Context: an optimization exercise on an open-source flow, tuned for small area. The choices shown serve that exercise and are no tape-out recipe. RTL that was checked went through simulation tests only; none was proved equivalent to the original. Not every run is shown, and edits may drop behaviour that the tests do not exercise. Function not checked in runs 2 and 3: the RTL went through the layout flow alone.

==> design.v <==
`timescale 1ns / 1ps
module pc(
    input           clk,
    input           rst,
    input           pc_jmp,
    input           pc_br,       
    input   [15:0]  pc_off,      
    input   [25:0]  pc_tgt,      
    output  [31:0]  pc_val       
    );
    reg [31:0] pc_reg;
    wire [31:0] pc_ds;   
    assign pc_ds = pc_reg + 32'h4;       
    always @(posedge clk or negedge rst) begin       
        if (!rst) pc_reg <= 32'hbfc00000;            
        else if (pc_jmp) pc_reg <= {pc_ds[31:28], pc_tgt[25:0], 2'b00};
        else if (pc_br) pc_reg <= pc_ds + (pc_off << 2);    
        else pc_reg <= pc_ds;
    end
    assign pc_val = pc_reg;
endmodule
`timescale 1ns / 1ps
module regfile(
    input  wire       clk,
    input  wire       rst,
    input  wire       reg_we,
    input  wire[4:0]  reg_ra1,
    input  wire[4:0]  reg_ra2,
    input  wire[4:0]  reg_wa,
    input  wire[31:0] reg_wd,
    output wire[31:0] reg_rd1,
    output wire[31:0] reg_rd2
    );
    (*mark_debug = "true"*)reg [31:0] regs[31:0];
   assign reg_rd1 = regs[reg_ra1];
    assign reg_rd2 = regs[reg_ra2];
    integer i;
    always @(posedge clk or negedge rst) begin
        if (!rst) begin
            for (i = 0; i <= 31; i = i + 1) regs[i] <= 32'b0;
        end
        else if (reg_we == 1'b1) regs[reg_wa] <= reg_wd;
    end
endmodule
`timescale 1ns / 1ps
module alu(
    input  wire [3:0]  alu_op,
    input  wire [31:0] alu_in1,
    input  wire [31:0] alu_in2,
    output wire [31:0] alu_out,
    output wire        alu_zero
    );
    reg err;
    reg zero;
    wire [31:0] in1   = alu_in1;
    wire [31:0] in2   = alu_in2;
    wire [31:0] in2_u = {16'b0, alu_in2[15:0]};
    wire [4:0]  sa    = alu_in1[10:6];
    wire [31:0] o_or  = in1 | in2_u;
    wire [31:0] o_lui = {alu_in2[15:0], 16'b0};
    wire [31:0] o_nor = ~(o_or);
    wire [32:0] in1_e = {alu_in1[31], alu_in1};
    wire [32:0] in2_e = {alu_in2[31], alu_in2};
    wire [32:0] o_add = in1_e + in2_e;
    wire [32:0] o_addiu = in1_e + in2_e;     
    wire [32:0] o_sub = in1_e - in2_e;
    assign alu_out = (alu_op == 0) ? o_add[31:0] :
                     (alu_op == 1) ? o_sub[31:0] :
                     (alu_op == 3 ) ? o_or  :
                     (alu_op == 6) ? o_lui : 
                     (alu_op == 9) ? o_addiu:
                     (alu_op == 8) ? o_nor : 32'b0;
    assign alu_zero = (alu_out == 32'b0) ? 1 : 0;
endmodule
`timescale 1ns / 1ps
module control(
    input   [5:0]   opcode,
    input   [5:0]   func,
    output          cu_c1,   
    output          cu_c2,   
    output          cu_c3,   
    output          cu_c4,   
    output  [3:0]   cu_cA,   
    output          cu_jmp,
    output          cu_br,
    output          d_we,    
    output          reg_we
    );
    wire [3:0] inst_id = get_inst_id(opcode, func);
    function [3:0] get_inst_id(input [5:0] opcode, input [5:0] func);
    begin
        case (opcode)
            6'b001111   : get_inst_id = 4;
            6'b001101   : get_inst_id = 5;
            6'b101011    : get_inst_id = 0;
            6'b100011    : get_inst_id = 1;
            6'b000100   : get_inst_id = 2;
            6'b000010     : get_inst_id = 3;
            6'b000101   : get_inst_id = 8;   
            6'b000000  : begin
                case (func)
                    6'b100000   : get_inst_id = 6;
                    default     : get_inst_id = 7;
                endcase
            end
            default     : get_inst_id = 7;
        endcase
    end
    endfunction
    wire [15:0] mask_c1 = 16'b0000000100110011;
    assign cu_c1  = mask_c1[inst_id];
    wire [15:0] mask_c2 = 16'b0000000001000000;
    assign cu_c2  = mask_c2[inst_id];
    assign cu_c3  = 1'b0;
    assign cu_c4  = (inst_id == 1 ) ? 1 : 0;
    assign cu_cA  = get_alu_op(inst_id);
    function [3:0] get_alu_op(input [3:0] inst_id);
    begin
        case (inst_id)
            0, 1, 6 : get_alu_op = 0;
            4                 : get_alu_op = 6;
            2                 : get_alu_op = 1;
            5                 : get_alu_op = 3;
            8                 : get_alu_op = 8;   
            default                 : get_alu_op = 7;
        endcase
    end
    endfunction
    assign cu_br  = (inst_id == 2) ? 1 : 0;
    assign cu_jmp = (inst_id == 3  ) ? 1 : 0;
    assign d_we   = (inst_id == 0 ) ? 1 : 0;
    wire [15:0] mask_regwe = 16'b0000000101110010;
    assign reg_we = mask_regwe[inst_id];
endmodule
`timescale 1ns / 1ps
module mycpu (
    input         rstn,
    input         clk,
    output [31:0] inst_rom_addr,     
    input  [31:0] inst_rom_rdata,    
    output [31:0] data_ram_addr,     
    output [31:0] data_ram_wdata,    
    output        data_ram_wen,      
    input  [31:0] data_ram_rdata     
    );
    wire        pc_jmp;      
    wire        pc_br;       
    wire [15:0] pc_off;      
    wire [25:0] pc_tgt;      
    wire [31:0] pc_val;      
    pc _pc(
        .clk(clk),
        .rst(rstn),
        .pc_jmp(pc_jmp),
        .pc_br(pc_br),
        .pc_off(pc_off),
        .pc_tgt(pc_tgt),
        .pc_val(pc_val)
    );
    wire        reg_we;      
    wire [4:0]  reg_ra1;     
    wire [4:0]  reg_ra2;     
    wire [4:0]  reg_wa;      
    wire [31:0] reg_wd;      
    wire [31:0] reg_rd1;     
    wire [31:0] reg_rd2;     
    regfile _regfile(
        .clk(clk),
        .rst(rstn),
        .reg_we(reg_we),
        .reg_ra1(reg_ra1),
        .reg_ra2(reg_ra2),
        .reg_wa(reg_wa),
        .reg_wd(reg_wd),
        .reg_rd1(reg_rd1),
        .reg_rd2(reg_rd2)
    );
    wire [3:0]  alu_op;      
    wire [31:0] alu_in1;     
    wire [31:0] alu_in2;     
    wire [31:0] alu_out;     
    wire        alu_zero;    
    alu _alu(
        .alu_op(alu_op),
        .alu_in1(alu_in1),
        .alu_in2(alu_in2),
        .alu_out(alu_out),
        .alu_zero(alu_zero)
    );
    wire [31:0] instr;       
    assign inst_rom_addr = pc_val;
    assign instr = inst_rom_rdata;
    wire        d_we;        
    wire [31:0] d_rdata;     
    assign data_ram_addr  = alu_out;
    assign data_ram_wdata = reg_rd2;
    assign data_ram_wen   = d_we;
    assign d_rdata        = data_ram_rdata;
    wire [5:0]  opcode;      
    wire [5:0]  func;        
    wire        cu_c1;       
    wire        cu_c2;       
    wire        cu_c3;       
    wire        cu_c4;       
    wire        cu_br;       
    control _cu(
        .opcode(opcode),
        .func(func),
        .cu_c1(cu_c1),
        .cu_c2(cu_c2),
        .cu_c3(cu_c3),
        .cu_c4(cu_c4),
        .cu_cA(alu_op),
        .cu_jmp(pc_jmp),
        .cu_br(cu_br),
        .d_we(d_we),
        .reg_we(reg_we)
    );
    wire [31:0] imm_e;       
    assign opcode   = instr[31:26];
    assign func     = instr[5:0];
    assign imm_e    = {{16{instr[15]}}, instr[15:0]};
    assign pc_tgt   = instr[25:0];
    assign pc_off   = instr[15:0];
    assign pc_br    = (cu_br == 1'b1) && (reg_rd1 == reg_rd2);
    assign reg_ra1  = instr[25:21];
    assign reg_ra2  = instr[20:16];
    assign reg_wa   = (cu_c2 == 1) ? instr[15:11] : instr[20:16];
    assign reg_wd   = (cu_c4 == 1) ? d_rdata : alu_out;      
    assign alu_in1  = (cu_c3 == 1) ? imm_e : reg_rd1;
    assign alu_in2  = (cu_c1 == 1) ? imm_e : reg_rd2;
endmodule
==> run.sh <==
#!/bin/bash
# synth_recipe.tcl (not shown) runs the flow's synth.tcl, then flattens the netlist and writes it again
# the make line also repeats each setting of config.mk as NAME=value (left out here)
make -C /OpenROAD-flow-scripts/flow DESIGN_CONFIG=/design/flow/config.mk WORK_HOME=/design/flow/orfs CLKGATE_MAP_FILE= SYNTH_SCRIPT=/design/flow/synth_recipe.tcl finish
==> config.mk <==
export PLATFORM = sky130hd
export DESIGN_NAME = mycpu
export DESIGN_NICKNAME = mycpu
export VERILOG_FILES = /design/flow/design.v
export SDC_FILE = /design/flow/constraint.sdc
export NUM_CORES = 8
export LEC_CHECK = 0
export CAP_MARGIN = 20
export CORE_MARGIN = 2
export CORE_UTILIZATION = 40
export PLACE_DENSITY = 0.55
export SETUP_SLACK_MARGIN = 0.3
export SLEW_MARGIN = 20
==> constraint.sdc <==
create_clock -name core_clock -period 13.0 [get_ports {clk}]
set_input_delay 2.6000 -clock core_clock [delete_from_list [all_inputs] [get_ports {clk}]]
set_output_delay 2.6000 -clock core_clock [all_outputs]
set_load 0.01 [all_outputs]
==> run_1/congestion.png <==
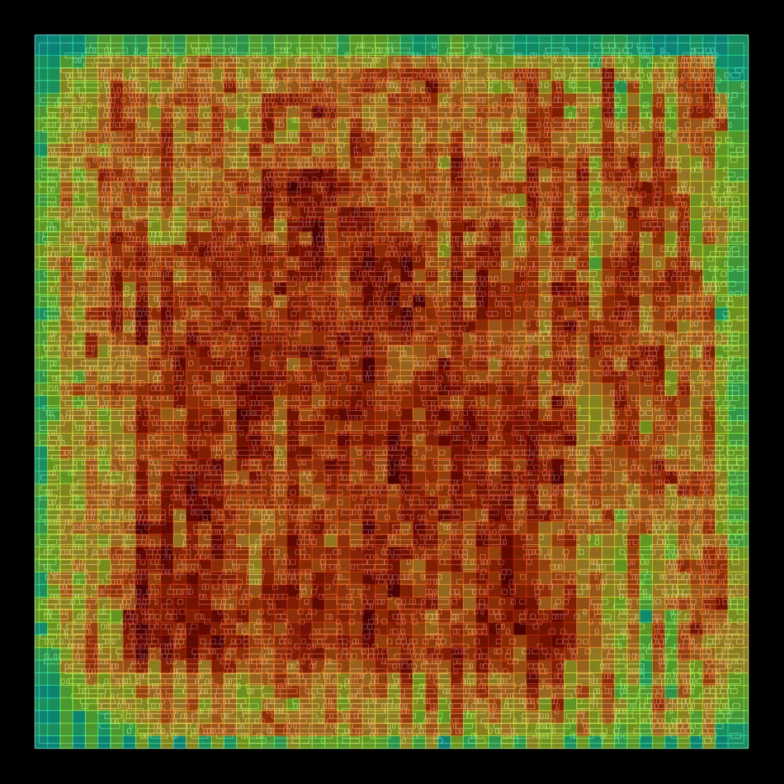
layer with the highest usage: met2
GRT met2 Usage: 66.2%

==> run_1/io_placement.png <==
Bar = 100 µm. Pins as bars across the die edge, other pins in grey.
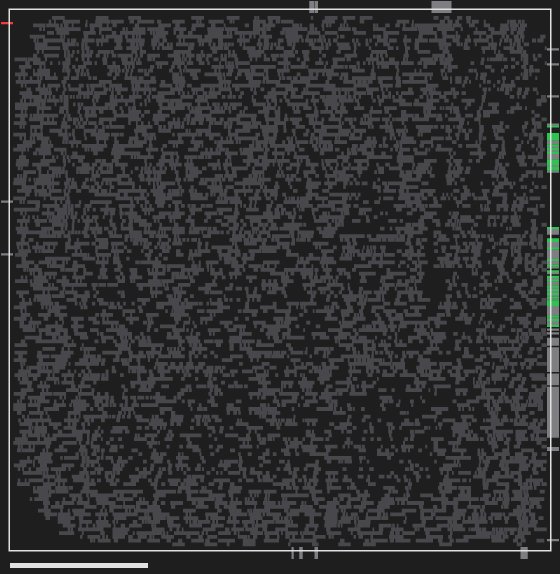
| colour | port | pins | direction | edge |
|---|---|---|---|---|
| green | data_ram_addr | 32 | output | right |
| red | clk | 1 | input | left |
all pins by edge: 130 right, 20 top, 10 bottom, 3 left

==> run_1/sizes.png <==
Bar = 100 µm.
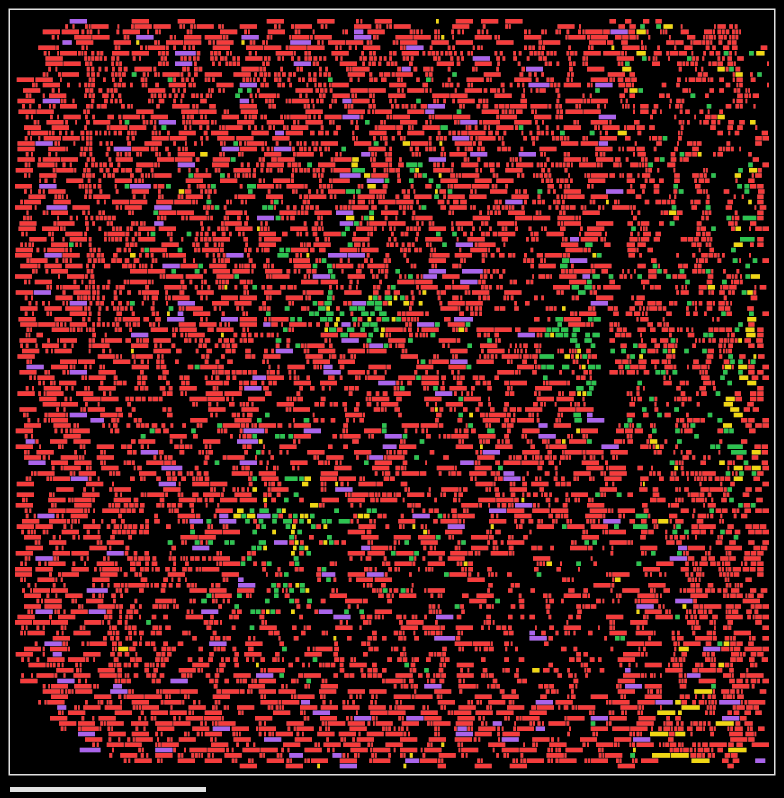
| colour | size | cells | most used |
|---|---|---|---|
| red | _0 and _1 cells | 6,495 | nand2_1 |
| yellow | _2 cells | 165 | nor2_2 |
| purple | _6 and larger | 188 | clkbuf_16 |
| green | _3 and _4 cells | 427 | buf_4 |

==> impl_metrics.toml, run 1 <==
[worst_hold_path]
hp-class = "flip-flop to flip-flop"
holdPathStages = 2
hp-start = "_regfile.regs[6][28]"
holdPathEnd = "_regfile.regs[6][28]"

[layout]
largest_reg_flops = 1024
fin_area_um2 = 68800
drive_gt1_share_pct = 10.7
syn_to_final_growth_pct = 15.0
fin_nets = 7342
multi_input_area_um2 = 30800
fill_cells = 14524
final_cells = 9221
regArea_um2 = 26400

[routing]
vias = 64206
drtIter0Drc = 10508
avgRoutedWirePerCell_um = 39.5
viasPerCell = 6.96
ant_nets = 0
drt_first_pass_iters = 8
drc = 0
wirelength_mm = 364

[setup_path]
criticalPathCategory = "input pin to output pin"
cp-start-kind = "input pin"
r2r_cells = 22
crit_arrival_ns = 9.88
critPathCaptureType = "output pin"
r2r-end = "_regfile.regs[15][30]"
critical_path_required_ns = 10.40
r2r_slack_ns = 6.14
crit_fanout = 32
r2r_start = "_regfile.regs[14][7]"

[grt]
track_usage_pct = 46.8
grt_pass1_wl_mm = 499
grt_max_degree = 152
grt_pass1_vias = 59316
grt-ovfl-total = 0
grt_antenna_before_repair = 32

[place]
routabilityCongestion = 1.02
io_buffers = 160
dp_hpwl_mm = 239
placed_cell_area_um2 = 64600
place_inst = 8986

[floorplan]
die_height_um = 391
start_util_pct = 40.4
pin_count = 163
die_w_um = 391
dieArea_um2 = 153000
coreArea_um2 = 148000
placementRows = 141

[timing]
finalCriticalPeriod_ns = 12.48
max-slew-margin-rel_pct = 13.5
tightest_slew_ns = 1.29
finalClockSkew_ns = 0.0490
fmax_mhz = 80.1
finalSetupTns_ns = 0
slew_viol_final = 0
min_period_over_period_pct = 96.0
rsz0062_at_grt = "no"
setup_viol = 0
hold_viol = 0

[cts]
htreeDepth = 3
clock-sinks = 1054
cts_tree = "built"
ctsRootBufferMaster = "clkbuf_16"
cts_buffers = 119
clock_latency_ns = 0.79
post_cts_buffers = 0
clk_pin_slew_ns = 0.06
cts_max_path_buffers = 3

[synthesis]
netlist_instances = 7192
syn_area_um2 = 59800
ys_ff_latch = 1054
async_flop_share_pct = 100
yosysSeqAreaShare_pct = 44.1
synth_edf_count = 0
ys.flop_type = "dfrtp_1"
yosysWarnings = 4
syn_area_per_cell_um2 = 8.31
yosysUniqueCellTypes = 92

[outcome]
status = "finished clean"

[job]
cap_viol_max_count = 0
run 1: worst max-delay path, cell delays in order:
cell and delay, ns:
buf_2 0.58, nor3b_2 1.10, buf_4 0.42, nand3_1 0.14
nand4_1 0.18, nor4_1 0.08, a31oi_1 0.85, inv_1 0.19
ha_1 0.32, fa_1 0.46, nand2b_1 0.16, a21oi_1 0.17
o21ai_0 0.14, a21oi_1 0.31, o21ai_1 0.15, a21oi_1 0.17
buf_4 0.15, nor4b_1 0.08, or2_2 0.33, a221o_1 0.32
a21oi_1 0.33, clkdlybuf4s50_1 0.62
run 1: per-layer routing:
layer	vias up	global-route usage [%]	part of all wire, %
li1	26061	-	-
met1	31374	60.3	38
met2	5209	66.2	40
met3	1536	16.5	14
met4	26	30.3	8.2
met5	-	0.797	0.10
run 1: cells by family (layout without fill, tap and decap cells):
logic type / count (synthesis) / after routing / synth area share (%)
AND/OR/NAND/NOR: 2994 / 2994 / 23.9
AO/OA/AOI/OAI: 2083 / 2083 / 21.4
flip-flops: 1054 / 1054 / 44.1
buffers and inverters: 779 / 861 / 5.53
XOR/XNOR: 105 / 105 / 1.54
adder cells (fa/ha/maj): 98 / 98 / 2.09
multiplexers: 78 / 78 / 1.32
other: 1 / 18 / 0.00627
run 1: timing repair:
item	4_1_cts	5_1_grt
resized for setup	0	1
hold buffers	0	0
setup endpoints to repair	0	7
run 1: stage by stage:
stage | utilization (%) | worst slack, ns | hold WS (ns)
4_1_cts | 46.4 | 0.530 | 0.496
2_1_floorplan | - | 3.03 | 0.455
5_1_grt | 46.4 | 0.466 | 0.513
3_3_place_gp | 43.6 | 0.601 | 0.473
6_report | 46.5 | 0.522 | 0.498
3_5_place_dp | 43.6 | 0.556 | 0.483
run 1: cell usage after synthesis, types with 34 or more instances:
| library cell | n | area, µm² |
|---|---|---|
| a2111oi_0 | 48 | 420 |
| a21oi_1 | 209 | 1050 |
| a22o_1 | 42 | 368 |
| a22oi_1 | 421 | 3160 |
| a31oi_1 | 48 | 300 |
| and3_1 | 176 | 1100 |
| buf_1 | 42 | 158 |
| buf_2 | 142 | 711 |
| clkbuf_1 | 445 | 1670 |
| dfrtp_1 | 1045 | 26200 |
| ha_1 | 95 | 1190 |
| inv_1 | 108 | 405 |
| mux2i_1 | 73 | 731 |
| nand2_1 | 1199 | 4500 |
| nand2b_1 | 34 | 213 |
| nand3_1 | 726 | 3630 |
| nand4_1 | 248 | 1550 |
| nor2_1 | 291 | 1090 |
| nor3_1 | 60 | 300 |
| nor4_1 | 66 | 413 |
| o21ai_0 | 1042 | 5220 |
| xnor2_1 | 68 | 596 |
| xor2_1 | 37 | 324 |
run 1: area by class of cell:
cell class,count,share of cell area [%]
multi-input combinational,5360,44.8
sequential,1054,38.4
timing repair buffer,534,6.69
clock buffer,166,5.00
tap,1930,3.51
clock inverter,52,0.999
inverter,109,0.595
antenna,16,0.0582
run 1: worst max-delay path by stage:
| stage | start | to | slack [ns] | cells past startpoint |
|---|---|---|---|---|
| 3_5_place_dp | inst_rom_rdata[16] | data_ram_addr[30] | 0.56 | 21 |
| 6_report | inst_rom_rdata[22] | data_ram_addr[22] | 0.52 | 22 |
| 4_1_cts | inst_rom_rdata[16] | data_ram_addr[30] | 0.53 | 21 |
| 3_3_place_gp | inst_rom_rdata[16] | data_ram_addr[24] | 0.60 | 20 |
| 2_1_floorplan | inst_rom_rdata[19] | data_ram_addr[24] | 3.03 | 25 |
| 5_1_grt | inst_rom_rdata[19] | data_ram_addr[24] | 0.47 | 25 |
run 1: cell usage in the layout, fill, tap and decap left out, drive strengths merged, types with 37 or more instances in the layout:
cell,instances
nand2,1199
a22oi,421
nand3,727
clkdlybuf4s50,148
buf,385
a2111oi,51
and3,176
ha,95
o21ai,1051
nor4,67
nor3,62
dfrtp,1045
nor2,302
a22o,42
a31oi,48
a21oi,209
clkbuf,166
xor2,37
xnor2,68
inv,115
mux2i,73
nand4,248
==> run_1/layer_met3.png <==
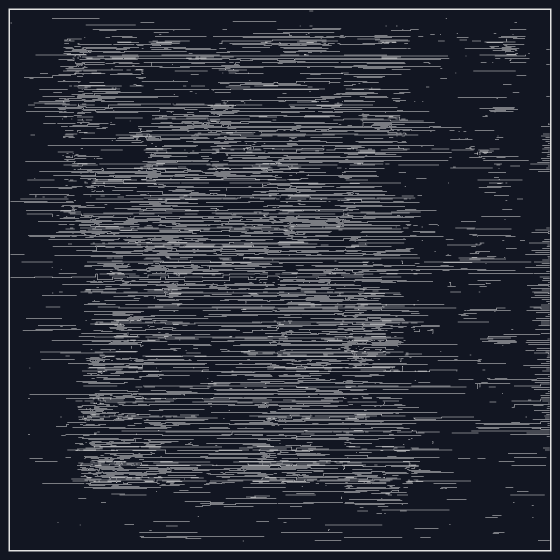

==> inputs of run 2 (changes only) <==
==> design.v (replaced) <==
module rf_o22i(input wire a1, input wire a2, input wire b1, input wire b2, output wire y);
    assign y = ~((a1 | a2) & (b1 | b2));
endmodule
module rf_nor4(input wire a, input wire b, input wire c, input wire d, output wire y);
    assign y = ~(a | b | c | d);
endmodule
module rf_nand4(input wire a, input wire b, input wire c, input wire d, output wire y);
    assign y = ~(a & b & c & d);
endmodule
module rf_xnor2(input wire a, input wire b, output wire y);
    assign y = ~(a ^ b);
endmodule
module rf_word(
    input  wire        clk,
    input  wire        we,
    input  wire        wen,
    input  wire [31:0] x,
    output reg  [31:0] s
    );
    wire [31:0] d;
    genvar k;
    generate
        for (k = 0; k < 32; k = k + 1) begin : b
            rf_o22i u(.a1(we), .a2(s[k]), .b1(wen), .b2(x[k]), .y(d[k]));
        end
    endgenerate
    always @(posedge clk)
        s <= d;
endmodule
module rf_rbit(
    input  wire [31:0] seln,
    input  wire [31:0] d,
    input  wire        q,
    output wire        y
    );
    wire [15:0] t;
    wire [3:0]  w;
    wire        vn;
    genvar k;
    generate
        for (k = 0; k < 16; k = k + 1) begin : p
            rf_o22i u(.a1(seln[2*k]), .a2(d[2*k]), .b1(seln[2*k+1]), .b2(d[2*k+1]), .y(t[k]));
        end
        for (k = 0; k < 4; k = k + 1) begin : n
            rf_nor4 u(.a(t[4*k]), .b(t[4*k+1]), .c(t[4*k+2]), .d(t[4*k+3]), .y(w[k]));
        end
    endgenerate
    rf_nand4 un(.a(w[0]), .b(w[1]), .c(w[2]), .d(w[3]), .y(vn));
    rf_xnor2 ux(.a(vn), .b(q), .y(y));
endmodule
module regfile(
    input  wire        clk,
    input  wire        rstn,
    input  wire        we,
    input  wire [4:0]  wa,
    input  wire [31:0] wd,
    input  wire [4:0]  ra1,
    input  wire [4:0]  ra2,
    output wire [31:0] rd1,
    output wire [31:0] rd2
    );
    reg         phase;
    reg [31:0]  valid;
    wire [31:0] s [0:31];
    wire [31:0] wsel = we ? (32'b1 << wa) : 32'b0;
    wire [31:0] x    = wd ^ {32{phase}};
    always @(posedge clk or negedge rstn) begin
        if (!rstn) begin
            phase <= 1'b0;
            valid <= 32'b0;
        end else begin
            phase <= ~phase;
            valid <= valid | wsel;
        end
    end
    genvar g, k;
    generate
        for (g = 0; g < 32; g = g + 1) begin : w
            rf_word u(.clk(clk), .we(wsel[g]), .wen(~wsel[g]), .x(x), .s(s[g]));
        end
    endgenerate
    wire [31:0] sel1 = (32'b1 << ra1) & valid;
    wire [31:0] sel2 = (32'b1 << ra2) & valid;
    wire        q1   = phase | ~(|sel1);
    wire        q2   = phase | ~(|sel2);
    generate
        for (k = 0; k < 32; k = k + 1) begin : r
            wire [31:0] col;
            for (g = 0; g < 32; g = g + 1) begin : c
                assign col[g] = s[g][k];
            end
            rf_rbit u1(.seln(~sel1), .d(col), .q(q1), .y(rd1[k]));
            rf_rbit u2(.seln(~sel2), .d(col), .q(q2), .y(rd2[k]));
        end
    endgenerate
endmodule
module mycpu (
    input         rstn,
    input         clk,
    output [31:0] inst_rom_addr,
    input  [31:0] inst_rom_rdata,
    output [31:0] data_ram_addr,
    output [31:0] data_ram_wdata,
    output        data_ram_wen,
    input  [31:0] data_ram_rdata
    );
    wire [31:0] instr = inst_rom_rdata;
    wire [5:0]  op    = instr[31:26];
    wire [5:0]  func  = instr[5:0];
    wire [4:0]  rs    = instr[25:21];
    wire [4:0]  rt    = instr[20:16];
    wire [4:0]  rd    = instr[15:11];
    wire [15:0] imm   = instr[15:0];
    wire is_add = (op == 6'b000000) && (func == 6'b100000);
    wire is_lui = (op == 6'b001111);
    wire is_ori = (op == 6'b001101);
    wire is_nor = (op == 6'b000101);
    wire is_lw  = (op == 6'b100011);
    wire is_sw  = (op == 6'b101011);
    wire is_beq = (op == 6'b000100);
    wire is_j   = (op == 6'b000010);
    reg  [29:0] pc;
    assign inst_rom_addr = {pc, 2'b00};
    wire [31:0] a, b;
    wire [31:0] wd;
    regfile _regfile(
        .clk(clk), .rstn(rstn),
        .we(is_add | is_lui | is_ori | is_nor | is_lw),
        .wa(is_add ? rd : rt),
        .wd(wd),
        .ra1(rs), .ra2(rt),
        .rd1(a), .rd2(b)
    );
    wire [31:0] sum = a + ((is_lw | is_sw) ? {{16{imm[15]}}, imm} : b);
    wire [31:0] orv = a | {16'b0, imm};
    assign wd = is_lw  ? data_ram_rdata :
                is_add ? sum :
                is_lui ? {imm, 16'b0} :
                         (orv ^ {32{is_nor}});
    assign data_ram_addr  = sum;
    assign data_ram_wdata = b;
    assign data_ram_wen   = is_sw;
    wire        br   = is_beq && (a == b);
    wire [30:0] pcs  = {pc, 1'b1} + {14'b0, br ? imm : 16'b0, 1'b1};
    wire [29:0] pc1  = pcs[30:1];
    always @(posedge clk or negedge rstn) begin
        if (!rstn)     pc <= 30'h2FF00000;
        else if (is_j) pc <= {pc1[29:26], instr[25:0]};
        else           pc <= pc1;
    end
endmodule
--- a/config.mk
+++ b/config.mk
@@ -7,7 +7,9 @@
 export LEC_CHECK = 0
 export CAP_MARGIN = 20
 export CORE_MARGIN = 2
-export CORE_UTILIZATION = 40
-export PLACE_DENSITY = 0.55
+export CORE_UTILIZATION = 50
+export CTS_BUF_LIST = sky130_fd_sc_hd__clkbuf_4
+export PLACE_DENSITY = 0.65
 export SETUP_SLACK_MARGIN = 0.3
 export SLEW_MARGIN = 20
+export SYNTH_HIERARCHICAL = 1
==> run_2/layer_met3.png <==
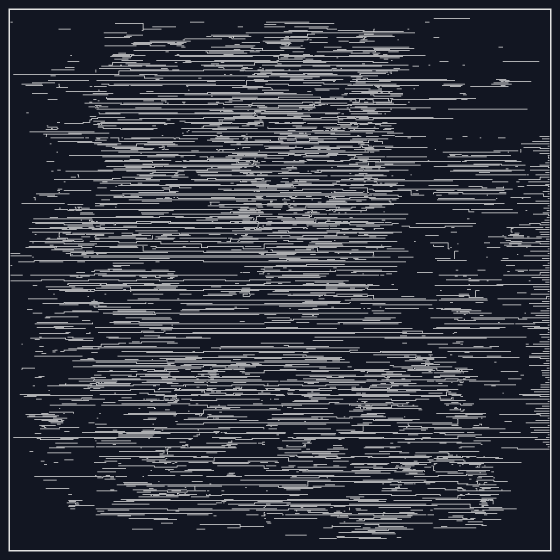
wire length on this layer: 36.0 mm
nets with wire on the layer: 1,046

==> run_2/sizes.png <==
Bar = 100 µm.
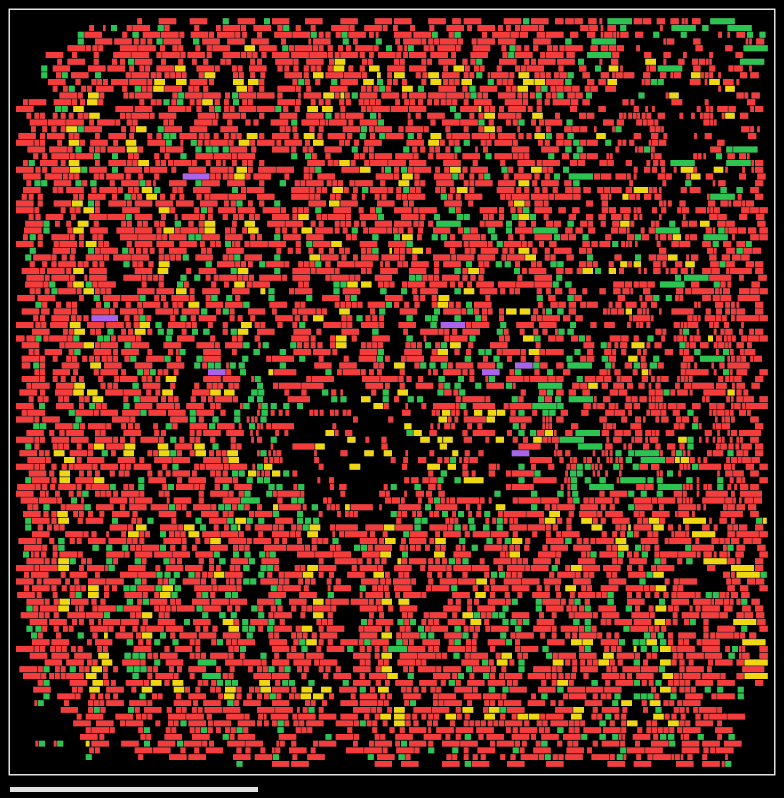
| colour | size | cells | most used |
|---|---|---|---|
| green | _3 and _4 cells | 811 | clkbuf_4 |
| purple | _6 and larger | 7 | buf_12 |
| red | _0 and _1 cells | 4,398 | o22ai_1 |
| yellow | _2 cells | 340 | nor4_2 |

==> run_2/layer_met2.png <==
Bar = 100 µm.
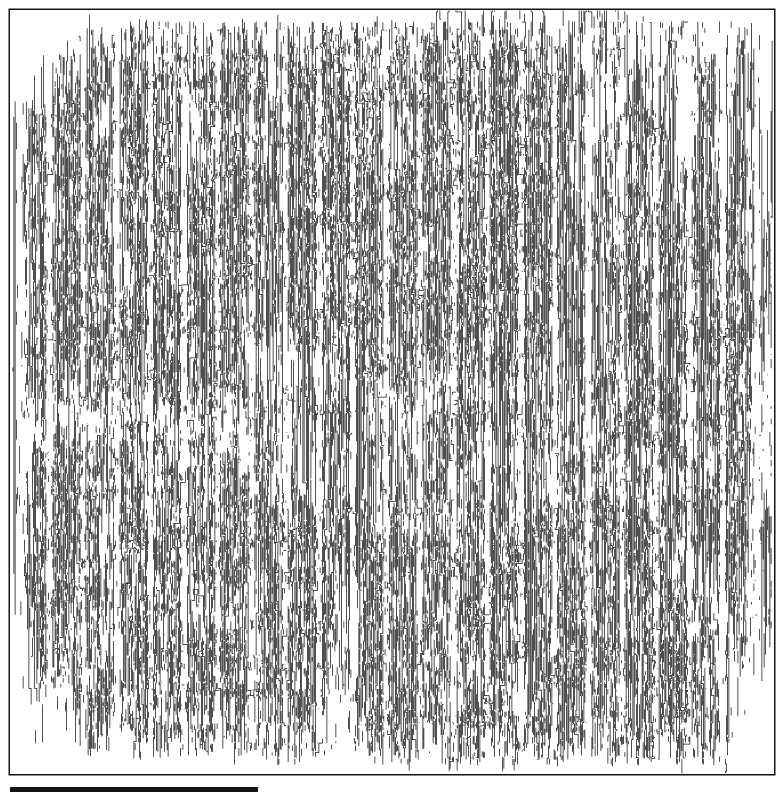
wire length on this layer: 96.9 mm
main direction: vertical
nets with wire on the layer: 4,923
longest straight run: 207 µm
share of all routed wire: 41%

==> run 2 against run 1 <==
Critical path depth is 2 lower. Utilization is 15 points higher. Clock-buffer cell count up 251. Critical endpoint is now data_ram_addr[29].
==> impl_metrics.toml, run 2 <==
[outcome]
status = "finished clean"

[setup_path]
crit_slowest_cell = "nor4_2"
critical_path_required_ns = 10.40
criticalPathCategory = "input pin to output pin"
crit_arrival_ns = 10.08
cp-start-kind = "input pin"
crit_fanout = 15
cpPeakStageDelay_ns = 0.92
critPathCaptureType = "output pin"
crit_chain = "clkdlybuf4s50_1, and3_1, nand3_1, buf_4, o22ai_1, nor4_2, nand4_1, buf_4, xnor2_1, mux2_2, ha_1, nand2_1, a21oi_1, a21oi_1, a21boi_1, a21oi_1, o41ai_1, buf_4, xor2_1, clkdlybuf4s50_1"
r2r_start = "_regfile.valid[0]"
crit_path_start = "inst_rom_rdata[19]"

[layout]
fin_nets = 5500
mostFrequentLayoutCell = "o22ai_1"
fill_cells = 7974
syn_to_final_growth_pct = 21.0
final_cell_mix = "o22ai_1 (2,052), dfxtp_1 (1,024), clkbuf_4 (417)"
largest_reg_flops = 1024
top_register = "_regfile.w.u.s"
drive_gt1_share_pct = 20.8
final_cells = 6760

[grt]
track_usage_pct = 48.4
grt_use_met3_pct = 20.5
grt_antenna_before_repair = 28
grt-ovfl-total = 0
grt_pass1_wl_mm = 334
grt_max_degree = 64
use_met2_pct = 69.1
met1_usage_pct = 58.2
grt.busiest_layer = "met2"
grt_pass1_vias = 46846

[synthesis]
yosys-top-cells-count = "o22ai_1 (2,052), dfxtp_1 (1,024), nor4_2 (256), xnor2_1 (122), nor2_1 (121)"
synthXorXnorAreaFrac_pct = 4.02
async_flop_share_pct = 5.80
yosysWarnings = 9
netlist_instances = 4622
syn_area_um2 = 46100
synth.most_common_cell = "o22ai_1"
yosysUniqueCellTypes = 86
synth_edf_count = 0
syn_area_per_cell_um2 = 9.98
synth_mux_area_share_pct = 0.770
ys_ff_latch = 1087
yosys.area_share.simple_pct = 13.1
synth_top_area_share_pct = 44.4
synth_top_family_by_area = "compound AO/OA/AOI/OAI gates"
yosysSeqAreaShare_pct = 47.9
synth_top_area_cell = "dfxtp_1"
synth-adder-area-share_pct = 1.36
ys.flop_type = "dfxtp_1"
synth_compound_area_share_pct = 31.7
yosys-top-cells-area = "dfxtp_1 (44%), o22ai_1 (28%), nor4_2 (6.9%)"

[timing]
slew_viol_final = 0
setup_viol = 0
max-slew-margin-rel_pct = 16.0
finalClockSkew_ns = 0.160
finalCriticalPeriod_ns = 12.68
rsz0062_at_grt = "no"
tightest_slew_ns = 1.26
fmax_mhz = 78.9
min_period_over_period_pct = 97.5
finalSetupTns_ns = 0
hold_viol = 0

[routing]
avgRoutedWirePerCell_um = 35.3
viasPerCell = 7.55
ant_nets = 0
drt_first_pass_iters = 7
drtIter0Drc = 7726
wirelength_mm = 238
vias = 51027
drc = 0

[cts]
cts_max_path_buffers = 4
clock_latency_ns = 1.30
cts_repair_resize_count = 0
clock-sinks = 1087
clk_pin_slew_ns = 0.06
cts_tree = "built"
cts_buffers = 301
hold_buffers = 0
htreeDepth = 5
post_cts_buffers = 0
ctsRootBufferMaster = "clkbuf_4"

[floorplan]
dieArea_um2 = 94700
die_w_um = 308
placementRows = 111
coreArea_um2 = 91500
die_height_um = 308
start_util_pct = 50.4
pin_count = 163

[job]
cap_viol_max_count = 0

[place]
io_buffers = 160
place_inst = 6266
routabilityCongestion = 1.10
dp_hpwl_mm = 159

[worst_hold_path]
hp-start = "_regfile.w[25].u.s[4]"
hp-class = "flip-flop to flip-flop"
==> run 2: stage by stage <==
stage / setup slack [ns] / utilization [%] / hold slack (ns) / instance area [µm²]
6_report: 0.323 / 61.0 / 0.481 / 55800
5_1_grt: 0.444 / 61.0 / 0.491 / 55800
4_1_cts: 0.770 / 60.9 / 0.481 / 55700
3_5_place_dp: 0.877 / 57.2 / 0.472 / 52300
3_3_place_gp: 0.877 / 57.2 / 0.465 / 52300
2_1_floorplan: 2.71 / - / 0.456 / 46100
==> run 2: layout make-up <==
type	instances	area [µm²]	share of cell area, %
Tap cell	1186	1480	2.66
Antenna cell	18	45.0	0.0807
Multi-Input combinational cell	3421	24200	43.4
Clock inverter	57	278	0.498
Inverter	54	203	0.363
Clock buffer	417	3130	5.61
Sequential cell	1087	22100	39.6
Timing Repair Buffer	520	4370	7.83
==> run 2: cells by family (layout without fill, tap and decap cells) <==
| family | Yosys count | after routing |
|---|---|---|
| mux | 30 | 30 |
| flops | 1087 | 1087 |
| fa+ha+maj | 49 | 49 |
| simple gates | 813 | 813 |
| compound gates | 2315 | 2315 |
| xor+xnor | 212 | 212 |
| buf+inv | 115 | 1048 |
| other cells | 1 | 20 |
==> run 2: path summary, 6_finish.rpt <==
check	endpoint	slack (ns)	cells after the start
setup / recovery	data_ram_addr[29]	0.32	20
hold / removal	_regfile.w[25].u.s[4]	0.48	1
setup reg to reg	pc[26]	5.33	23
hold reg to reg	_regfile.w[25].u.s[4]	0.48	1
max in group asynchronous	_regfile.phase	10.62	2
min in group asynchronous	pc[12]	1.54	2
==> run 2: critical path: cells and delay by family <==
kind	cells	cell delay [ns]
xor+xnor	2	0.59
mux	1	0.28
simple gates	5	2.53
fa+ha+maj	1	0.43
buf+inv	5	2.36
compound gates	6	1.22
==> run 2: Yosys stat by module (local to each module, per instance), excerpt <==
| module | times used | area (µm²) |
|---|---|---|
| rf_o22i | 2048 | 6.26 |
| rf_nand4 | 64 | 6.26 |
| rf_word | 32 | 641 |
| rf_nor4 | 256 | 12.5 |
| mycpu | 1 | 5880 |
| regfile | 1 | 2790 |
| rf_xnor2 | 64 | 8.76 |
==> run 2: layer usage <==
metal,vias to the layer above,share of wire (%)
met5,-,0.17
met2,4364,41
li1,21266,-
met4,30,8.8
met3,1057,15
met1,24310,35
==> run_2/congestion.png <==
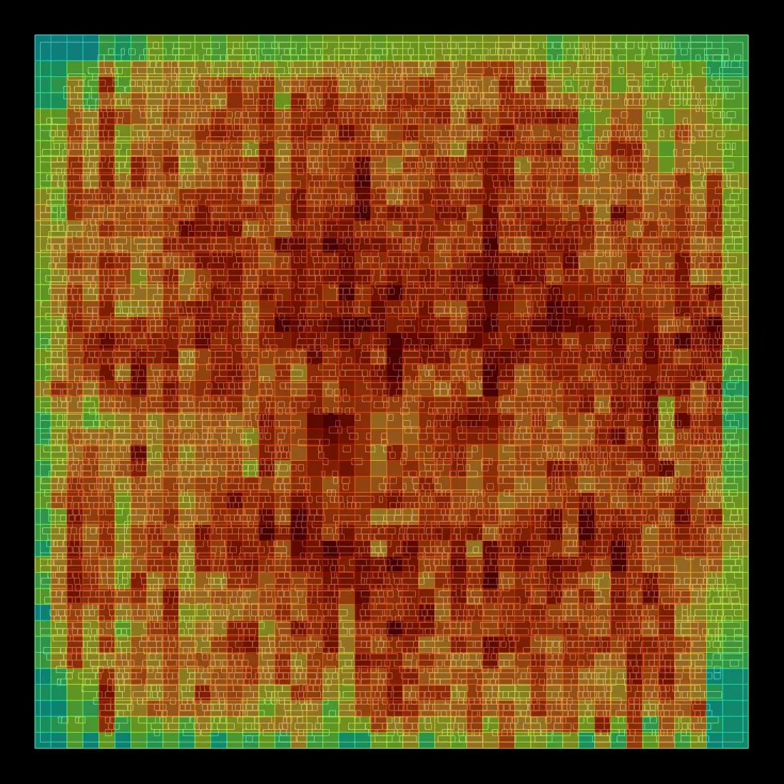

==> inputs of run 3 (changes only) <==
--- a/config.mk
+++ b/config.mk
@@ -8,7 +8,6 @@
 export CAP_MARGIN = 20
 export CORE_MARGIN = 2
 export CORE_UTILIZATION = 50
-export CTS_BUF_LIST = sky130_fd_sc_hd__clkbuf_4
 export PLACE_DENSITY = 0.65
 export SETUP_SLACK_MARGIN = 0.3
 export SLEW_MARGIN = 20
==> run_3/congestion.png <==
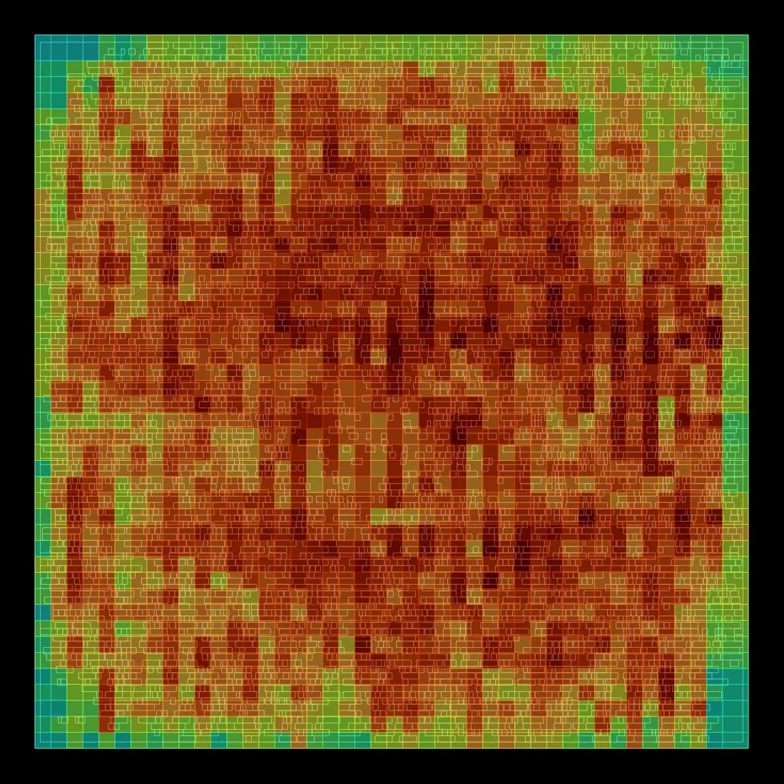
end-of-flow core utilization: 61.3%
GRT Total Usage: 48.1%

==> run_3/sizes.png <==
Bar = 100 µm.
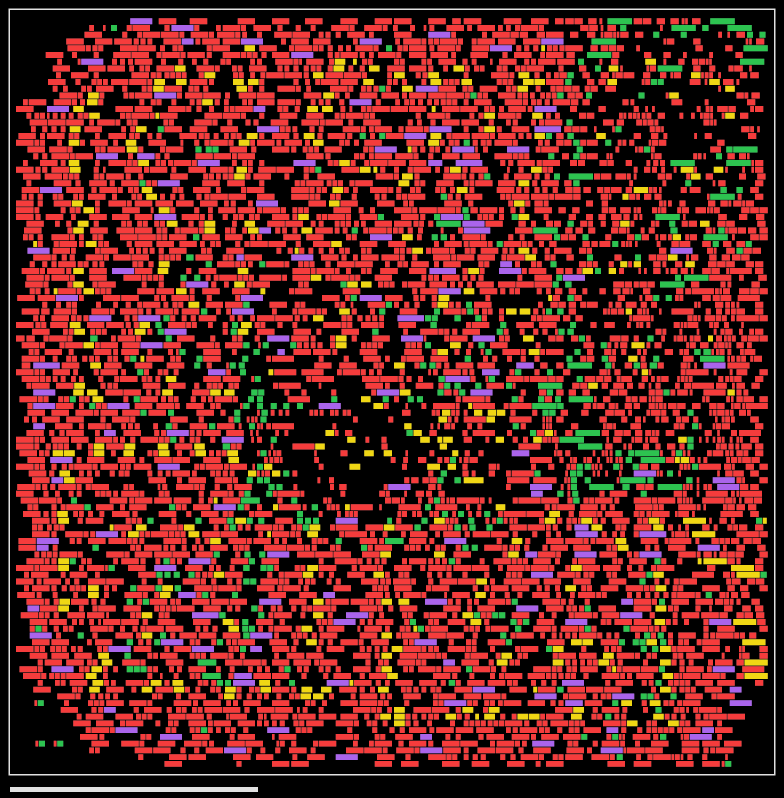
| colour | size | cells | most used |
|---|---|---|---|
| red | _0 and _1 cells | 4,378 | o22ai_1 |
| yellow | _2 cells | 351 | nor4_2 |
| purple | _6 and larger | 152 | clkbuf_16 |
| green | _3 and _4 cells | 404 | buf_4 |

==> run 3 against run 2 <==
Still clean. Setup slack improved by 0.22 ns. Wire length is 0.40% lower. Final cell count shrank 4.1%. Worst hold slack got worse by 0.00066 ns. Die area unchanged. Flip-flop and latch count unchanged. Via count fell by 2.3%. Non-clock buffer count did not move. Sequential share of layout area shrank 0.20 points. Critical path depth stayed put. Clock-buffer cell count is 262 lower.
==> impl_metrics.toml, run 3 <==
[floorplan]
pin_count = 163
dieArea_um2 = 94700
die_w_um = 308
start_util_pct = 50.4
placementRows = 111
die_height_um = 308
coreArea_um2 = 91500

[layout]
largest_reg_flops = 1024
drive_gt1_share_pct = 17.2
fill_cells = 7848
final_cells = 6481
fin_area_um2 = 56100
final_cell_mix = "o22ai_1 (2,052), dfxtp_1 (1,024), buf_4 (355)"
mostFrequentLayoutCell = "o22ai_1"
top_register = "_regfile.w.u.s"
syn_to_final_growth_pct = 21.6
fin_nets = 5309

[routing]
wirelength_mm = 237
drt_first_pass_iters = 8
wl_met3_mm = 34.3
drt-met1-wl_mm = 85.0
top_layer = "met5"
drc = 0
avgRoutedWirePerCell_um = 36.6
vias = 49844
drtIter0Drc = 7557
wl_met2_mm = 95.7
viasPerCell = 7.69
ant_nets = 0

[place]
dp_hpwl_mm = 159
place_ws_ns = 0.877
place_inst = 6266
routabilityCongestion = 1.10
placed_cell_area_um2 = 52300
io_buffers = 160

[timing]
finalClockSkew_ns = 0.0400
setup_ws_ns = 0.544
slew_viol_final = 0
tightest_slew_ns = 1.36
min_period_over_period_pct = 95.8
max-slew-margin-rel_pct = 8.84
fmax_mhz = 80.3
finalSetupTns_ns = 0
hold-worst-slack_ns = 0.481
setup_viol = 0
finalCriticalPeriod_ns = 12.46
hold_viol = 0
rsz0062_at_grt = "no"

[cts]
hold_buffers = 0
cts_buffers = 110
htreeDepth = 3
clock-sinks = 1087
ctsRootBufferMaster = "clkbuf_16"
clock_latency_ns = 0.78
clk_pin_slew_ns = 0.06
cts_repair_resize_count = 0
cts_max_path_buffers = 3
cts_tree = "built"
post_cts_buffers = 0

[synthesis]
netlist_instances = 4622
synth.most_common_cell = "o22ai_1"
syn_area_um2 = 46100
syn_area_per_cell_um2 = 9.98
yosysUniqueCellTypes = 86
yosysSeqAreaShare_pct = 47.9
ys.flop_type = "dfxtp_1"
yosys-top-cells-area = "dfxtp_1 (44%), o22ai_1 (28%), nor4_2 (6.9%)"
synth_edf_count = 0
synth_top_area_share_pct = 44.4
ys_ff_latch = 1087
yosysWarnings = 9
async_flop_share_pct = 5.80
yosys-top-cells-count = "o22ai_1 (2,052), dfxtp_1 (1,024), nor4_2 (256), xnor2_1 (122), nor2_1 (121)"
synth_top_area_cell = "dfxtp_1"

[setup_path]
critPathCaptureType = "output pin"
criticalPathCategory = "input pin to output pin"
r2r_cells = 23
r2r-end = "pc[26]"
r2r_slack_ns = 5.30
crit_arrival_ns = 9.86
cp-start-kind = "input pin"
r2r_start = "_regfile.valid[1]"
critical_path_required_ns = 10.40
crit_fanout = 15

[grt]
grt_pass1_vias = 45471
grt_pass1_wl_mm = 332
grt_max_degree = 64
grt_antenna_before_repair = 24
grt-ovfl-total = 0

[worst_hold_path]
holdPathStages = 1
hp-class = "flip-flop to flip-flop"
hp-start = "_regfile.w[25].u.s[4]"
holdPathEnd = "_regfile.w[25].u.s[4]"

[outcome]
status = "finished clean"

[job]
cap_viol_max_count = 0
==> run_3/io_placement.png <==
Bar = 100 µm. Pins as bars across the die edge, other pins in grey.
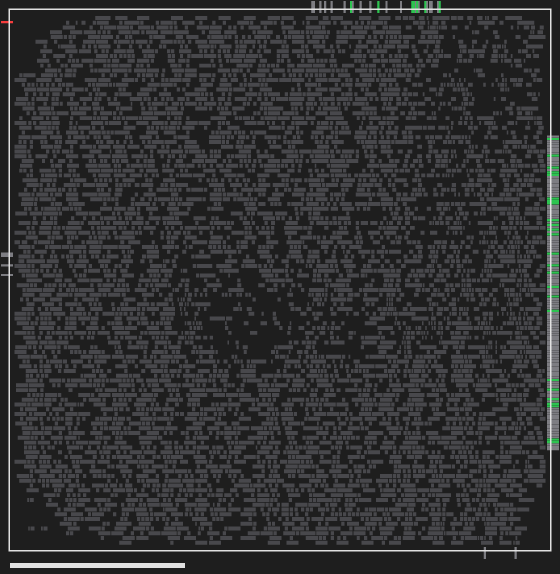
| colour | port | pins | direction | edge |
|---|---|---|---|---|
| green | data_ram_addr | 32 | output | 25 right, 7 top |
| red | clk | 1 | input | left |
all pins by edge: 132 right, 24 top, 5 left, 2 bottom

[run 3: cell counts after synthesis]
No cell type changed its count.
[run 3: per-layer routing]
| metal | vias up | GRT usage [%] |
|---|---|---|
| li1 | 20718 | - |
| met1 | 23955 | 58.8 |
| met2 | 4115 | 68.7 |
| met3 | 1026 | 18.4 |
| met4 | 30 | 35.4 |
| met5 | - | 0.672 |
[run 3: cell families after synthesis]
logic type	share of synthesized area [%]
AOI/OAI and AO/OA	31.7
xor gates and xnor gates	4.02
adders and majority gates	1.36
buffers and inverters	1.20
DFF	47.9
muxes	0.770
other	0.00813
and+or+nand+nor	13.1
[run 3: cell type report]
type	instances	area, µm²	area share, %
sequential	1087	22100	39.4
tap	1186	1480	2.64
clock inverter	48	564	1.01
multi-input combinational	3421	24200	43.2
clock buffer	155	3140	5.60
timing repair buffer	520	4370	7.79
inverter	54	203	0.361
antenna	10	25.0	0.0446
[run 3: worst max path at each step]
stage / depth (start not counted) / startpoint / slack [ns] / to
2_1_floorplan: 19 / inst_rom_rdata[22] / 2.71 / data_ram_addr[30]
3_3_place_gp: 20 / inst_rom_rdata[19] / 0.88 / data_ram_addr[29]
3_5_place_dp: 20 / inst_rom_rdata[19] / 0.88 / data_ram_addr[29]
4_1_cts: 20 / inst_rom_rdata[19] / 0.83 / data_ram_addr[29]
5_1_grt: 20 / inst_rom_rdata[19] / 0.55 / data_ram_addr[29]
6_report: 20 / inst_rom_rdata[19] / 0.54 / data_ram_addr[29]
[run 3: per-module statistics from Yosys, one instance, submodules excluded, excerpt]
module	cell area, µm²	cells inside	flops+latches	copies in the design
rf_word	641	32	32	32
rf_xnor2	8.76	1	0	64
rf_nand4	6.26	1	0	64
regfile	2790	353	33	1
rf_nor4	12.5	1	0	256
mycpu	5880	813	30	1
rf_o22i	6.26	1	0	2048
[run 3: critical path, cell delays in order]
cell and delay, ns:
clkdlybuf4s50_1 0.85, and3_1 0.46, nand3_1 0.49, buf_4 0.41, o22ai_1 0.13, nor4_2 0.75
nand4_1 0.50, buf_4 0.29, xnor2_1 0.15, mux2_2 0.28, ha_1 0.43, nand2_1 0.15
a21oi_1 0.21, a21oi_1 0.10, a21boi_1 0.30, a21oi_1 0.20, o41ai_1 0.28, buf_4 0.19
xor2_1 0.41, clkdlybuf4s50_1 0.63
==> run_3/layer_met3.png <==
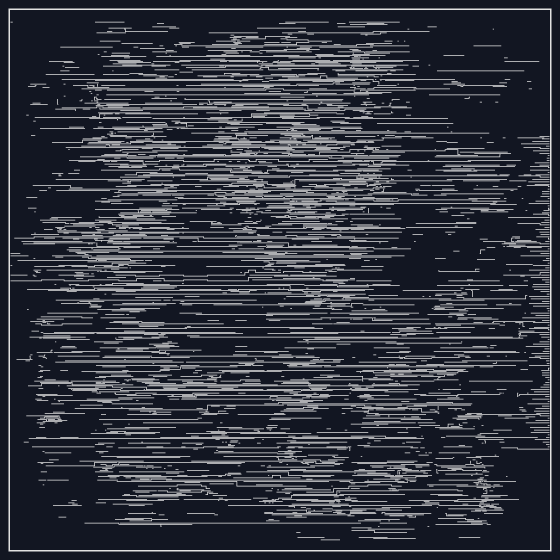

## Run 4: files that changed since run 3, shown whole
removed: run.sh
==> design.v <==
module pc_next(
    input  wire [29:0] pc,
    input  wire [15:0] imm,
    input  wire        br,
    input  wire        j,
    input  wire [25:0] tgt,
    output wire [29:0] nx
    );
    wire [16:0] tc;
    wire [15:0] t;
    assign t[0]  = ~(pc[0] ^ imm[0]);
    assign tc[1] = pc[0] | imm[0];
    genvar i;
    generate
        for (i = 1; i < 16; i = i + 1) begin : f
            add_fa u(.a(pc[i]), .b(imm[i]), .c(tc[i]), .s(t[i]), .co(tc[i+1]));
        end
    endgenerate
    wire [29:0] p;
    assign p[0] = 1'b1;
    generate
        for (i = 1; i < 30; i = i + 1) begin : a
            if (i == 16) begin : z
                assign p[i] = 1'b1;
            end else begin : n
                add_and2 u(.a(p[i-1]), .b(pc[i-1]), .y(p[i]));
            end
        end
    endgenerate
    wire ci = p[15] & pc[15];           
    wire c  = br ? tc[16] : ci;
    wire [15:0] lo = br ? t : (pc[15:0] ^ p[15:0]);
    wire [13:0] hi = pc[29:16] ^ ({14{c}} & p[29:16]);
    assign nx = {hi[13:10], j ? tgt : {hi[9:0], lo}};
endmodule
module rf_o22i(input wire a1, input wire a2, input wire b1, input wire b2, output wire y);
    assign y = ~((a1 | a2) & (b1 | b2));
endmodule
module rf_a222i(input wire a1, input wire a2, input wire b1, input wire b2,
                input wire c1, input wire c2, output wire y);
    assign y = ~((a1 & a2) | (b1 & b2) | (c1 & c2));
endmodule
module rf_nand4(input wire a, input wire b, input wire c, input wire d, output wire y);
    assign y = ~(a & b & c & d);
endmodule
module rf_nand3(input wire a, input wire b, input wire c, output wire y);
    assign y = ~(a & b & c);
endmodule
module rf_or3(input wire a, input wire b, input wire c, output wire y);
    assign y = a | b | c;
endmodule
module rf_xor2(input wire a, input wire b, output wire y);
    assign y = a ^ b;
endmodule
module rf_word(
    input  wire        clk,
    input  wire        we,
    input  wire        wen,
    input  wire [31:0] x,
    output reg  [31:0] s
    );
    wire [31:0] d;
    genvar k;
    generate
        for (k = 0; k < 32; k = k + 1) begin : b
            rf_o22i u(.a1(we), .a2(s[k]), .b1(wen), .b2(x[k]), .y(d[k]));
        end
    endgenerate
    always @(posedge clk)
        s <= d;
endmodule
module rf_rbit(
    input  wire [31:0] sel,
    input  wire [31:0] d,
    input  wire        inv,
    input  wire        phase,
    output wire        y
    );
    wire [10:0] u;
    wire [2:0]  p;
    wire        v;
    genvar k;
    generate
        for (k = 0; k < 10; k = k + 1) begin : a
            rf_a222i ua(.a1(sel[3*k]), .a2(d[3*k]), .b1(sel[3*k+1]), .b2(d[3*k+1]),
                        .c1(sel[3*k+2]), .c2(d[3*k+2]), .y(u[k]));
        end
    endgenerate
    rf_a222i ul(.a1(sel[30]), .a2(d[30]), .b1(sel[31]), .b2(d[31]), .c1(inv), .c2(phase), .y(u[10]));
    rf_nand4 n0(.a(u[0]), .b(u[1]), .c(u[2]), .d(u[3]), .y(p[0]));
    rf_nand4 n1(.a(u[4]), .b(u[5]), .c(u[6]), .d(u[7]), .y(p[1]));
    rf_nand3 n2(.a(u[8]), .b(u[9]), .c(u[10]), .y(p[2]));
    rf_or3   o (.a(p[0]), .b(p[1]), .c(p[2]), .y(v));
    rf_xor2  x (.a(v), .b(phase), .y(y));
endmodule
module regfile(
    input  wire        clk,
    input  wire        rstn,
    input  wire        we,
    input  wire [4:0]  wa,
    input  wire [31:0] wd,
    input  wire [4:0]  ra1,
    input  wire [4:0]  ra2,
    output wire [31:0] rd1,
    output wire [31:0] rd2
    );
    reg         phase;
    reg [31:0]  valid;
    wire [31:0] s [0:31];
    wire [31:0] wsel = we ? (32'b1 << wa) : 32'b0;
    wire [31:0] x    = wd ^ {32{phase}};
    always @(posedge clk or negedge rstn) begin
        if (!rstn) begin
            phase <= 1'b0;
            valid <= 32'b0;
        end else begin
            phase <= ~phase;
            valid <= valid | wsel;
        end
    end
    genvar g, k;
    generate
        for (g = 0; g < 32; g = g + 1) begin : w
            rf_word u(.clk(clk), .we(wsel[g]), .wen(~wsel[g]), .x(x), .s(s[g]));
        end
    endgenerate
    wire [31:0] sel1 = (32'b1 << ra1) & valid;
    wire [31:0] sel2 = (32'b1 << ra2) & valid;
    wire        inv1 = ~valid[ra1];
    wire        inv2 = ~valid[ra2];
    generate
        for (k = 0; k < 32; k = k + 1) begin : r
            wire [31:0] col;
            for (g = 0; g < 32; g = g + 1) begin : c
                assign col[g] = s[g][k];
            end
            rf_rbit u1(.sel(sel1), .d(col), .inv(inv1), .phase(phase), .y(rd1[k]));
            rf_rbit u2(.sel(sel2), .d(col), .inv(inv2), .phase(phase), .y(rd2[k]));
        end
    endgenerate
endmodule
module add_fa(input wire a, input wire b, input wire c, output wire s, output wire co);
    assign {co, s} = a + b + c;
endmodule
module add_ha(input wire a, input wire b, output wire s, output wire co);
    assign {co, s} = a + b;
endmodule
module add_and2(input wire a, input wire b, output wire y);
    assign y = a & b;
endmodule
module add_a21o(input wire a1, input wire a2, input wire b, output wire y);
    assign y = (a1 & a2) | b;
endmodule
module add_inc(input wire s, input wire c, input wire p, output wire y);
    assign y = s ^ (c & p);
endmodule
module add_blk #(parameter N = 4) (
    input  wire [N-1:0] a,
    input  wire [N-1:0] b,
    input  wire         cin,
    output wire [N-1:0] y,
    output wire         cout
    );
    wire [N:0]   c;
    wire [N-1:0] s;
    wire [N:0]   pre;
    add_ha h0(.a(a[0]), .b(b[0]), .s(s[0]), .co(c[1]));
    genvar i;
    generate
        for (i = 1; i < N; i = i + 1) begin : f
            add_fa u(.a(a[i]), .b(b[i]), .c(c[i]), .s(s[i]), .co(c[i+1]));
        end
    endgenerate
    assign pre[1] = s[0];
    generate
        for (i = 1; i < N; i = i + 1) begin : p
            add_and2 u(.a(pre[i]), .b(s[i]), .y(pre[i+1]));
        end
    endgenerate
    assign y[0] = s[0] ^ cin;
    generate
        for (i = 1; i < N; i = i + 1) begin : q
            add_inc u(.s(s[i]), .c(cin), .p(pre[i]), .y(y[i]));
        end
    endgenerate
    add_a21o uc(.a1(cin), .a2(pre[N]), .b(c[N]), .y(cout));
endmodule
module add32(
    input  wire [31:0] a,
    input  wire [31:0] b,
    output wire [31:0] y
    );
    wire [4:0] rc;
    wire [4:1] c;
    add_ha h0(.a(a[0]), .b(b[0]), .s(y[0]), .co(rc[1]));
    genvar i;
    generate
        for (i = 1; i < 4; i = i + 1) begin : r
            add_fa u(.a(a[i]), .b(b[i]), .c(rc[i]), .s(y[i]), .co(rc[i+1]));
        end
    endgenerate
    add_blk #(4) b1(.a(a[7:4]),   .b(b[7:4]),   .cin(rc[4]), .y(y[7:4]),   .cout(c[1]));
    add_blk #(5) b2(.a(a[12:8]),  .b(b[12:8]),  .cin(c[1]),  .y(y[12:8]),  .cout(c[2]));
    add_blk #(6) b3(.a(a[18:13]), .b(b[18:13]), .cin(c[2]),  .y(y[18:13]), .cout(c[3]));
    add_blk #(6) b4(.a(a[24:19]), .b(b[24:19]), .cin(c[3]),  .y(y[24:19]), .cout(c[4]));
    wire unused;
    add_blk #(7) b5(.a(a[31:25]), .b(b[31:25]), .cin(c[4]),  .y(y[31:25]), .cout(unused));
endmodule
module mycpu (
    input         rstn,
    input         clk,
    output [31:0] inst_rom_addr,
    input  [31:0] inst_rom_rdata,
    output [31:0] data_ram_addr,
    output [31:0] data_ram_wdata,
    output        data_ram_wen,
    input  [31:0] data_ram_rdata
    );
    wire [31:0] instr = inst_rom_rdata;
    wire [5:0]  op    = instr[31:26];
    wire [5:0]  func  = instr[5:0];
    wire [4:0]  rs    = instr[25:21];
    wire [4:0]  rt    = instr[20:16];
    wire [4:0]  rd    = instr[15:11];
    wire [15:0] imm   = instr[15:0];
    wire is_add = (op == 6'b000000) && (func == 6'b100000);
    wire is_lui = (op == 6'b001111);
    wire is_ori = (op == 6'b001101);
    wire is_nor = (op == 6'b000101);
    wire is_lw  = (op == 6'b100011);
    wire is_sw  = (op == 6'b101011);
    wire is_beq = (op == 6'b000100);
    wire is_j   = (op == 6'b000010);
    reg  [29:0] pc;
    assign inst_rom_addr = {pc, 2'b00};
    wire [31:0] a, b;
    wire [31:0] wd;
    regfile _regfile(
        .clk(clk), .rstn(rstn),
        .we(is_add | is_lui | is_ori | is_nor | is_lw),
        .wa(is_add ? rd : rt),
        .wd(wd),
        .ra1(rs), .ra2(rt),
        .rd1(a), .rd2(b)
    );
    wire [31:0] sum;
    add32 _add(.a(a), .b((is_lw | is_sw) ? {{16{imm[15]}}, imm} : b), .y(sum));
    wire [31:0] orv = a | {16'b0, imm};
    assign wd = is_lw  ? data_ram_rdata :
                is_add ? sum :
                is_lui ? {imm, 16'b0} :
                         (orv ^ {32{is_nor}});
    assign data_ram_addr  = sum;
    assign data_ram_wdata = b;
    assign data_ram_wen   = is_sw;
    wire [29:0] pc_nx;
    pc_next _pcn(.pc(pc), .imm(imm), .br(is_beq && (a == b)), .j(is_j),
                 .tgt(instr[25:0]), .nx(pc_nx));
    always @(posedge clk or negedge rstn) begin
        if (!rstn) pc <= 30'h2FF00000;
        else       pc <= pc_nx;
    end
endmodule
==> flow/run.sh <==
#!/bin/bash
# Standard ORFS layout (standard.sh, unchanged synthesis, floorplan,
# power grid and tap cells), with two layout settings changed:
#  - port buffers use sky130_fd_sc_hd__buf_1 instead of the default pick;
#  - clock tree: clkbuf_4 buffers, clusters of at most 8 sinks within 40 um,
#    no dummy loads.
# All tool output goes to standard.log in the work folder (and ORFS's own
# per-step logs under orfs/logs).
set -euo pipefail
cd "$(dirname "$0")/.."
bash standard.sh \
  "BUFFER_PORTS_ARGS=-buffer_cell sky130_fd_sc_hd__buf_1" \
  "CTS_ARGS=-sink_clustering_enable -repair_clock_nets -dont_use_dummy_load -buf_list sky130_fd_sc_hd__clkbuf_4 -sink_clustering_size 8 -sink_clustering_max_diameter 40" \
  finish > standard.log 2>&1
==> standard.sh <==
#!/bin/bash
# synth_recipe.tcl (not shown) runs the flow's synth.tcl, then flattens the netlist and writes it again
# the make line also repeats each setting of config.mk as NAME=value (left out here)
make -C /OpenROAD-flow-scripts/flow DESIGN_CONFIG=/design/flow/config.mk WORK_HOME=/design/flow/orfs CLKGATE_MAP_FILE= SYNTH_SCRIPT=/design/flow/synth_recipe.tcl "${@:-finish}"
==> config.mk <==
export PLATFORM = sky130hd
export DESIGN_NAME = mycpu
export DESIGN_NICKNAME = mycpu
export VERILOG_FILES = /design/flow/design.v
export SDC_FILE = /design/flow/constraint.sdc
export NUM_CORES = 8
export LEC_CHECK = 0
export CAP_MARGIN = 5
export CORE_MARGIN = 2
export CORE_UTILIZATION = 60
export CTS_BUF_LIST = sky130_fd_sc_hd__clkbuf_4
export PLACE_DENSITY = 0.7
export SETUP_SLACK_MARGIN = 0.3
export SLEW_MARGIN = 5
export SYNTH_HIERARCHICAL = 1
==> run_4/layer_met3.png <==
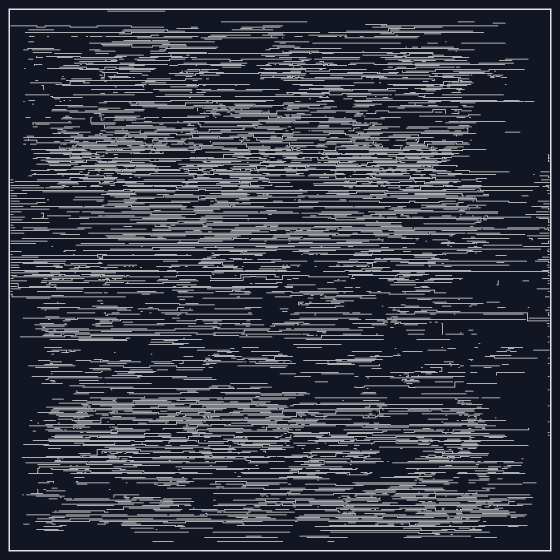
longest straight run: 165 µm
wire length on this layer: 37.3 mm
nets with wire on the layer: 1,015

==> run_4/congestion.png <==
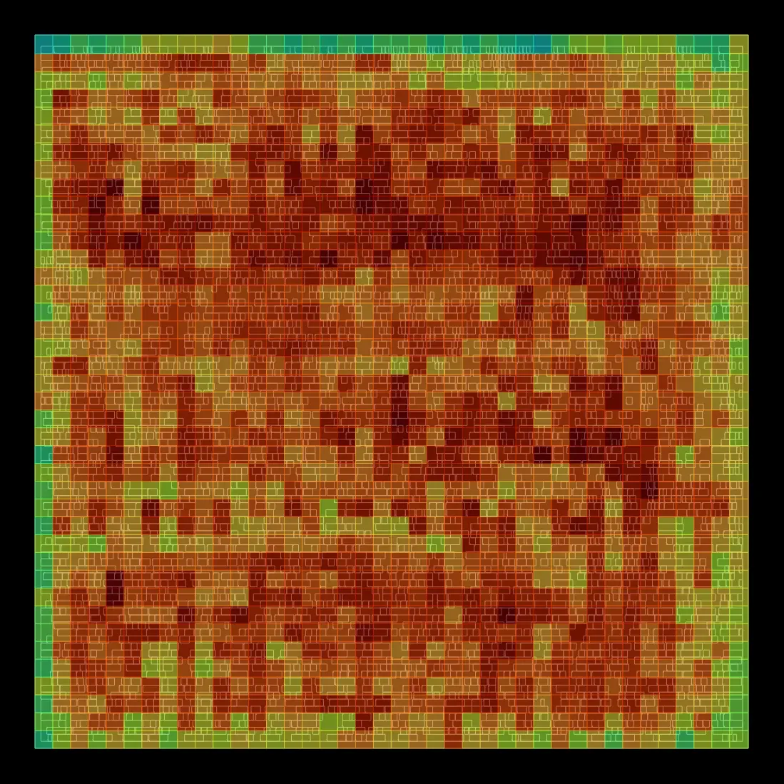
end-of-flow core utilization: 67.1%
met3 usage: 21.0%
GRT Total Usage: 51.3%
met1 Use GR: 66.6%

==> run 4 against run 3 <==
Still clean. Wire length is 13% lower. Non-clock buffer count is 164 lower. Synthesized cell count is 9.4% lower. Flip-flop and latch count stayed put. Maximum frequency is 3.3% higher. Worst hold slack better by 0.0029 ns. Utilization is 5.8 points higher. Sequential share of layout area is 5.6 points higher. Clock skew is 0.091 ns higher. Clock-buffer cell count is 10 higher. Final cell count is 13% lower. Critical path depth is 2 higher.
==> impl_metrics.toml, run 4 <==
[setup_path]
r2r_cells = 27
crit_arrival_ns = 9.46
criticalPathCategory = "input pin to output pin"
crit_fanout = 17
cp-start-kind = "input pin"
critical_path_required_ns = 10.40
critPathCaptureType = "output pin"

[timing]
finalCriticalPeriod_ns = 12.06
min_period_over_period_pct = 92.7
tightest_slew_ns = 1.34
fmax_mhz = 82.9
slew_viol_final = 0
finalSetupTns_ns = 0
setup_viol = 0
hold_viol = 0
max-slew-margin-rel_pct = 10.9
rsz0062_at_grt = "no"
finalClockSkew_ns = 0.131

[cts]
post_cts_buffers = 0
cts_max_path_buffers = 3
cts_tree = "built"
ctsRootBufferMaster = "clkbuf_4"
clock_latency_ns = 1.15
cts_repair_resize_count = 0
htreeDepth = 4
clk_pin_slew_ns = 0.05
clock-sinks = 1087
cts_buffers = 165
hold_buffers = 0

[routing]
vias = 48319
viasPerCell = 8.61
drt_first_pass_iters = 19
ant_nets = 0
avgRoutedWirePerCell_um = 36.6
wirelength_mm = 205
drc = 0
drtIter0Drc = 13571

[place]
place_inst = 5439
routabilityCongestion = 1.06
io_buffers = 160
placed_cell_area_um2 = 47800
dp_hpwl_mm = 128

[layout]
drive_gt1_share_pct = 9.45
top_register = "_regfile.w.u.s"
final_cells = 5612
syn_to_final_growth_pct = 10.3
fin_area_um2 = 49100
final_cell_mix = "o22ai_1 (1,024), dfxtp_1 (1,024), a222oi_1 (704)"
fin_nets = 4762
largest_reg_flops = 1024

[floorplan]
coreArea_um2 = 73200
die_w_um = 276
start_util_pct = 60.8
die_height_um = 276
placementRows = 99
dieArea_um2 = 76400
pin_count = 163

[job]
cap_viol_max_count = 0

[synthesis]
yosysWarnings = 9
netlist_instances = 4189
syn_area_per_cell_um2 = 10.6
syn_area_um2 = 44500

[worst_hold_path]
holdPathStages = 1
hp-class = "flip-flop to flip-flop"

[grt]
grt_antenna_before_repair = 9
grt_pass1_vias = 44094
grt-ovfl-total = 0
grt_max_degree = 102
grt_pass1_wl_mm = 296

[outcome]
status = "finished clean"
==> run_4/layer_met2.png <==
Bar = 100 µm.
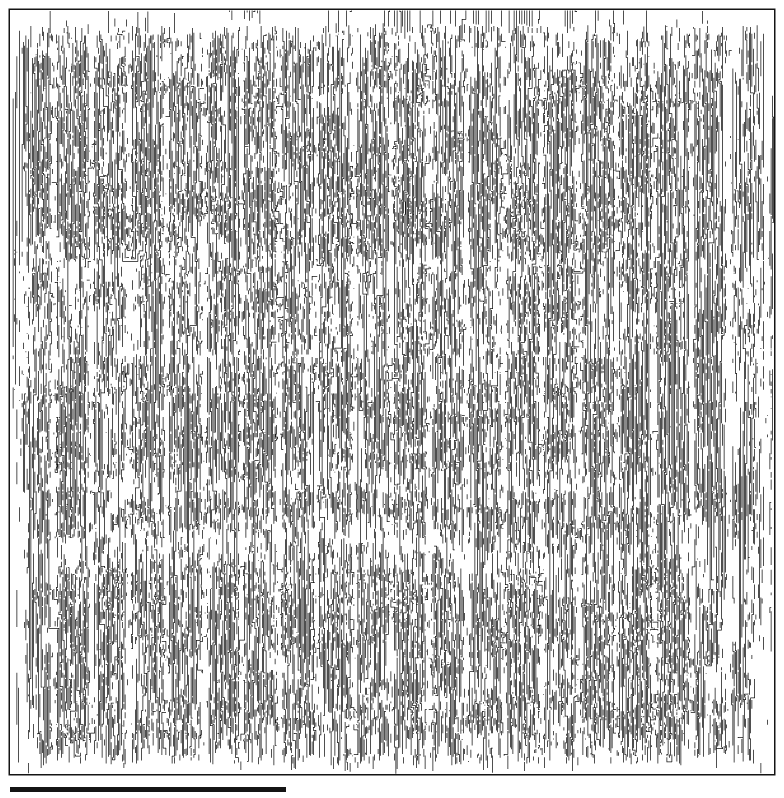
main direction: vertical
longest straight run: 106 µm

## run 4: layout make-up
class | instances | area, µm²
Timing Repair Buffer | 356 | 2090
Clock buffer | 165 | 1240
Fill cell | 6039 | 24100
Tap cell | 959 | 1200
Sequential cell | 1087 | 22100
Inverter | 62 | 233
Antenna cell | 8 | 20.0
Multi-Input combinational cell | 2975 | 22200
## run 4: worst max-delay path, stage by stage
cell	delay, ns
buf_1	0.40
nor2b_1	0.75
and3_1	0.96
buf_4	0.43
a222oi_1	0.14
nand4_1	0.22
or3_1	0.16
xor2_1	0.11
nand2_1	0.12
nand2_1	0.07
ha_1	0.19
fa_1	0.38
fa_1	0.38
fa_1	0.53
and2_1	0.13
a21o_1	0.23
a21o_1	0.43
a21o_1	0.31
a21o_1	0.29
nand2_1	0.11
xnor2_1	0.27
buf_1	0.19
## run 4: final timing paths
| kind | start | to | slack [ns] |
|---|---|---|---|
| max | inst_rom_rdata[17] | data_ram_addr[29] | 0.94 |
| min | _regfile.w[31].u.s[21] | _regfile.w[31].u.s[21] | 0.48 |
| max reg2reg | _regfile.valid[3] | _regfile.w[25].u.s[21] | 4.94 |
| min reg2reg | _regfile.w[31].u.s[21] | _regfile.w[31].u.s[21] | 0.48 |
| max in group asynchronous | rstn | _regfile.phase | 10.58 |
| min in group asynchronous | rstn | pc[28] | 1.68 |
## run 4: through the flow
stage	utilization [%]	setup slack, ns	hold WS [ns]
finish	67.1	0.944	0.484
global route	67.0	0.779	0.494
CTS	67.0	1.31	0.483
detailed placement	65.3	1.34	0.471
global placement	65.3	1.43	0.462
floorplan	-	1.23	0.455
## run 4: metal layers
layer | share of wire [%] | wire length [µm] | global-route usage (%)
met1 | 34 | 70600 | 66.6
met2 | 38 | 77800 | 68.0
met3 | 18 | 37300 | 21.0
met4 | 9.5 | 19600 | 37.9
met5 | 0.10 | 209 | 0.813
==> run_4/sizes.png <==
Bar = 100 µm.
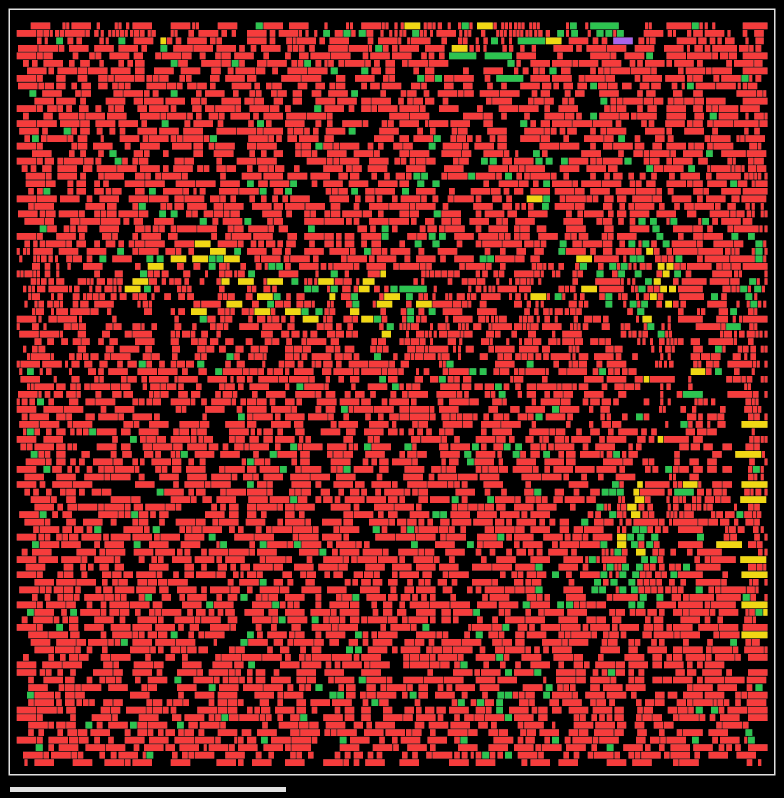

==> inputs of run 5 (changes only) <==
==> run.sh (new file) <==
#!/bin/bash
# synth_recipe.tcl (not shown) runs the flow's synth.tcl, then flattens the netlist and writes it again
# the make line also repeats each setting of config.mk as NAME=value (left out here)
make -C /OpenROAD-flow-scripts/flow DESIGN_CONFIG=/design/flow/config.mk WORK_HOME=/design/flow/orfs CLKGATE_MAP_FILE= SYNTH_SCRIPT=/design/flow/synth_recipe.tcl finish
removed: flow/run.sh
removed: standard.sh
==> run_5/sizes.png <==
Bar = 100 µm.
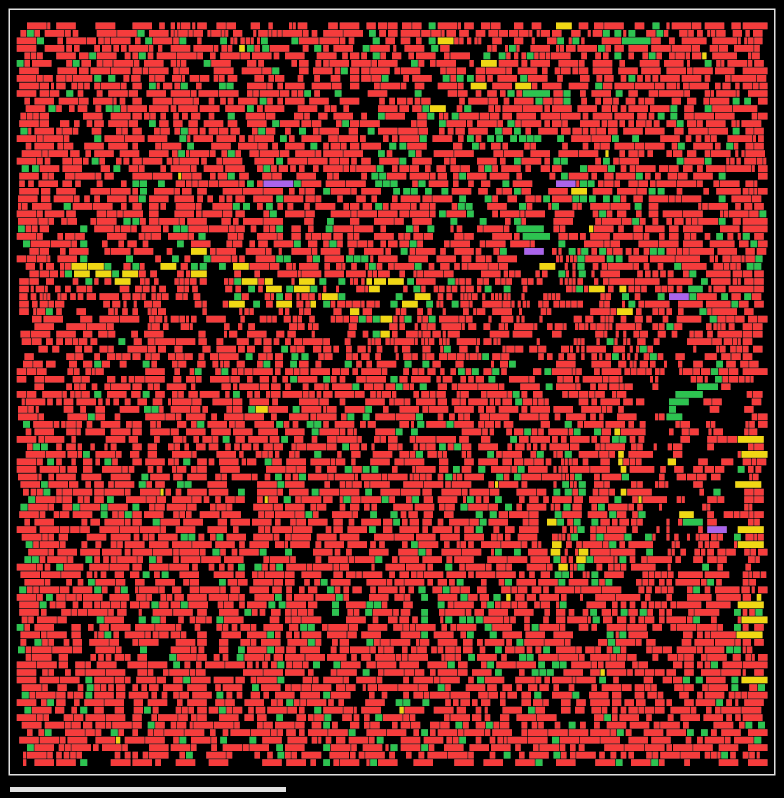
| colour | size | cells |
|---|---|---|
| purple | _6 and larger | 5 |
| yellow | _2 cells | 76 |
| green | _3 and _4 cells | 665 |
| red | _0 and _1 cells | 4,260 |

==> run_5/io_placement.png <==
Bar = 100 µm. Pins as bars across the die edge, other pins in grey.
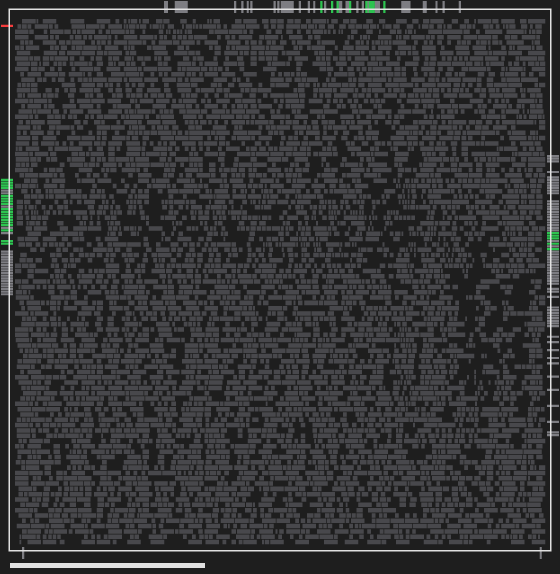
| colour | port | pins | direction | edge |
|---|---|---|---|---|
| green | data_ram_addr | 32 | output | 18 left, 9 top, 5 right |
| red | clk | 1 | input | left |
all pins by edge: 65 right, 55 top, 41 left, 2 bottom

==> run_5/congestion.png <==
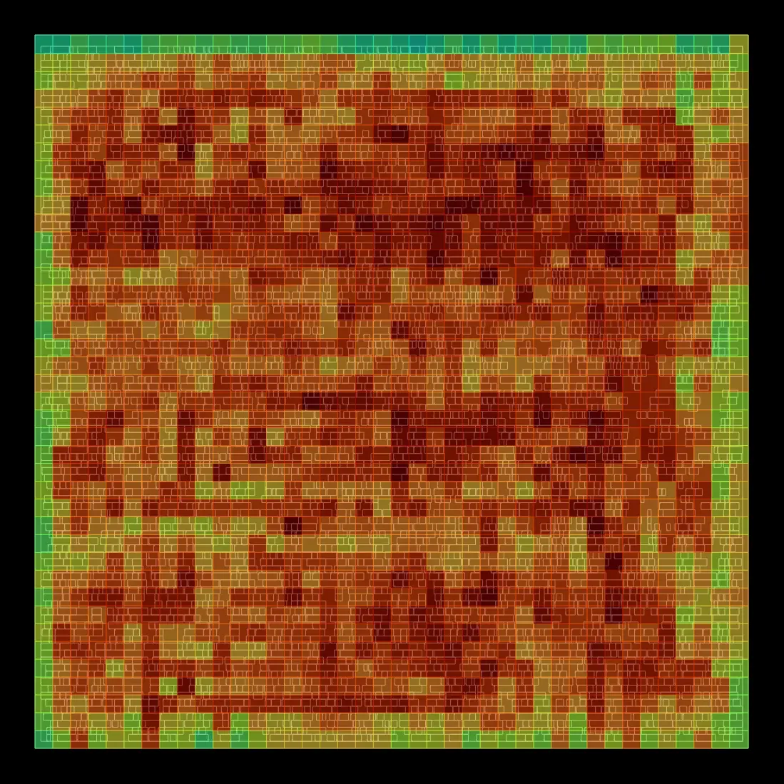
WL/cell: 35.1 µm
end-of-flow core utilization: 71.9%
GRT met2 Usage: 69.4%

==> run 5 against run 4 <==
Global-route usage rose by 0.80 points. First-iteration DRC count grew 3.0%. Final cell count increased by 6.4%. Worst hold slack worse by 0.0038 ns. Critical endpoint is now data_ram_addr[21]. Largest cell class unchanged.
==> impl_metrics.toml, run 5 <==
[cts]
cts_max_path_buffers = 4
clk_pin_slew_ns = 0.06
ctsRootBufferMaster = "clkbuf_4"
clock_latency_ns = 1.19
clock-sinks = 1087
cts_tree = "built"
cts_buffers = 289
htreeDepth = 5
hold_buffers = 0

[routing]
vias = 49946
drt_first_pass_iters = 15
viasPerCell = 8.37
drc = 0
ant_nets = 0
drtIter0Drc = 13979
wirelength_mm = 209

[timing]
finalCriticalPeriod_ns = 12.55
hold-worst-slack_ns = 0.480
tightest_slew_ns = 1.35
finalClockSkew_ns = 0.149
finalSetupTns_ns = 0
rsz0062_at_grt = "no"
slew_viol_final = 0
min_period_over_period_pct = 96.6
setup_viol = 0
hold_viol = 0
fmax_mhz = 79.7
max-slew-margin-rel_pct = 9.99

[floorplan]
die_height_um = 276
dieArea_um2 = 76400
coreArea_um2 = 73200
pin_count = 163
start_util_pct = 60.8
die_w_um = 276
placementRows = 99

[setup_path]
crit_slowest_cell = "clkdlybuf4s50_1"
crit_arrival_ns = 9.95
crit_fanout = 21
crit_chain = "clkdlybuf4s50_1, nor2b_1, and3_1, buf_4, a222oi_1, nand4_1, or3_1, xor2_1, nand2_1, nand2_1, ha_1, fa_1, fa_1, fa_1, and2_1, a21o_1, a21o_1, a21o_1, nand2_1, xnor2_1, clkdlybuf4s50_1"
critical_path_required_ns = 10.40
criticalPathCategory = "input pin to output pin"
crit_family = "simple AND/OR/NAND/NOR gates"
cpPeakStageDelay_ns = 0.78
cp-start-kind = "input pin"
cp_num_buf_inv = 3
critPathCaptureType = "output pin"

[synthesis]
netlist_instances = 4189
syn_area_per_cell_um2 = 10.6
yosysWarnings = 9
syn_area_um2 = 44500

[layout]
syn_to_final_growth_pct = 18.3
fin_area_um2 = 52600
final_cell_mix = "o22ai_1 (1,024), dfxtp_1 (1,024), a222oi_1 (704)"
fin_nets = 4949
largest_reg_flops = 1024
top_register = "_regfile.w.u.s"
final_cells = 5970
drive_gt1_share_pct = 14.9

[grt]
grt-ovfl-total = 0
grt_use_met3_pct = 21.3
grt.busiest_layer = "met2"
grt_pass1_wl_mm = 302
grt_pass1_vias = 46384
track_usage_pct = 52.1
met1_usage_pct = 66.8
grt_antenna_before_repair = 7
grt_max_degree = 131

[worst_hold_path]
hp-class = "flip-flop to flip-flop"

[place]
place_inst = 5498
routabilityCongestion = 1.04
dp_hpwl_mm = 135
io_buffers = 160
placed_cell_area_um2 = 49300

[job]
cap_viol_max_count = 0

[outcome]
status = "finished clean"
==> run 5: worst reg2reg max path: stages (launching register included) <==
cell	delay, ns
dfrtp_1	0.52
mux2i_1	0.13
a22o_1	0.27
a31oi_4	0.39
a211oi_4	0.27
a222oi_1	0.37
nand3_1	0.12
or3_1	0.34
xor2_1	0.17
nand2_1	0.11
nand2_1	0.07
ha_1	0.20
fa_1	0.39
fa_1	0.42
fa_1	0.39
fa_1	0.53
and2_1	0.14
a21o_1	0.35
a21o_1	0.32
a21o_1	0.29
nand2_1	0.10
xnor2_1	0.15
a31oi_1	0.25
o31ai_1	0.17
xor2_2	0.57
buf_4	0.43
o22ai_1	0.17
==> run 5: timing repair <==
action / CTS / global route
hold endpoints to repair: 0 / 0
resized for setup: 0 / 10
setup buffers: 0 / 3
setup endpoints to repair: 0 / 12
==> run 5: final timing paths <==
path,cells after the start,end,start,slack [ns]
worst max-delay path,21,data_ram_addr[21],inst_rom_rdata[17],0.45
worst max register to register,26,_regfile.w[25].u.s[30],_regfile.valid[19],5.22
worst min register to register,1,_regfile.w[10].u.s[30],_regfile.w[10].u.s[30],0.48
min in group asynchronous,2,_regfile.valid[17],rstn,1.63
worst min-delay path,1,_regfile.w[10].u.s[30],_regfile.w[10].u.s[30],0.48
max in group asynchronous,2,_regfile.phase,rstn,10.63
==> run 5: layer usage <==
metal,share of wire [%],vias to the layer above,wire length [µm]
met1,34,23279,70500
li1,-,19958,-
met2,38,5400,79500
met5,0.099,-,207
met4,9.6,10,20200
met3,19,1299,38900
==> run 5: through the flow <==
step	worst slack [ns]	util [%]
floorplan	1.23	-
global placement	0.640	67.3
detailed placement	0.628	67.3
CTS	0.578	71.8
global route	0.303	71.9
finish	0.447	71.9
==> run 5: area by class of cell <==
class / count / area (µm²)
fill: 5578 / 20600
multi-input combinational: 2976 / 22200
sequential: 1087 / 22100
timing repair buffer: 418 / 3590
clock inverter: 64 / 284
clock buffer: 399 / 3000
antenna: 5 / 12.5
inverter: 62 / 233
tap: 959 / 1200
==> run_5/layer_met3.png <==
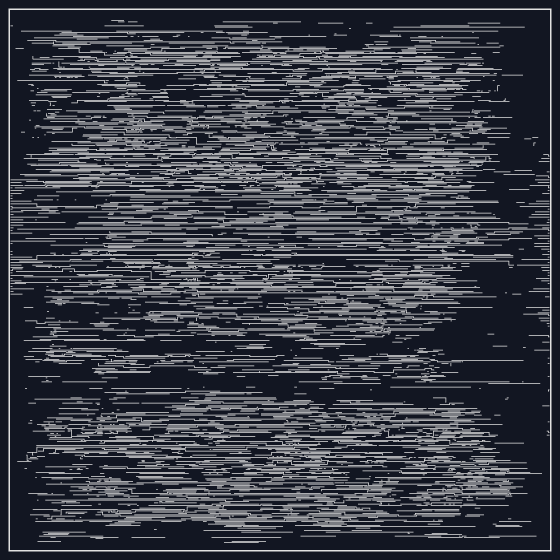

==> inputs of run 6 (changes only) <==
--- a/design.v
+++ b/design.v
@@ -46,9 +46,21 @@
 module rf_nand3(input wire a, input wire b, input wire c, output wire y);
     assign y = ~(a & b & c);
 endmodule
+module rf_nand2(input wire a, input wire b, output wire y);
+    assign y = ~(a & b);
+endmodule
+module rf_nor2(input wire a, input wire b, output wire y);
+    assign y = ~(a | b);
+endmodule
+module rf_and3(input wire a, input wire b, input wire c, output wire y);
+    assign y = a & b & c;
+endmodule
 module rf_or3(input wire a, input wire b, input wire c, output wire y);
     assign y = a | b | c;
 endmodule
+module rf_or2(input wire a, input wire b, output wire y);
+    assign y = a | b;
+endmodule
 module rf_xor2(input wire a, input wire b, output wire y);
     assign y = a ^ b;
 endmodule
@@ -93,41 +105,63 @@
     rf_or3   o (.a(p[0]), .b(p[1]), .c(p[2]), .y(v));
     rf_xor2  x (.a(v), .b(phase), .y(y));
 endmodule
+module rf_rdec(
+    input  wire [4:0]  ra,
+    input  wire [31:0] valid,
+    output wire [31:0] sel,
+    output wire        inv
+    );
+    wire [3:0] lo = 4'b1 << ra[1:0];
+    wire [7:0] hi = 8'b1 << ra[4:2];
+    genvar i;
+    generate
+        for (i = 0; i < 32; i = i + 1) begin : s
+            rf_and3 u(.a(valid[i]), .b(lo[i % 4]), .c(hi[i / 4]), .y(sel[i]));
+        end
+    endgenerate
+    assign inv = ~valid[ra];
+endmodule
 module regfile(
     input  wire        clk,
     input  wire        rstn,
     input  wire        we,
     input  wire [4:0]  wa,
-    input  wire [31:0] wd,
+    input  wire [31:0] x,        
     input  wire [4:0]  ra1,
     input  wire [4:0]  ra2,
     output wire [31:0] rd1,
-    output wire [31:0] rd2
+    output wire [31:0] rd2,
+    output reg         phase
     );
-    reg         phase;
-    reg [31:0]  valid;
+    reg  [31:0] valid;
     wire [31:0] s [0:31];
-    wire [31:0] wsel = we ? (32'b1 << wa) : 32'b0;
-    wire [31:0] x    = wd ^ {32{phase}};
+    wire [3:0]  wl  = 4'b1 << wa[1:0];
+    wire [7:0]  wh  = we ? (8'b1 << wa[4:2]) : 8'b0;
+    wire [3:0]  wln = ~wl;
+    wire [7:0]  whn = ~wh;
+    wire [31:0] wsel, wseln, vnext;
     always @(posedge clk or negedge rstn) begin
         if (!rstn) begin
             phase <= 1'b0;
             valid <= 32'b0;
         end else begin
             phase <= ~phase;
-            valid <= valid | wsel;
+            valid <= vnext;
         end
     end
     genvar g, k;
     generate
         for (g = 0; g < 32; g = g + 1) begin : w
-            rf_word u(.clk(clk), .we(wsel[g]), .wen(~wsel[g]), .x(x), .s(s[g]));
+            rf_nor2  un(.a(whn[g / 4]), .b(wln[g % 4]), .y(wsel[g]));
+            rf_nand2 ua(.a(wh[g / 4]),  .b(wl[g % 4]),  .y(wseln[g]));
+            rf_or2   uv(.a(valid[g]), .b(wsel[g]), .y(vnext[g]));
+            rf_word  u(.clk(clk), .we(wsel[g]), .wen(wseln[g]), .x(x), .s(s[g]));
         end
     endgenerate
-    wire [31:0] sel1 = (32'b1 << ra1) & valid;
-    wire [31:0] sel2 = (32'b1 << ra2) & valid;
-    wire        inv1 = ~valid[ra1];
-    wire        inv2 = ~valid[ra2];
+    wire [31:0] sel1, sel2;
+    wire        inv1, inv2;
+    rf_rdec d1(.ra(ra1), .valid(valid), .sel(sel1), .inv(inv1));
+    rf_rdec d2(.ra(ra2), .valid(valid), .sel(sel2), .inv(inv2));
     generate
         for (k = 0; k < 32; k = k + 1) begin : r
             wire [31:0] col;
@@ -231,25 +265,50 @@
     wire is_sw  = (op == 6'b101011);
     wire is_beq = (op == 6'b000100);
     wire is_j   = (op == 6'b000010);
+    wire is_orn = is_ori | is_nor;
+    wire is_mem = is_lw | is_sw;
     reg  [29:0] pc;
     assign inst_rom_addr = {pc, 2'b00};
     wire [31:0] a, b;
-    wire [31:0] wd;
+    wire [31:0] x;
+    wire        phase;
     regfile _regfile(
         .clk(clk), .rstn(rstn),
-        .we(is_add | is_lui | is_ori | is_nor | is_lw),
+        .we(is_add | is_lui | is_orn | is_lw),
         .wa(is_add ? rd : rt),
-        .wd(wd),
+        .x(x),
         .ra1(rs), .ra2(rt),
-        .rd1(a), .rd2(b)
+        .rd1(a), .rd2(b),
+        .phase(phase)
     );
     wire [31:0] sum;
-    add32 _add(.a(a), .b((is_lw | is_sw) ? {{16{imm[15]}}, imm} : b), .y(sum));
-    wire [31:0] orv = a | {16'b0, imm};
-    assign wd = is_lw  ? data_ram_rdata :
-                is_add ? sum :
-                is_lui ? {imm, 16'b0} :
-                         (orv ^ {32{is_nor}});
+    wire [31:0] imx = {{16{imm[15]}}, imm};
+    wire [31:0] bsel;
+    genvar i;
+    generate
+        for (i = 0; i < 32; i = i + 1) begin : bm
+            cpu_o22a u(.a1(is_mem), .a2(b[i]), .b1(~is_mem), .b2(imx[i]), .y(bsel[i]));
+        end
+    endgenerate
+    add32 _add(.a(a), .b(bsel), .y(sum));
+    wire q = phase ^ is_nor;
+    generate
+        for (i = 0; i < 16; i = i + 1) begin : wl
+            wire t, pn;
+            cpu_or2   uo(.a(a[i]), .b(imm[i]), .y(t));
+            cpu_a222i ua(.a1(is_lw), .a2(data_ram_rdata[i]), .b1(is_add), .b2(sum[i]),
+                         .c1(is_orn), .c2(t), .y(pn));
+            cpu_xnor2 ux(.a(pn), .b(q), .y(x[i]));
+        end
+        for (i = 16; i < 32; i = i + 1) begin : wh
+            wire u, w, p;
+            cpu_a222i ua(.a1(is_lw), .a2(data_ram_rdata[i]), .b1(is_add), .b2(sum[i]),
+                         .c1(is_lui), .c2(imm[i-16]), .y(u));
+            cpu_nand2 un(.a(is_orn), .b(a[i]), .y(w));
+            cpu_nand2 up(.a(u), .b(w), .y(p));
+            cpu_xor2  ux(.a(p), .b(q), .y(x[i]));
+        end
+    endgenerate
     assign data_ram_addr  = sum;
     assign data_ram_wdata = b;
     assign data_ram_wen   = is_sw;
@@ -261,3 +320,22 @@
         else       pc <= pc_nx;
     end
 endmodule
+module cpu_o22a(input wire a1, input wire a2, input wire b1, input wire b2, output wire y);
+    assign y = (a1 | a2) & (b1 | b2);
+endmodule
+module cpu_or2(input wire a, input wire b, output wire y);
+    assign y = a | b;
+endmodule
+module cpu_nand2(input wire a, input wire b, output wire y);
+    assign y = ~(a & b);
+endmodule
+module cpu_xor2(input wire a, input wire b, output wire y);
+    assign y = a ^ b;
+endmodule
+module cpu_a222i(input wire a1, input wire a2, input wire b1, input wire b2,
+                 input wire c1, input wire c2, output wire y);
+    assign y = ~((a1 & a2) | (b1 & b2) | (c1 & c2));
+endmodule
+module cpu_xnor2(input wire a, input wire b, output wire y);
+    assign y = ~(a ^ b);
+endmodule
==> flow/run.sh (new file) <==
#!/bin/bash
# Standard ORFS layout (standard.sh, unchanged synthesis, floorplan,
# power grid and tap cells), with two layout settings changed:
#  - port buffers use sky130_fd_sc_hd__buf_1 instead of the default pick;
#  - clock tree: clkbuf_4 buffers, clusters of at most 8 sinks within 40 um,
#    no dummy loads.
# All tool output goes to standard.log in the work folder (and ORFS's own
# per-step logs under orfs/logs).
set -euo pipefail
cd "$(dirname "$0")/.."
bash standard.sh \
  "BUFFER_PORTS_ARGS=-buffer_cell sky130_fd_sc_hd__buf_1" \
  "CTS_ARGS=-sink_clustering_enable -repair_clock_nets -dont_use_dummy_load -buf_list sky130_fd_sc_hd__clkbuf_4 -sink_clustering_size 8 -sink_clustering_max_diameter 40" \
  finish > standard.log 2>&1
==> standard.sh (new file) <==
#!/bin/bash
# synth_recipe.tcl (not shown) runs the flow's synth.tcl, then flattens the netlist and writes it again
# the make line also repeats each setting of config.mk as NAME=value (left out here)
make -C /OpenROAD-flow-scripts/flow DESIGN_CONFIG=/design/flow/config.mk WORK_HOME=/design/flow/orfs CLKGATE_MAP_FILE= SYNTH_SCRIPT=/design/flow/synth_recipe.tcl "${@:-finish}"
removed: run.sh
==> run_6/layer_met3.png <==
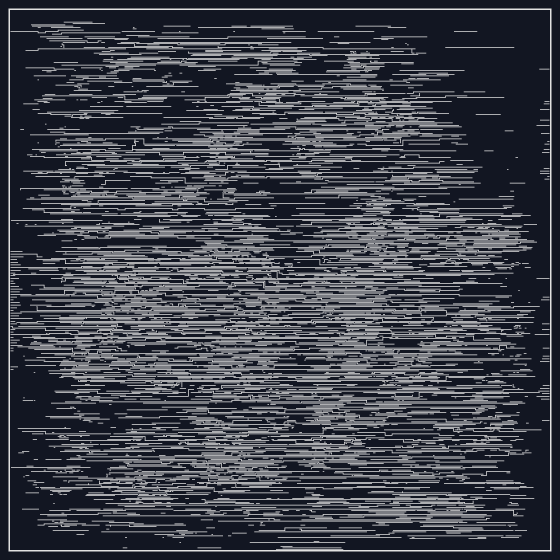
share of all routed wire: 20%
nets with wire on the layer: 999
longest straight run: 174 µm

==> run_6/sizes.png <==
Bar = 100 µm.
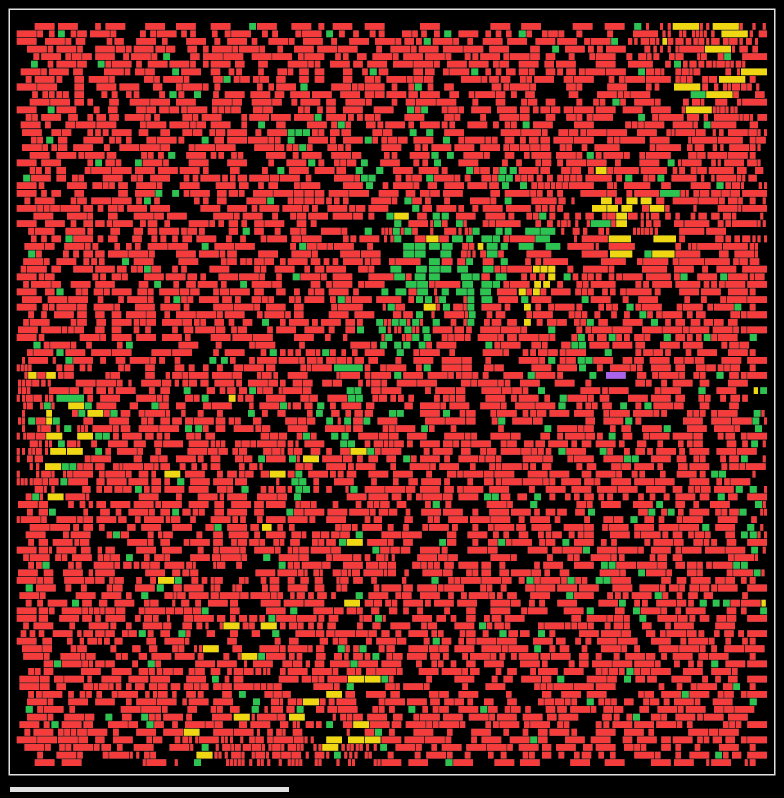
| colour | size | cells |
|---|---|---|
| red | _0 and _1 cells | 3,932 |
| purple | _6 and larger | 1 |
| yellow | _2 cells | 78 |
| green | _3 and _4 cells | 416 |

==> run 6 against run 5 <==
Still clean on timing, DRC and antenna. Worst hold slack better by 0.0073 ns. Via count shrank 2.8%. Utilization shrank 4.0 points. Clock skew decreased by 0.0093 ns. Flip-flop and latch count unchanged. Non-clock buffer count decreased by 50.
==> impl_metrics.toml, run 6 <==
[outcome]
status = "finished clean"

[routing]
viasPerCell = 8.97
drtIter0Drc = 14222
avgRoutedWirePerCell_um = 39.9
wirelength_mm = 216
drt_first_pass_iters = 23
drc = 0
ant_nets = 0
vias = 48562

[setup_path]
r2r_slack_ns = 4.29
r2r_cells = 25
crit_chain = "buf_1, inv_1, nor3b_1, and3_1, buf_4, a222oi_1, nand4_1, or3_1, xor2_1, o22a_1, fa_1, fa_1, fa_1, fa_1, fa_1, and2_1, a21o_1, a21o_1, nand2_1, xnor2_1, buf_1"
crit_slowest_cell = "and3_1"
cpPeakStageDelay_ns = 0.97
crit_top_cell = "fa_1"
crit_fanout = 14
crit_arrival_ns = 9.66
critical_path_required_ns = 10.40
r2r_start = "_regfile.valid[29]"
critPathCaptureType = "output pin"
criticalPathCategory = "input pin to output pin"
cp-start-kind = "input pin"
r2r-end = "_regfile.w[27].u.s[28]"

[place]
place_ws_ns = 0.843
dp_hpwl_mm = 134
routabilityCongestion = 1.03
place_inst = 5210
io_buffers = 160
placed_cell_area_um2 = 47400

[job]
cap_viol_max_count = 0

[timing]
rsz0062_at_grt = "no"
finalClockSkew_ns = 0.140
min_period_over_period_pct = 94.3
setup_viol = 0
tightest_slew_ns = 1.40
slew_viol_final = 0
finalCriticalPeriod_ns = 12.26
max-slew-margin-rel_pct = 5.90
hold_viol = 0
fmax_mhz = 81.5
setup_ws_ns = 0.737
finalSetupTns_ns = 0

[floorplan]
die_height_um = 274
die_w_um = 274
pin_count = 163
coreArea_um2 = 71700
start_util_pct = 60.9
dieArea_um2 = 74900
placementRows = 98

[grt]
grt_pass1_wl_mm = 304
grt_antenna_before_repair = 32
grt_max_degree = 64
grt_pass1_vias = 44205
grt-ovfl-total = 0
track_usage_pct = 55.7

[cts]
clock_latency_ns = 1.13
htreeDepth = 4
cts_buffers = 167
clock-sinks = 1087
cts_tree = "built"
cts_max_path_buffers = 3
ctsRootBufferMaster = "clkbuf_4"
post_cts_buffers = 0
clk_pin_slew_ns = 0.09

[layout]
fin_area_um2 = 48700
syn_to_final_growth_pct = 11.6
top_register = "_regfile.w.u.s"
drive_gt1_share_pct = 11.2
mostFrequentLayoutCell = "o22ai_1"
fill_cells = 5769
final_cells = 5412
final_cell_mix = "o22ai_1 (1,026), dfxtp_1 (1,024), a222oi_1 (736)"
largest_reg_flops = 1024
fin_nets = 4544

[synthesis]
yosysWarnings = 9
netlist_instances = 3917
syn_area_per_cell_um2 = 11.1
syn_area_um2 = 43700

[worst_hold_path]
hp-start = "_regfile.w[7].u.s[4]"
holdPathEnd = "_regfile.w[7].u.s[4]"
hp-class = "flip-flop to flip-flop"
holdPathStages = 1
==> run_6/io_placement.png <==
Bar = 100 µm. Pins as bars across the die edge, other pins in grey.
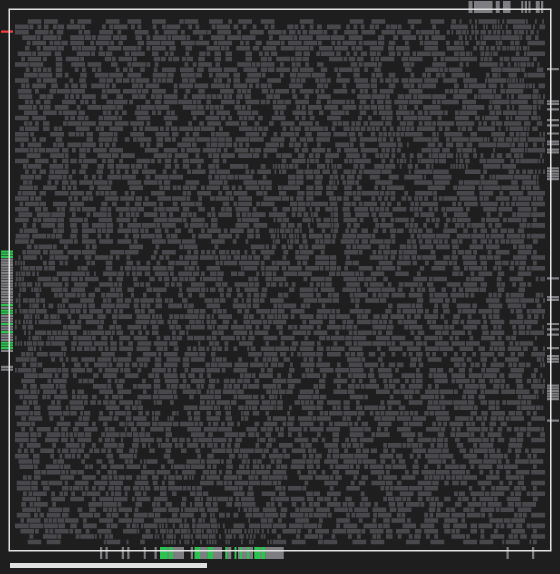
| colour | port | pins | direction | edge |
|---|---|---|---|---|
| green | data_ram_addr | 32 | output | 21 bottom, 11 left |
| red | clk | 1 | input | left |
all pins by edge: 65 bottom, 41 left, 33 right, 24 top

[run 6: cell types whose count changed in the layout (fill, tap and decap cells not counted), sizes merged, moves of 36 or more]
cell	before	now
inv	68	16
clkinv	56	0
clkdlybuf4s50	157	0
nor3	54	13
or2	6	49
a21oi	45	9
clkbuf	399	169
buf	259	366
[run 6: cell type report]
class / count / area [µm²] / area share, %
inverters: 16 / 60.1 / 0.123
flip-flops and latches: 1087 / 22100 / 45.3
well taps: 950 / 1190 / 2.44
multi-input cells: 2789 / 21900 / 44.9
clock buffers: 167 / 1250 / 2.57
diodes: 35 / 87.6 / 0.180
repair buffers: 368 / 2180 / 4.47
[run 6: worst max path at each step]
stage | startpoint | to | slack (ns) | depth (start not counted)
4_1_cts | inst_rom_rdata[16] | data_ram_addr[28] | 0.84 | 20
6_report | inst_rom_rdata[20] | data_ram_addr[28] | 0.74 | 21
2_1_floorplan | inst_rom_rdata[18] | data_ram_addr[26] | 1.64 | 21
3_3_place_gp | inst_rom_rdata[16] | data_ram_addr[28] | 0.94 | 20
5_1_grt | inst_rom_rdata[18] | data_ram_addr[27] | 0.61 | 20
3_5_place_dp | inst_rom_rdata[16] | data_ram_addr[28] | 0.84 | 20
[run 6: layer usage]
metal  part of all wire [%]  global-route usage [%]  routed length [µm]
met2                     37                    72.1               80800
met5                   0.14                    3.59                 298
met4                     10                    43.5               22100
met3                     20                    30.4               42200
met1                     33                    67.4               70800
[run 6: per-stage QoR]
step,utilization (%),hold WS [ns]
after global routing,67.8,0.496
after CTS,67.8,0.483
after detailed placement,66.1,0.471
after global placement,66.1,0.463
after floorplan,-,0.455
final,67.9,0.487
[run 6: worst max-delay path, delay by kind of cell]
kind	cells	cell delay (ns)
simple gates	6	2.25
buf+inv	4	1.19
fa+ha+maj	5	2.15
xor+xnor	2	0.34
compound gates	4	1.11
[run 6: repair_timing]
| action | CTS | global route |
|---|---|---|
| endpoints found under the setup margin | 0 | 6 |
| gates resized for setup | 0 | 2 |
| hold buffers | 0 | 0 |
==> run_6/congestion.png <==
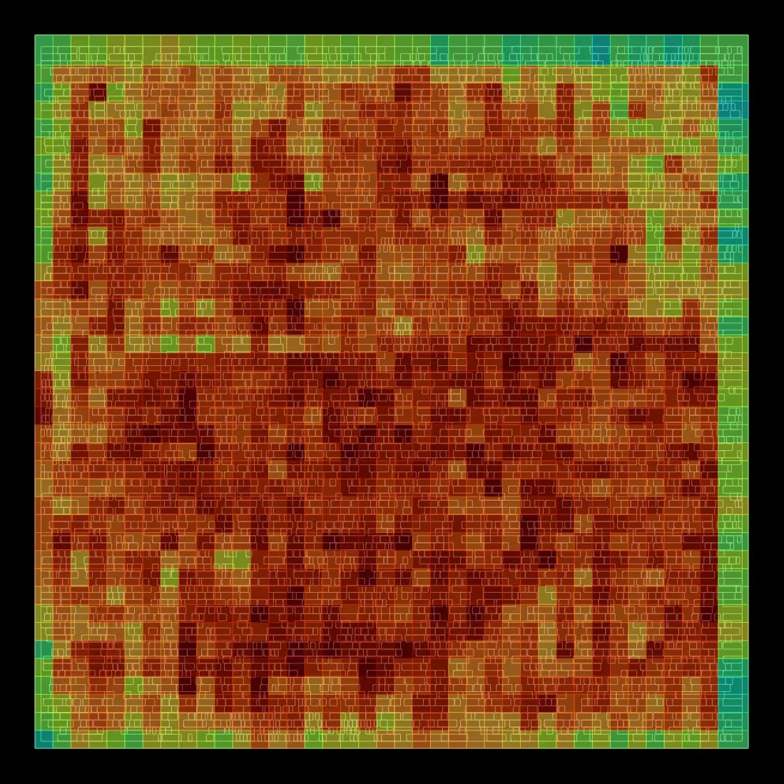

==> inputs of run 7 (changes only) <==
--- a/design.v
+++ b/design.v
@@ -58,8 +58,8 @@
 module rf_or3(input wire a, input wire b, input wire c, output wire y);
     assign y = a | b | c;
 endmodule
-module rf_or2(input wire a, input wire b, output wire y);
-    assign y = a | b;
+module rf_o21a(input wire a, input wire b, input wire c, output wire y);
+    assign y = (a | b) & c;
 endmodule
 module rf_xor2(input wire a, input wire b, output wire y);
     assign y = a ^ b;
@@ -141,20 +141,17 @@
     wire [7:0]  whn = ~wh;
     wire [31:0] wsel, wseln, vnext;
     always @(posedge clk or negedge rstn) begin
-        if (!rstn) begin
-            phase <= 1'b0;
-            valid <= 32'b0;
-        end else begin
-            phase <= ~phase;
-            valid <= vnext;
-        end
+        if (!rstn) phase <= 1'b0;
+        else       phase <= ~phase;
     end
+    always @(posedge clk)
+        valid <= vnext;              
     genvar g, k;
     generate
         for (g = 0; g < 32; g = g + 1) begin : w
             rf_nor2  un(.a(whn[g / 4]), .b(wln[g % 4]), .y(wsel[g]));
             rf_nand2 ua(.a(wh[g / 4]),  .b(wl[g % 4]),  .y(wseln[g]));
-            rf_or2   uv(.a(valid[g]), .b(wsel[g]), .y(vnext[g]));
+            rf_o21a  uv(.a(valid[g]), .b(wsel[g]), .c(rstn), .y(vnext[g]));
             rf_word  u(.clk(clk), .we(wsel[g]), .wen(wseln[g]), .x(x), .s(s[g]));
         end
     endgenerate
==> flow/run.sh (replaced) <==
#!/bin/bash
# Standard ORFS layout (standard.sh: unchanged synthesis, floorplan,
# power grid and tap cells), with these layout settings changed:
#  - port buffers use sky130_fd_sc_hd__buf_1 instead of the default pick;
#  - clock tree: clkbuf_4 buffers, clusters of at most 8 sinks within 40 um,
#    no dummy loads;
#  - RECOVER_POWER=100: after global routing, downsize gates on paths with
#    positive slack.
# All tool output goes to standard.log in the work folder (and ORFS's own
# per-step logs under orfs/logs).
set -euo pipefail
cd "$(dirname "$0")/.."
bash standard.sh \
  "BUFFER_PORTS_ARGS=-buffer_cell sky130_fd_sc_hd__buf_1" \
  "CTS_ARGS=-sink_clustering_enable -repair_clock_nets -dont_use_dummy_load -buf_list sky130_fd_sc_hd__clkbuf_4 -sink_clustering_size 8 -sink_clustering_max_diameter 40" \
  RECOVER_POWER=100 \
  finish > standard.log 2>&1
==> run_7/congestion.png <==
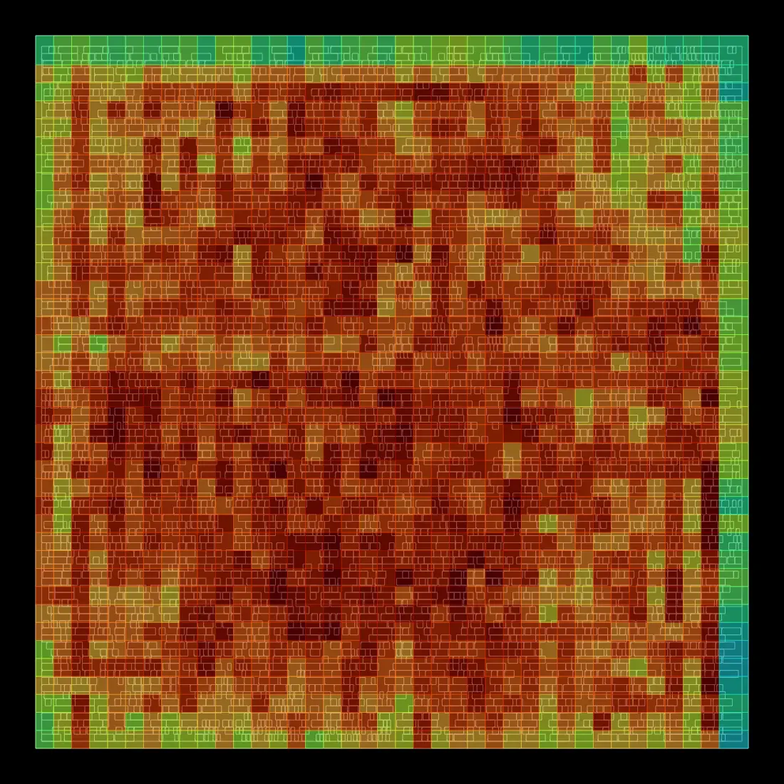
met1 Use GR: 66.7%
met3 usage: 30.2%
GRT met2 Usage: 73.5%

==> run_7/sizes.png <==
Bar = 100 µm.
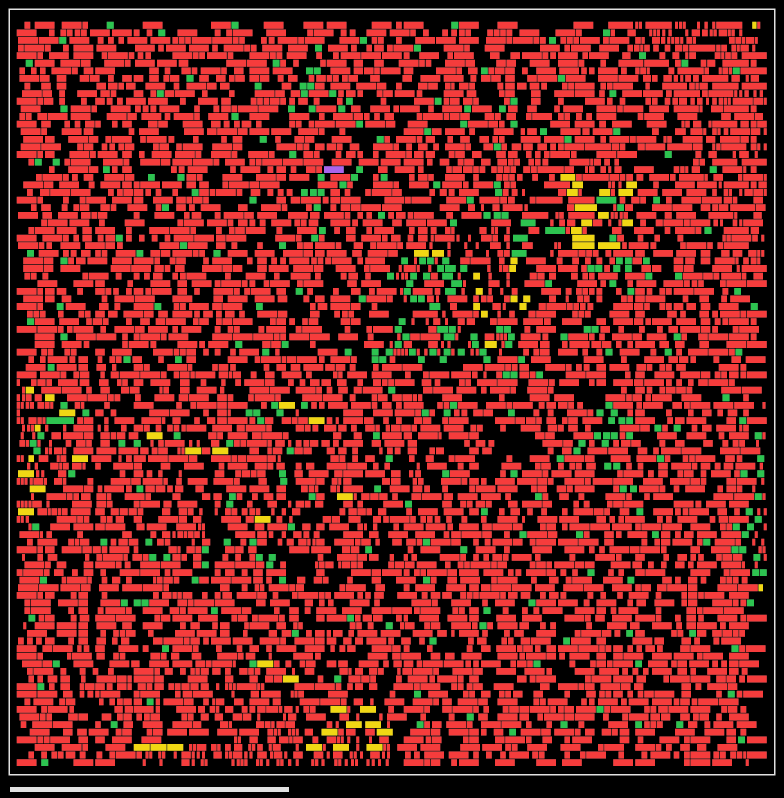
| colour | size | cells | most used |
|---|---|---|---|
| red | _0 and _1 cells | 4,029 | dfxtp_1 |
| purple | _6 and larger | 1 | buf_12 |
| green | _3 and _4 cells | 315 | clkbuf_4 |
| yellow | _2 cells | 58 | xnor2_2 |

==> run 7 against run 6 <==
The layout now fails its checks (capacitance limit, slew limit). Synthesized cell count stayed put. Register-to-register slack got worse by 0.93 ns. Non-clock buffer count is 19 lower.
==> impl_metrics.toml, run 7 <==
[outcome]
status = "finished with violations"
check-failures = "capacitance limit, slew limit"

[cts]
ctsRootBufferMaster = "clkbuf_4"
cts_buffers = 162
cts_repair_resize_count = 0
clock_latency_ns = 1.15
cts_tree = "built"
hold_buffers = 0
htreeDepth = 4
clock-sinks = 1087
post_cts_buffers = 0
cts_max_path_buffers = 3
clk_pin_slew_ns = 0.06

[layout]
syn_to_final_growth_pct = 10.3
fin_nets = 4520
drive_gt1_share_pct = 8.49
fill_cells = 5884
fin_area_um2 = 48000
top_register = "_regfile.w.u.s"
final_cell_mix = "dfxtp_1 (1,056), o22ai_1 (1,026), a222oi_1 (736)"
largest_reg_flops = 1024
mostFrequentLayoutCell = "dfxtp_1"

[floorplan]
pin_count = 163
die_height_um = 273
die_w_um = 273
start_util_pct = 60.8
coreArea_um2 = 71600
placementRows = 98
dieArea_um2 = 74700

[routing]
avgRoutedWirePerCell_um = 39.9
drt_first_pass_iters = 23
drtIter0Drc = 13222
wirelength_mm = 215
ant_nets = 0
viasPerCell = 8.90
vias = 48050
drc = 0

[place]
placed_cell_area_um2 = 47100
io_buffers = 160
routabilityCongestion = 1.04
dp_hpwl_mm = 131

[setup_path]
criticalPathCategory = "input pin to output pin"
crit_arrival_ns = 9.78
cp-start-kind = "input pin"
critical_path_required_ns = 10.40
cpPeakStageDelay_ns = 0.62
crit_fanout = 17
crit_slowest_cell = "or3_1"
cp_num_buf_inv = 3
critPathCaptureType = "output pin"
crit_chain = "clkbuf_1, nand2b_1, nor2_1, and3_1, clkbuf_1, a222oi_1, nand4_1, or3_1, xor2_1, o22a_1, fa_1, fa_1, fa_1, a21o_1, a21o_1, a21o_1, a21o_1, nand2_1, xnor2_1, buf_1"
crit_top_cell = "a21o_1"
crit_family = "simple AND/OR/NAND/NOR gates"

[grt]
grt_max_degree = 68
grt_pass1_vias = 44006
grt-ovfl-total = 0
grt_antenna_before_repair = 29
grt_pass1_wl_mm = 302
track_usage_pct = 55.2

[job]
cap_viol_max_count = 62

[timing]
tightest_slew_ns = 4.33
slew_viol_final = 1993
finalCriticalPeriod_ns = 12.38
finalSetupTns_ns = 0
max-slew-margin-rel_pct = -189
rsz0062_at_grt = "no"
setup_viol = 0
finalClockSkew_ns = 0.150
hold_viol = 0
fmax_mhz = 80.8
min_period_over_period_pct = 95.2

[synthesis]
netlist_instances = 3917
syn_area_per_cell_um2 = 11.1
yosysWarnings = 9
syn_area_um2 = 43500

[worst_hold_path]
hp-class = "flip-flop to flip-flop"
==> run_7/layer_met3.png <==
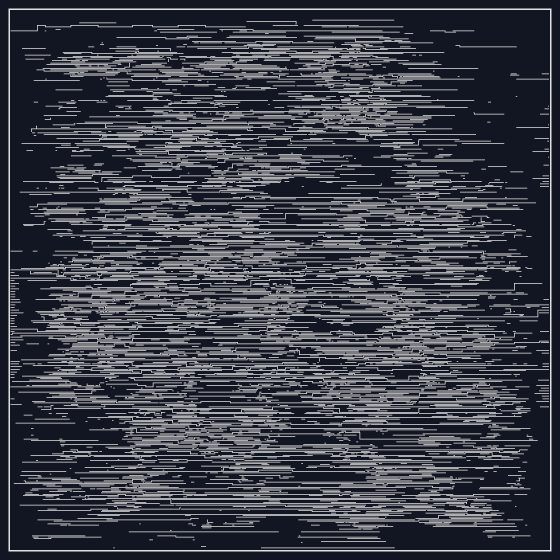
main direction: horizontal
wire length on this layer: 41.4 mm

==> run 7: area by class of cell <==
cell class	count	area [µm²]	share of cell area [%]
multi-input cells	2789	21700	45.1
flip-flops and latches	1087	21900	45.7
diodes	43	108	0.224
inverters	16	60.1	0.125
repair buffers	349	1850	3.86
well taps	950	1190	2.48
clock buffers	162	1220	2.53
==> run 7: path summary, 6_finish.rpt <==
check	slack (ns)	depth (start not counted)	from	end
max	0.62	20	inst_rom_rdata[18]	data_ram_addr[26]
min	0.48	1	_regfile.w[31].u.s[30]	_regfile.w[31].u.s[30]
max reg2reg	3.36	25	_regfile.valid[15]	_regfile.w[7].u.s[29]
min reg2reg	0.48	1	_regfile.w[31].u.s[30]	_regfile.w[31].u.s[30]
max in group asynchronous	8.36	2	rstn	_regfile.phase
min in group asynchronous	2.70	2	rstn	pc[28]
==> run 7: metal layers <==
| layer | track usage [%] | vias up | part of all wire (%) | wire, µm |
|---|---|---|---|---|
| met3 | 30.2 | 1466 | 19 | 41400 |
| met4 | 39.8 | 18 | 9.7 | 20800 |
| met5 | 1.73 | - | 0.14 | 303 |
| li1 | - | 18742 | - | - |
| met1 | 66.7 | 22650 | 33 | 70900 |
| met2 | 73.5 | 5174 | 38 | 81900 |
==> run 7: stage by stage <==
stage               std cells  setup slack (ns)  hold WS [ns]  util (%)
floorplan                3919              1.64         0.455         -
global placement         5191              1.20         0.463      65.8
detailed placement       5191              1.06         0.470      65.8
CTS                      5353              1.06         0.483      67.5
global route             5358             0.348         0.497      66.9
finish                   5396             0.623         0.483      67.1

==> layout pictures side by side <==
Ports around the boundary.
Bar = 100 µm. Pins as bars across the die edge, other pins in grey.
(a)
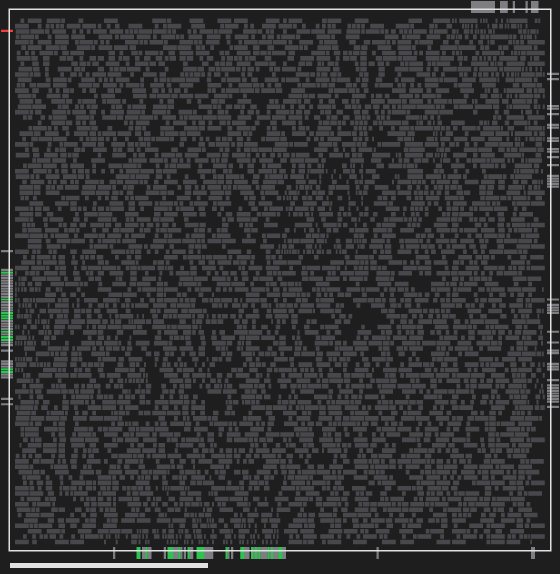
(b)
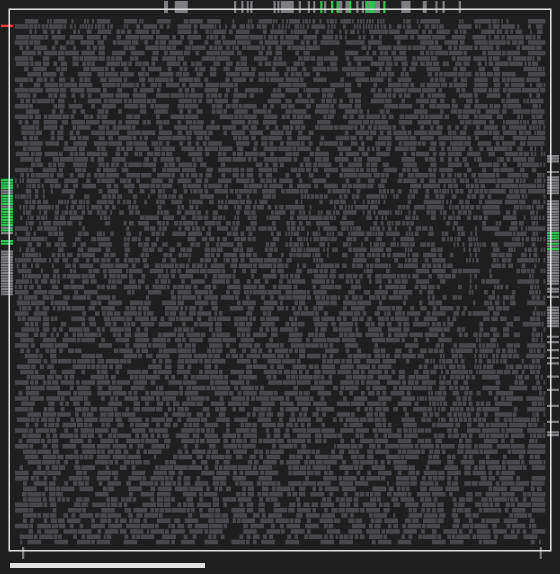
(c)
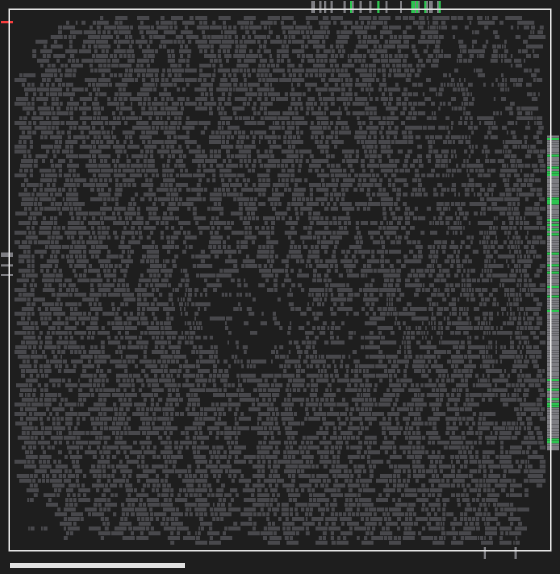
Of these, largest die: (c)
(c): run 2
(a): run 7
(b): run 4


## Gallery

M2 wires.
Bar = 100 µm.
shot_01.png
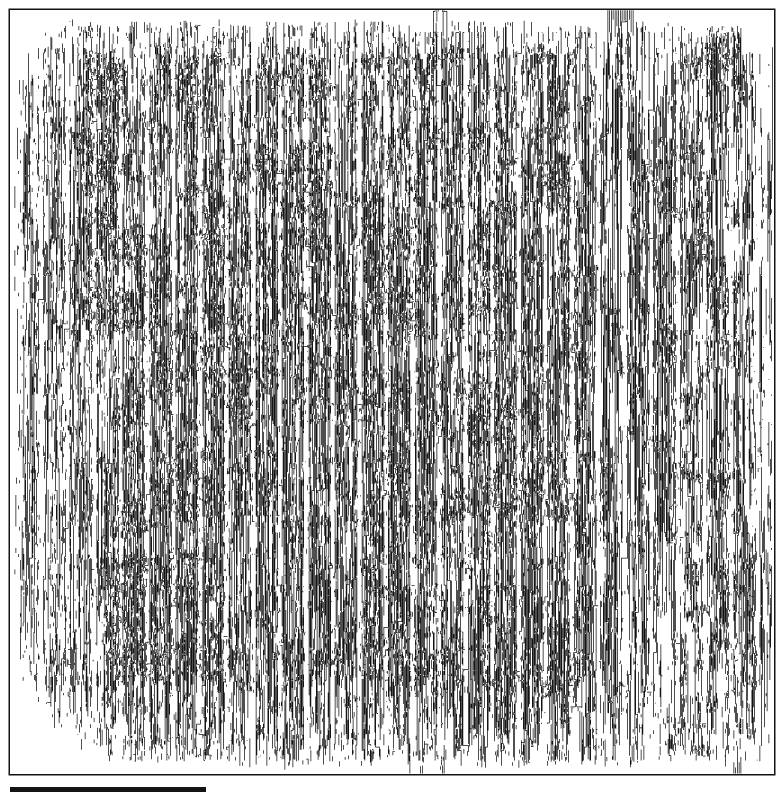
shot_02.png
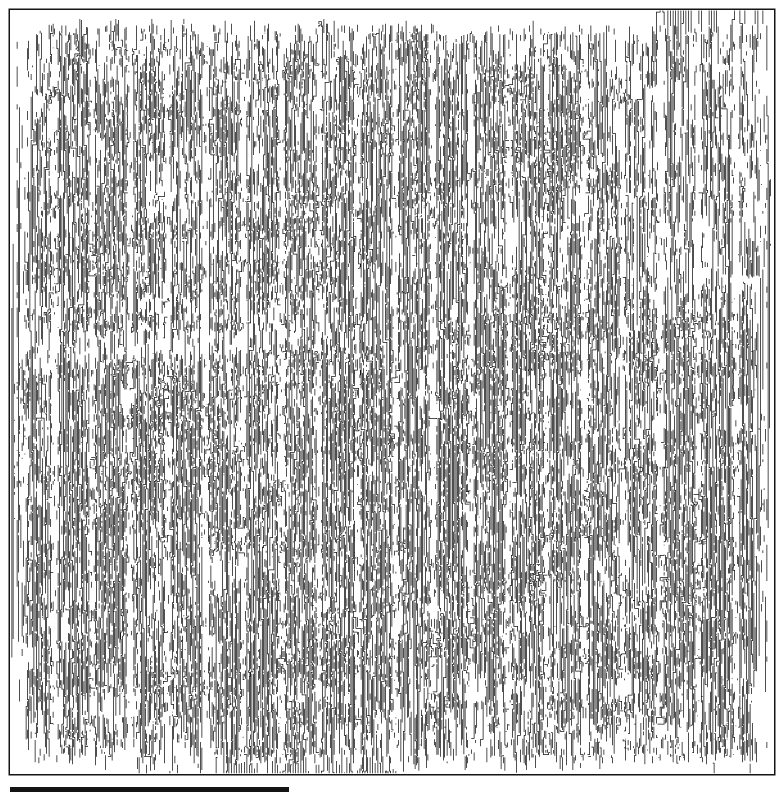
shot_03.png
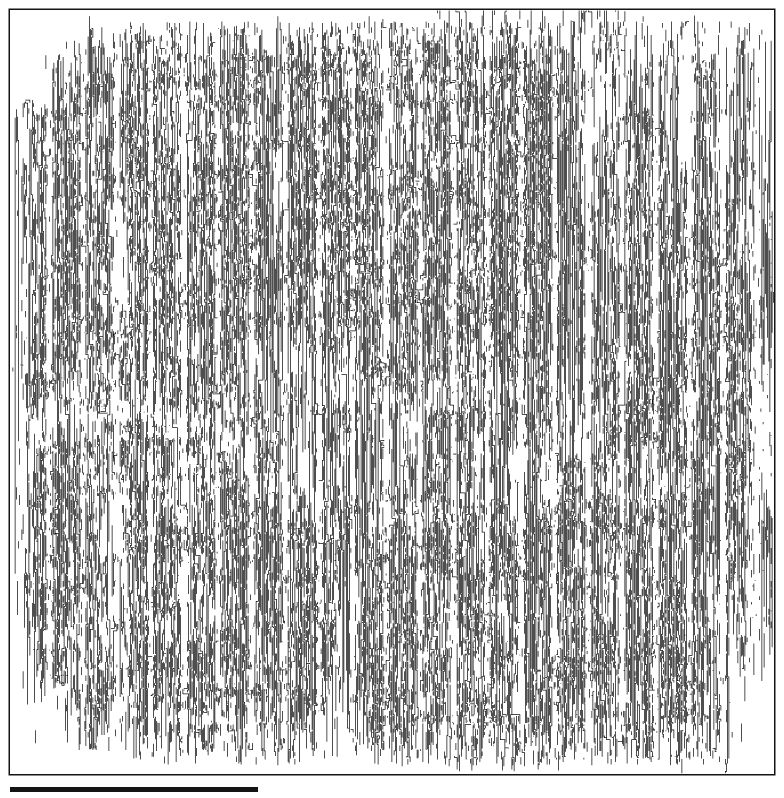
The one with the smallest die is shot_02.png.
shot_02.png -> run 6
shot_01.png -> run 1
shot_03.png -> run 3

Key to shot_03.png:
share of all routed wire: 40%
main direction: vertical
longest straight run: 184 µm
wire length on this layer: 95.7 mm
nets with wire on the layer: 4,779

-- re-timing with driven ports --
No port has a modelled driver above. Below, the same layouts with a new extraction and two added sets of constraints.
Step 1, drivers: a clkbuf_16 drives clk and a buf_2 each remaining input, both assumed.
Step 2 times the ports against the registers' clock, not the clock port: input delays grow and output delays shrink by t, the midpoint of the rising clock arrivals with the driver on.
Slacks: ideal ports / drivers / drivers and shift; pairs: ideal ports / drivers.
| run | t (ns) | slack for setup (ns) | hold WS [ns] |
|---|---|---|---|
| run 1 | 0.851 | 0.522 / 0.442 / 0.442 | 0.498 / 0.498 / 0.498 |
| run 2 | 1.293 | 0.323 / 0.295 / 0.295 | 0.481 / 0.481 / 0.481 |
| run 3 | 0.832 | 0.544 / 0.516 / 0.516 | 0.481 / 0.481 / 0.481 |
| run 4 | 1.155 | 0.944 / 0.917 / 0.917 | 0.484 / 0.484 / 0.484 |
| run 5 | 1.183 | 0.447 / 0.408 / 0.408 | 0.480 / 0.480 / 0.480 |
| run 6 | 1.132 | 0.737 / 0.713 / 0.713 | 0.487 / 0.487 / 0.487 |
| run 7 | 1.148 | 0.623 / 0.590 / 0.247 | 0.483 / 0.483 / 0.483 |
The setup slack of run 7, which loses most, moves by -0.033 ns with the drivers and by -0.376 ns with both steps.
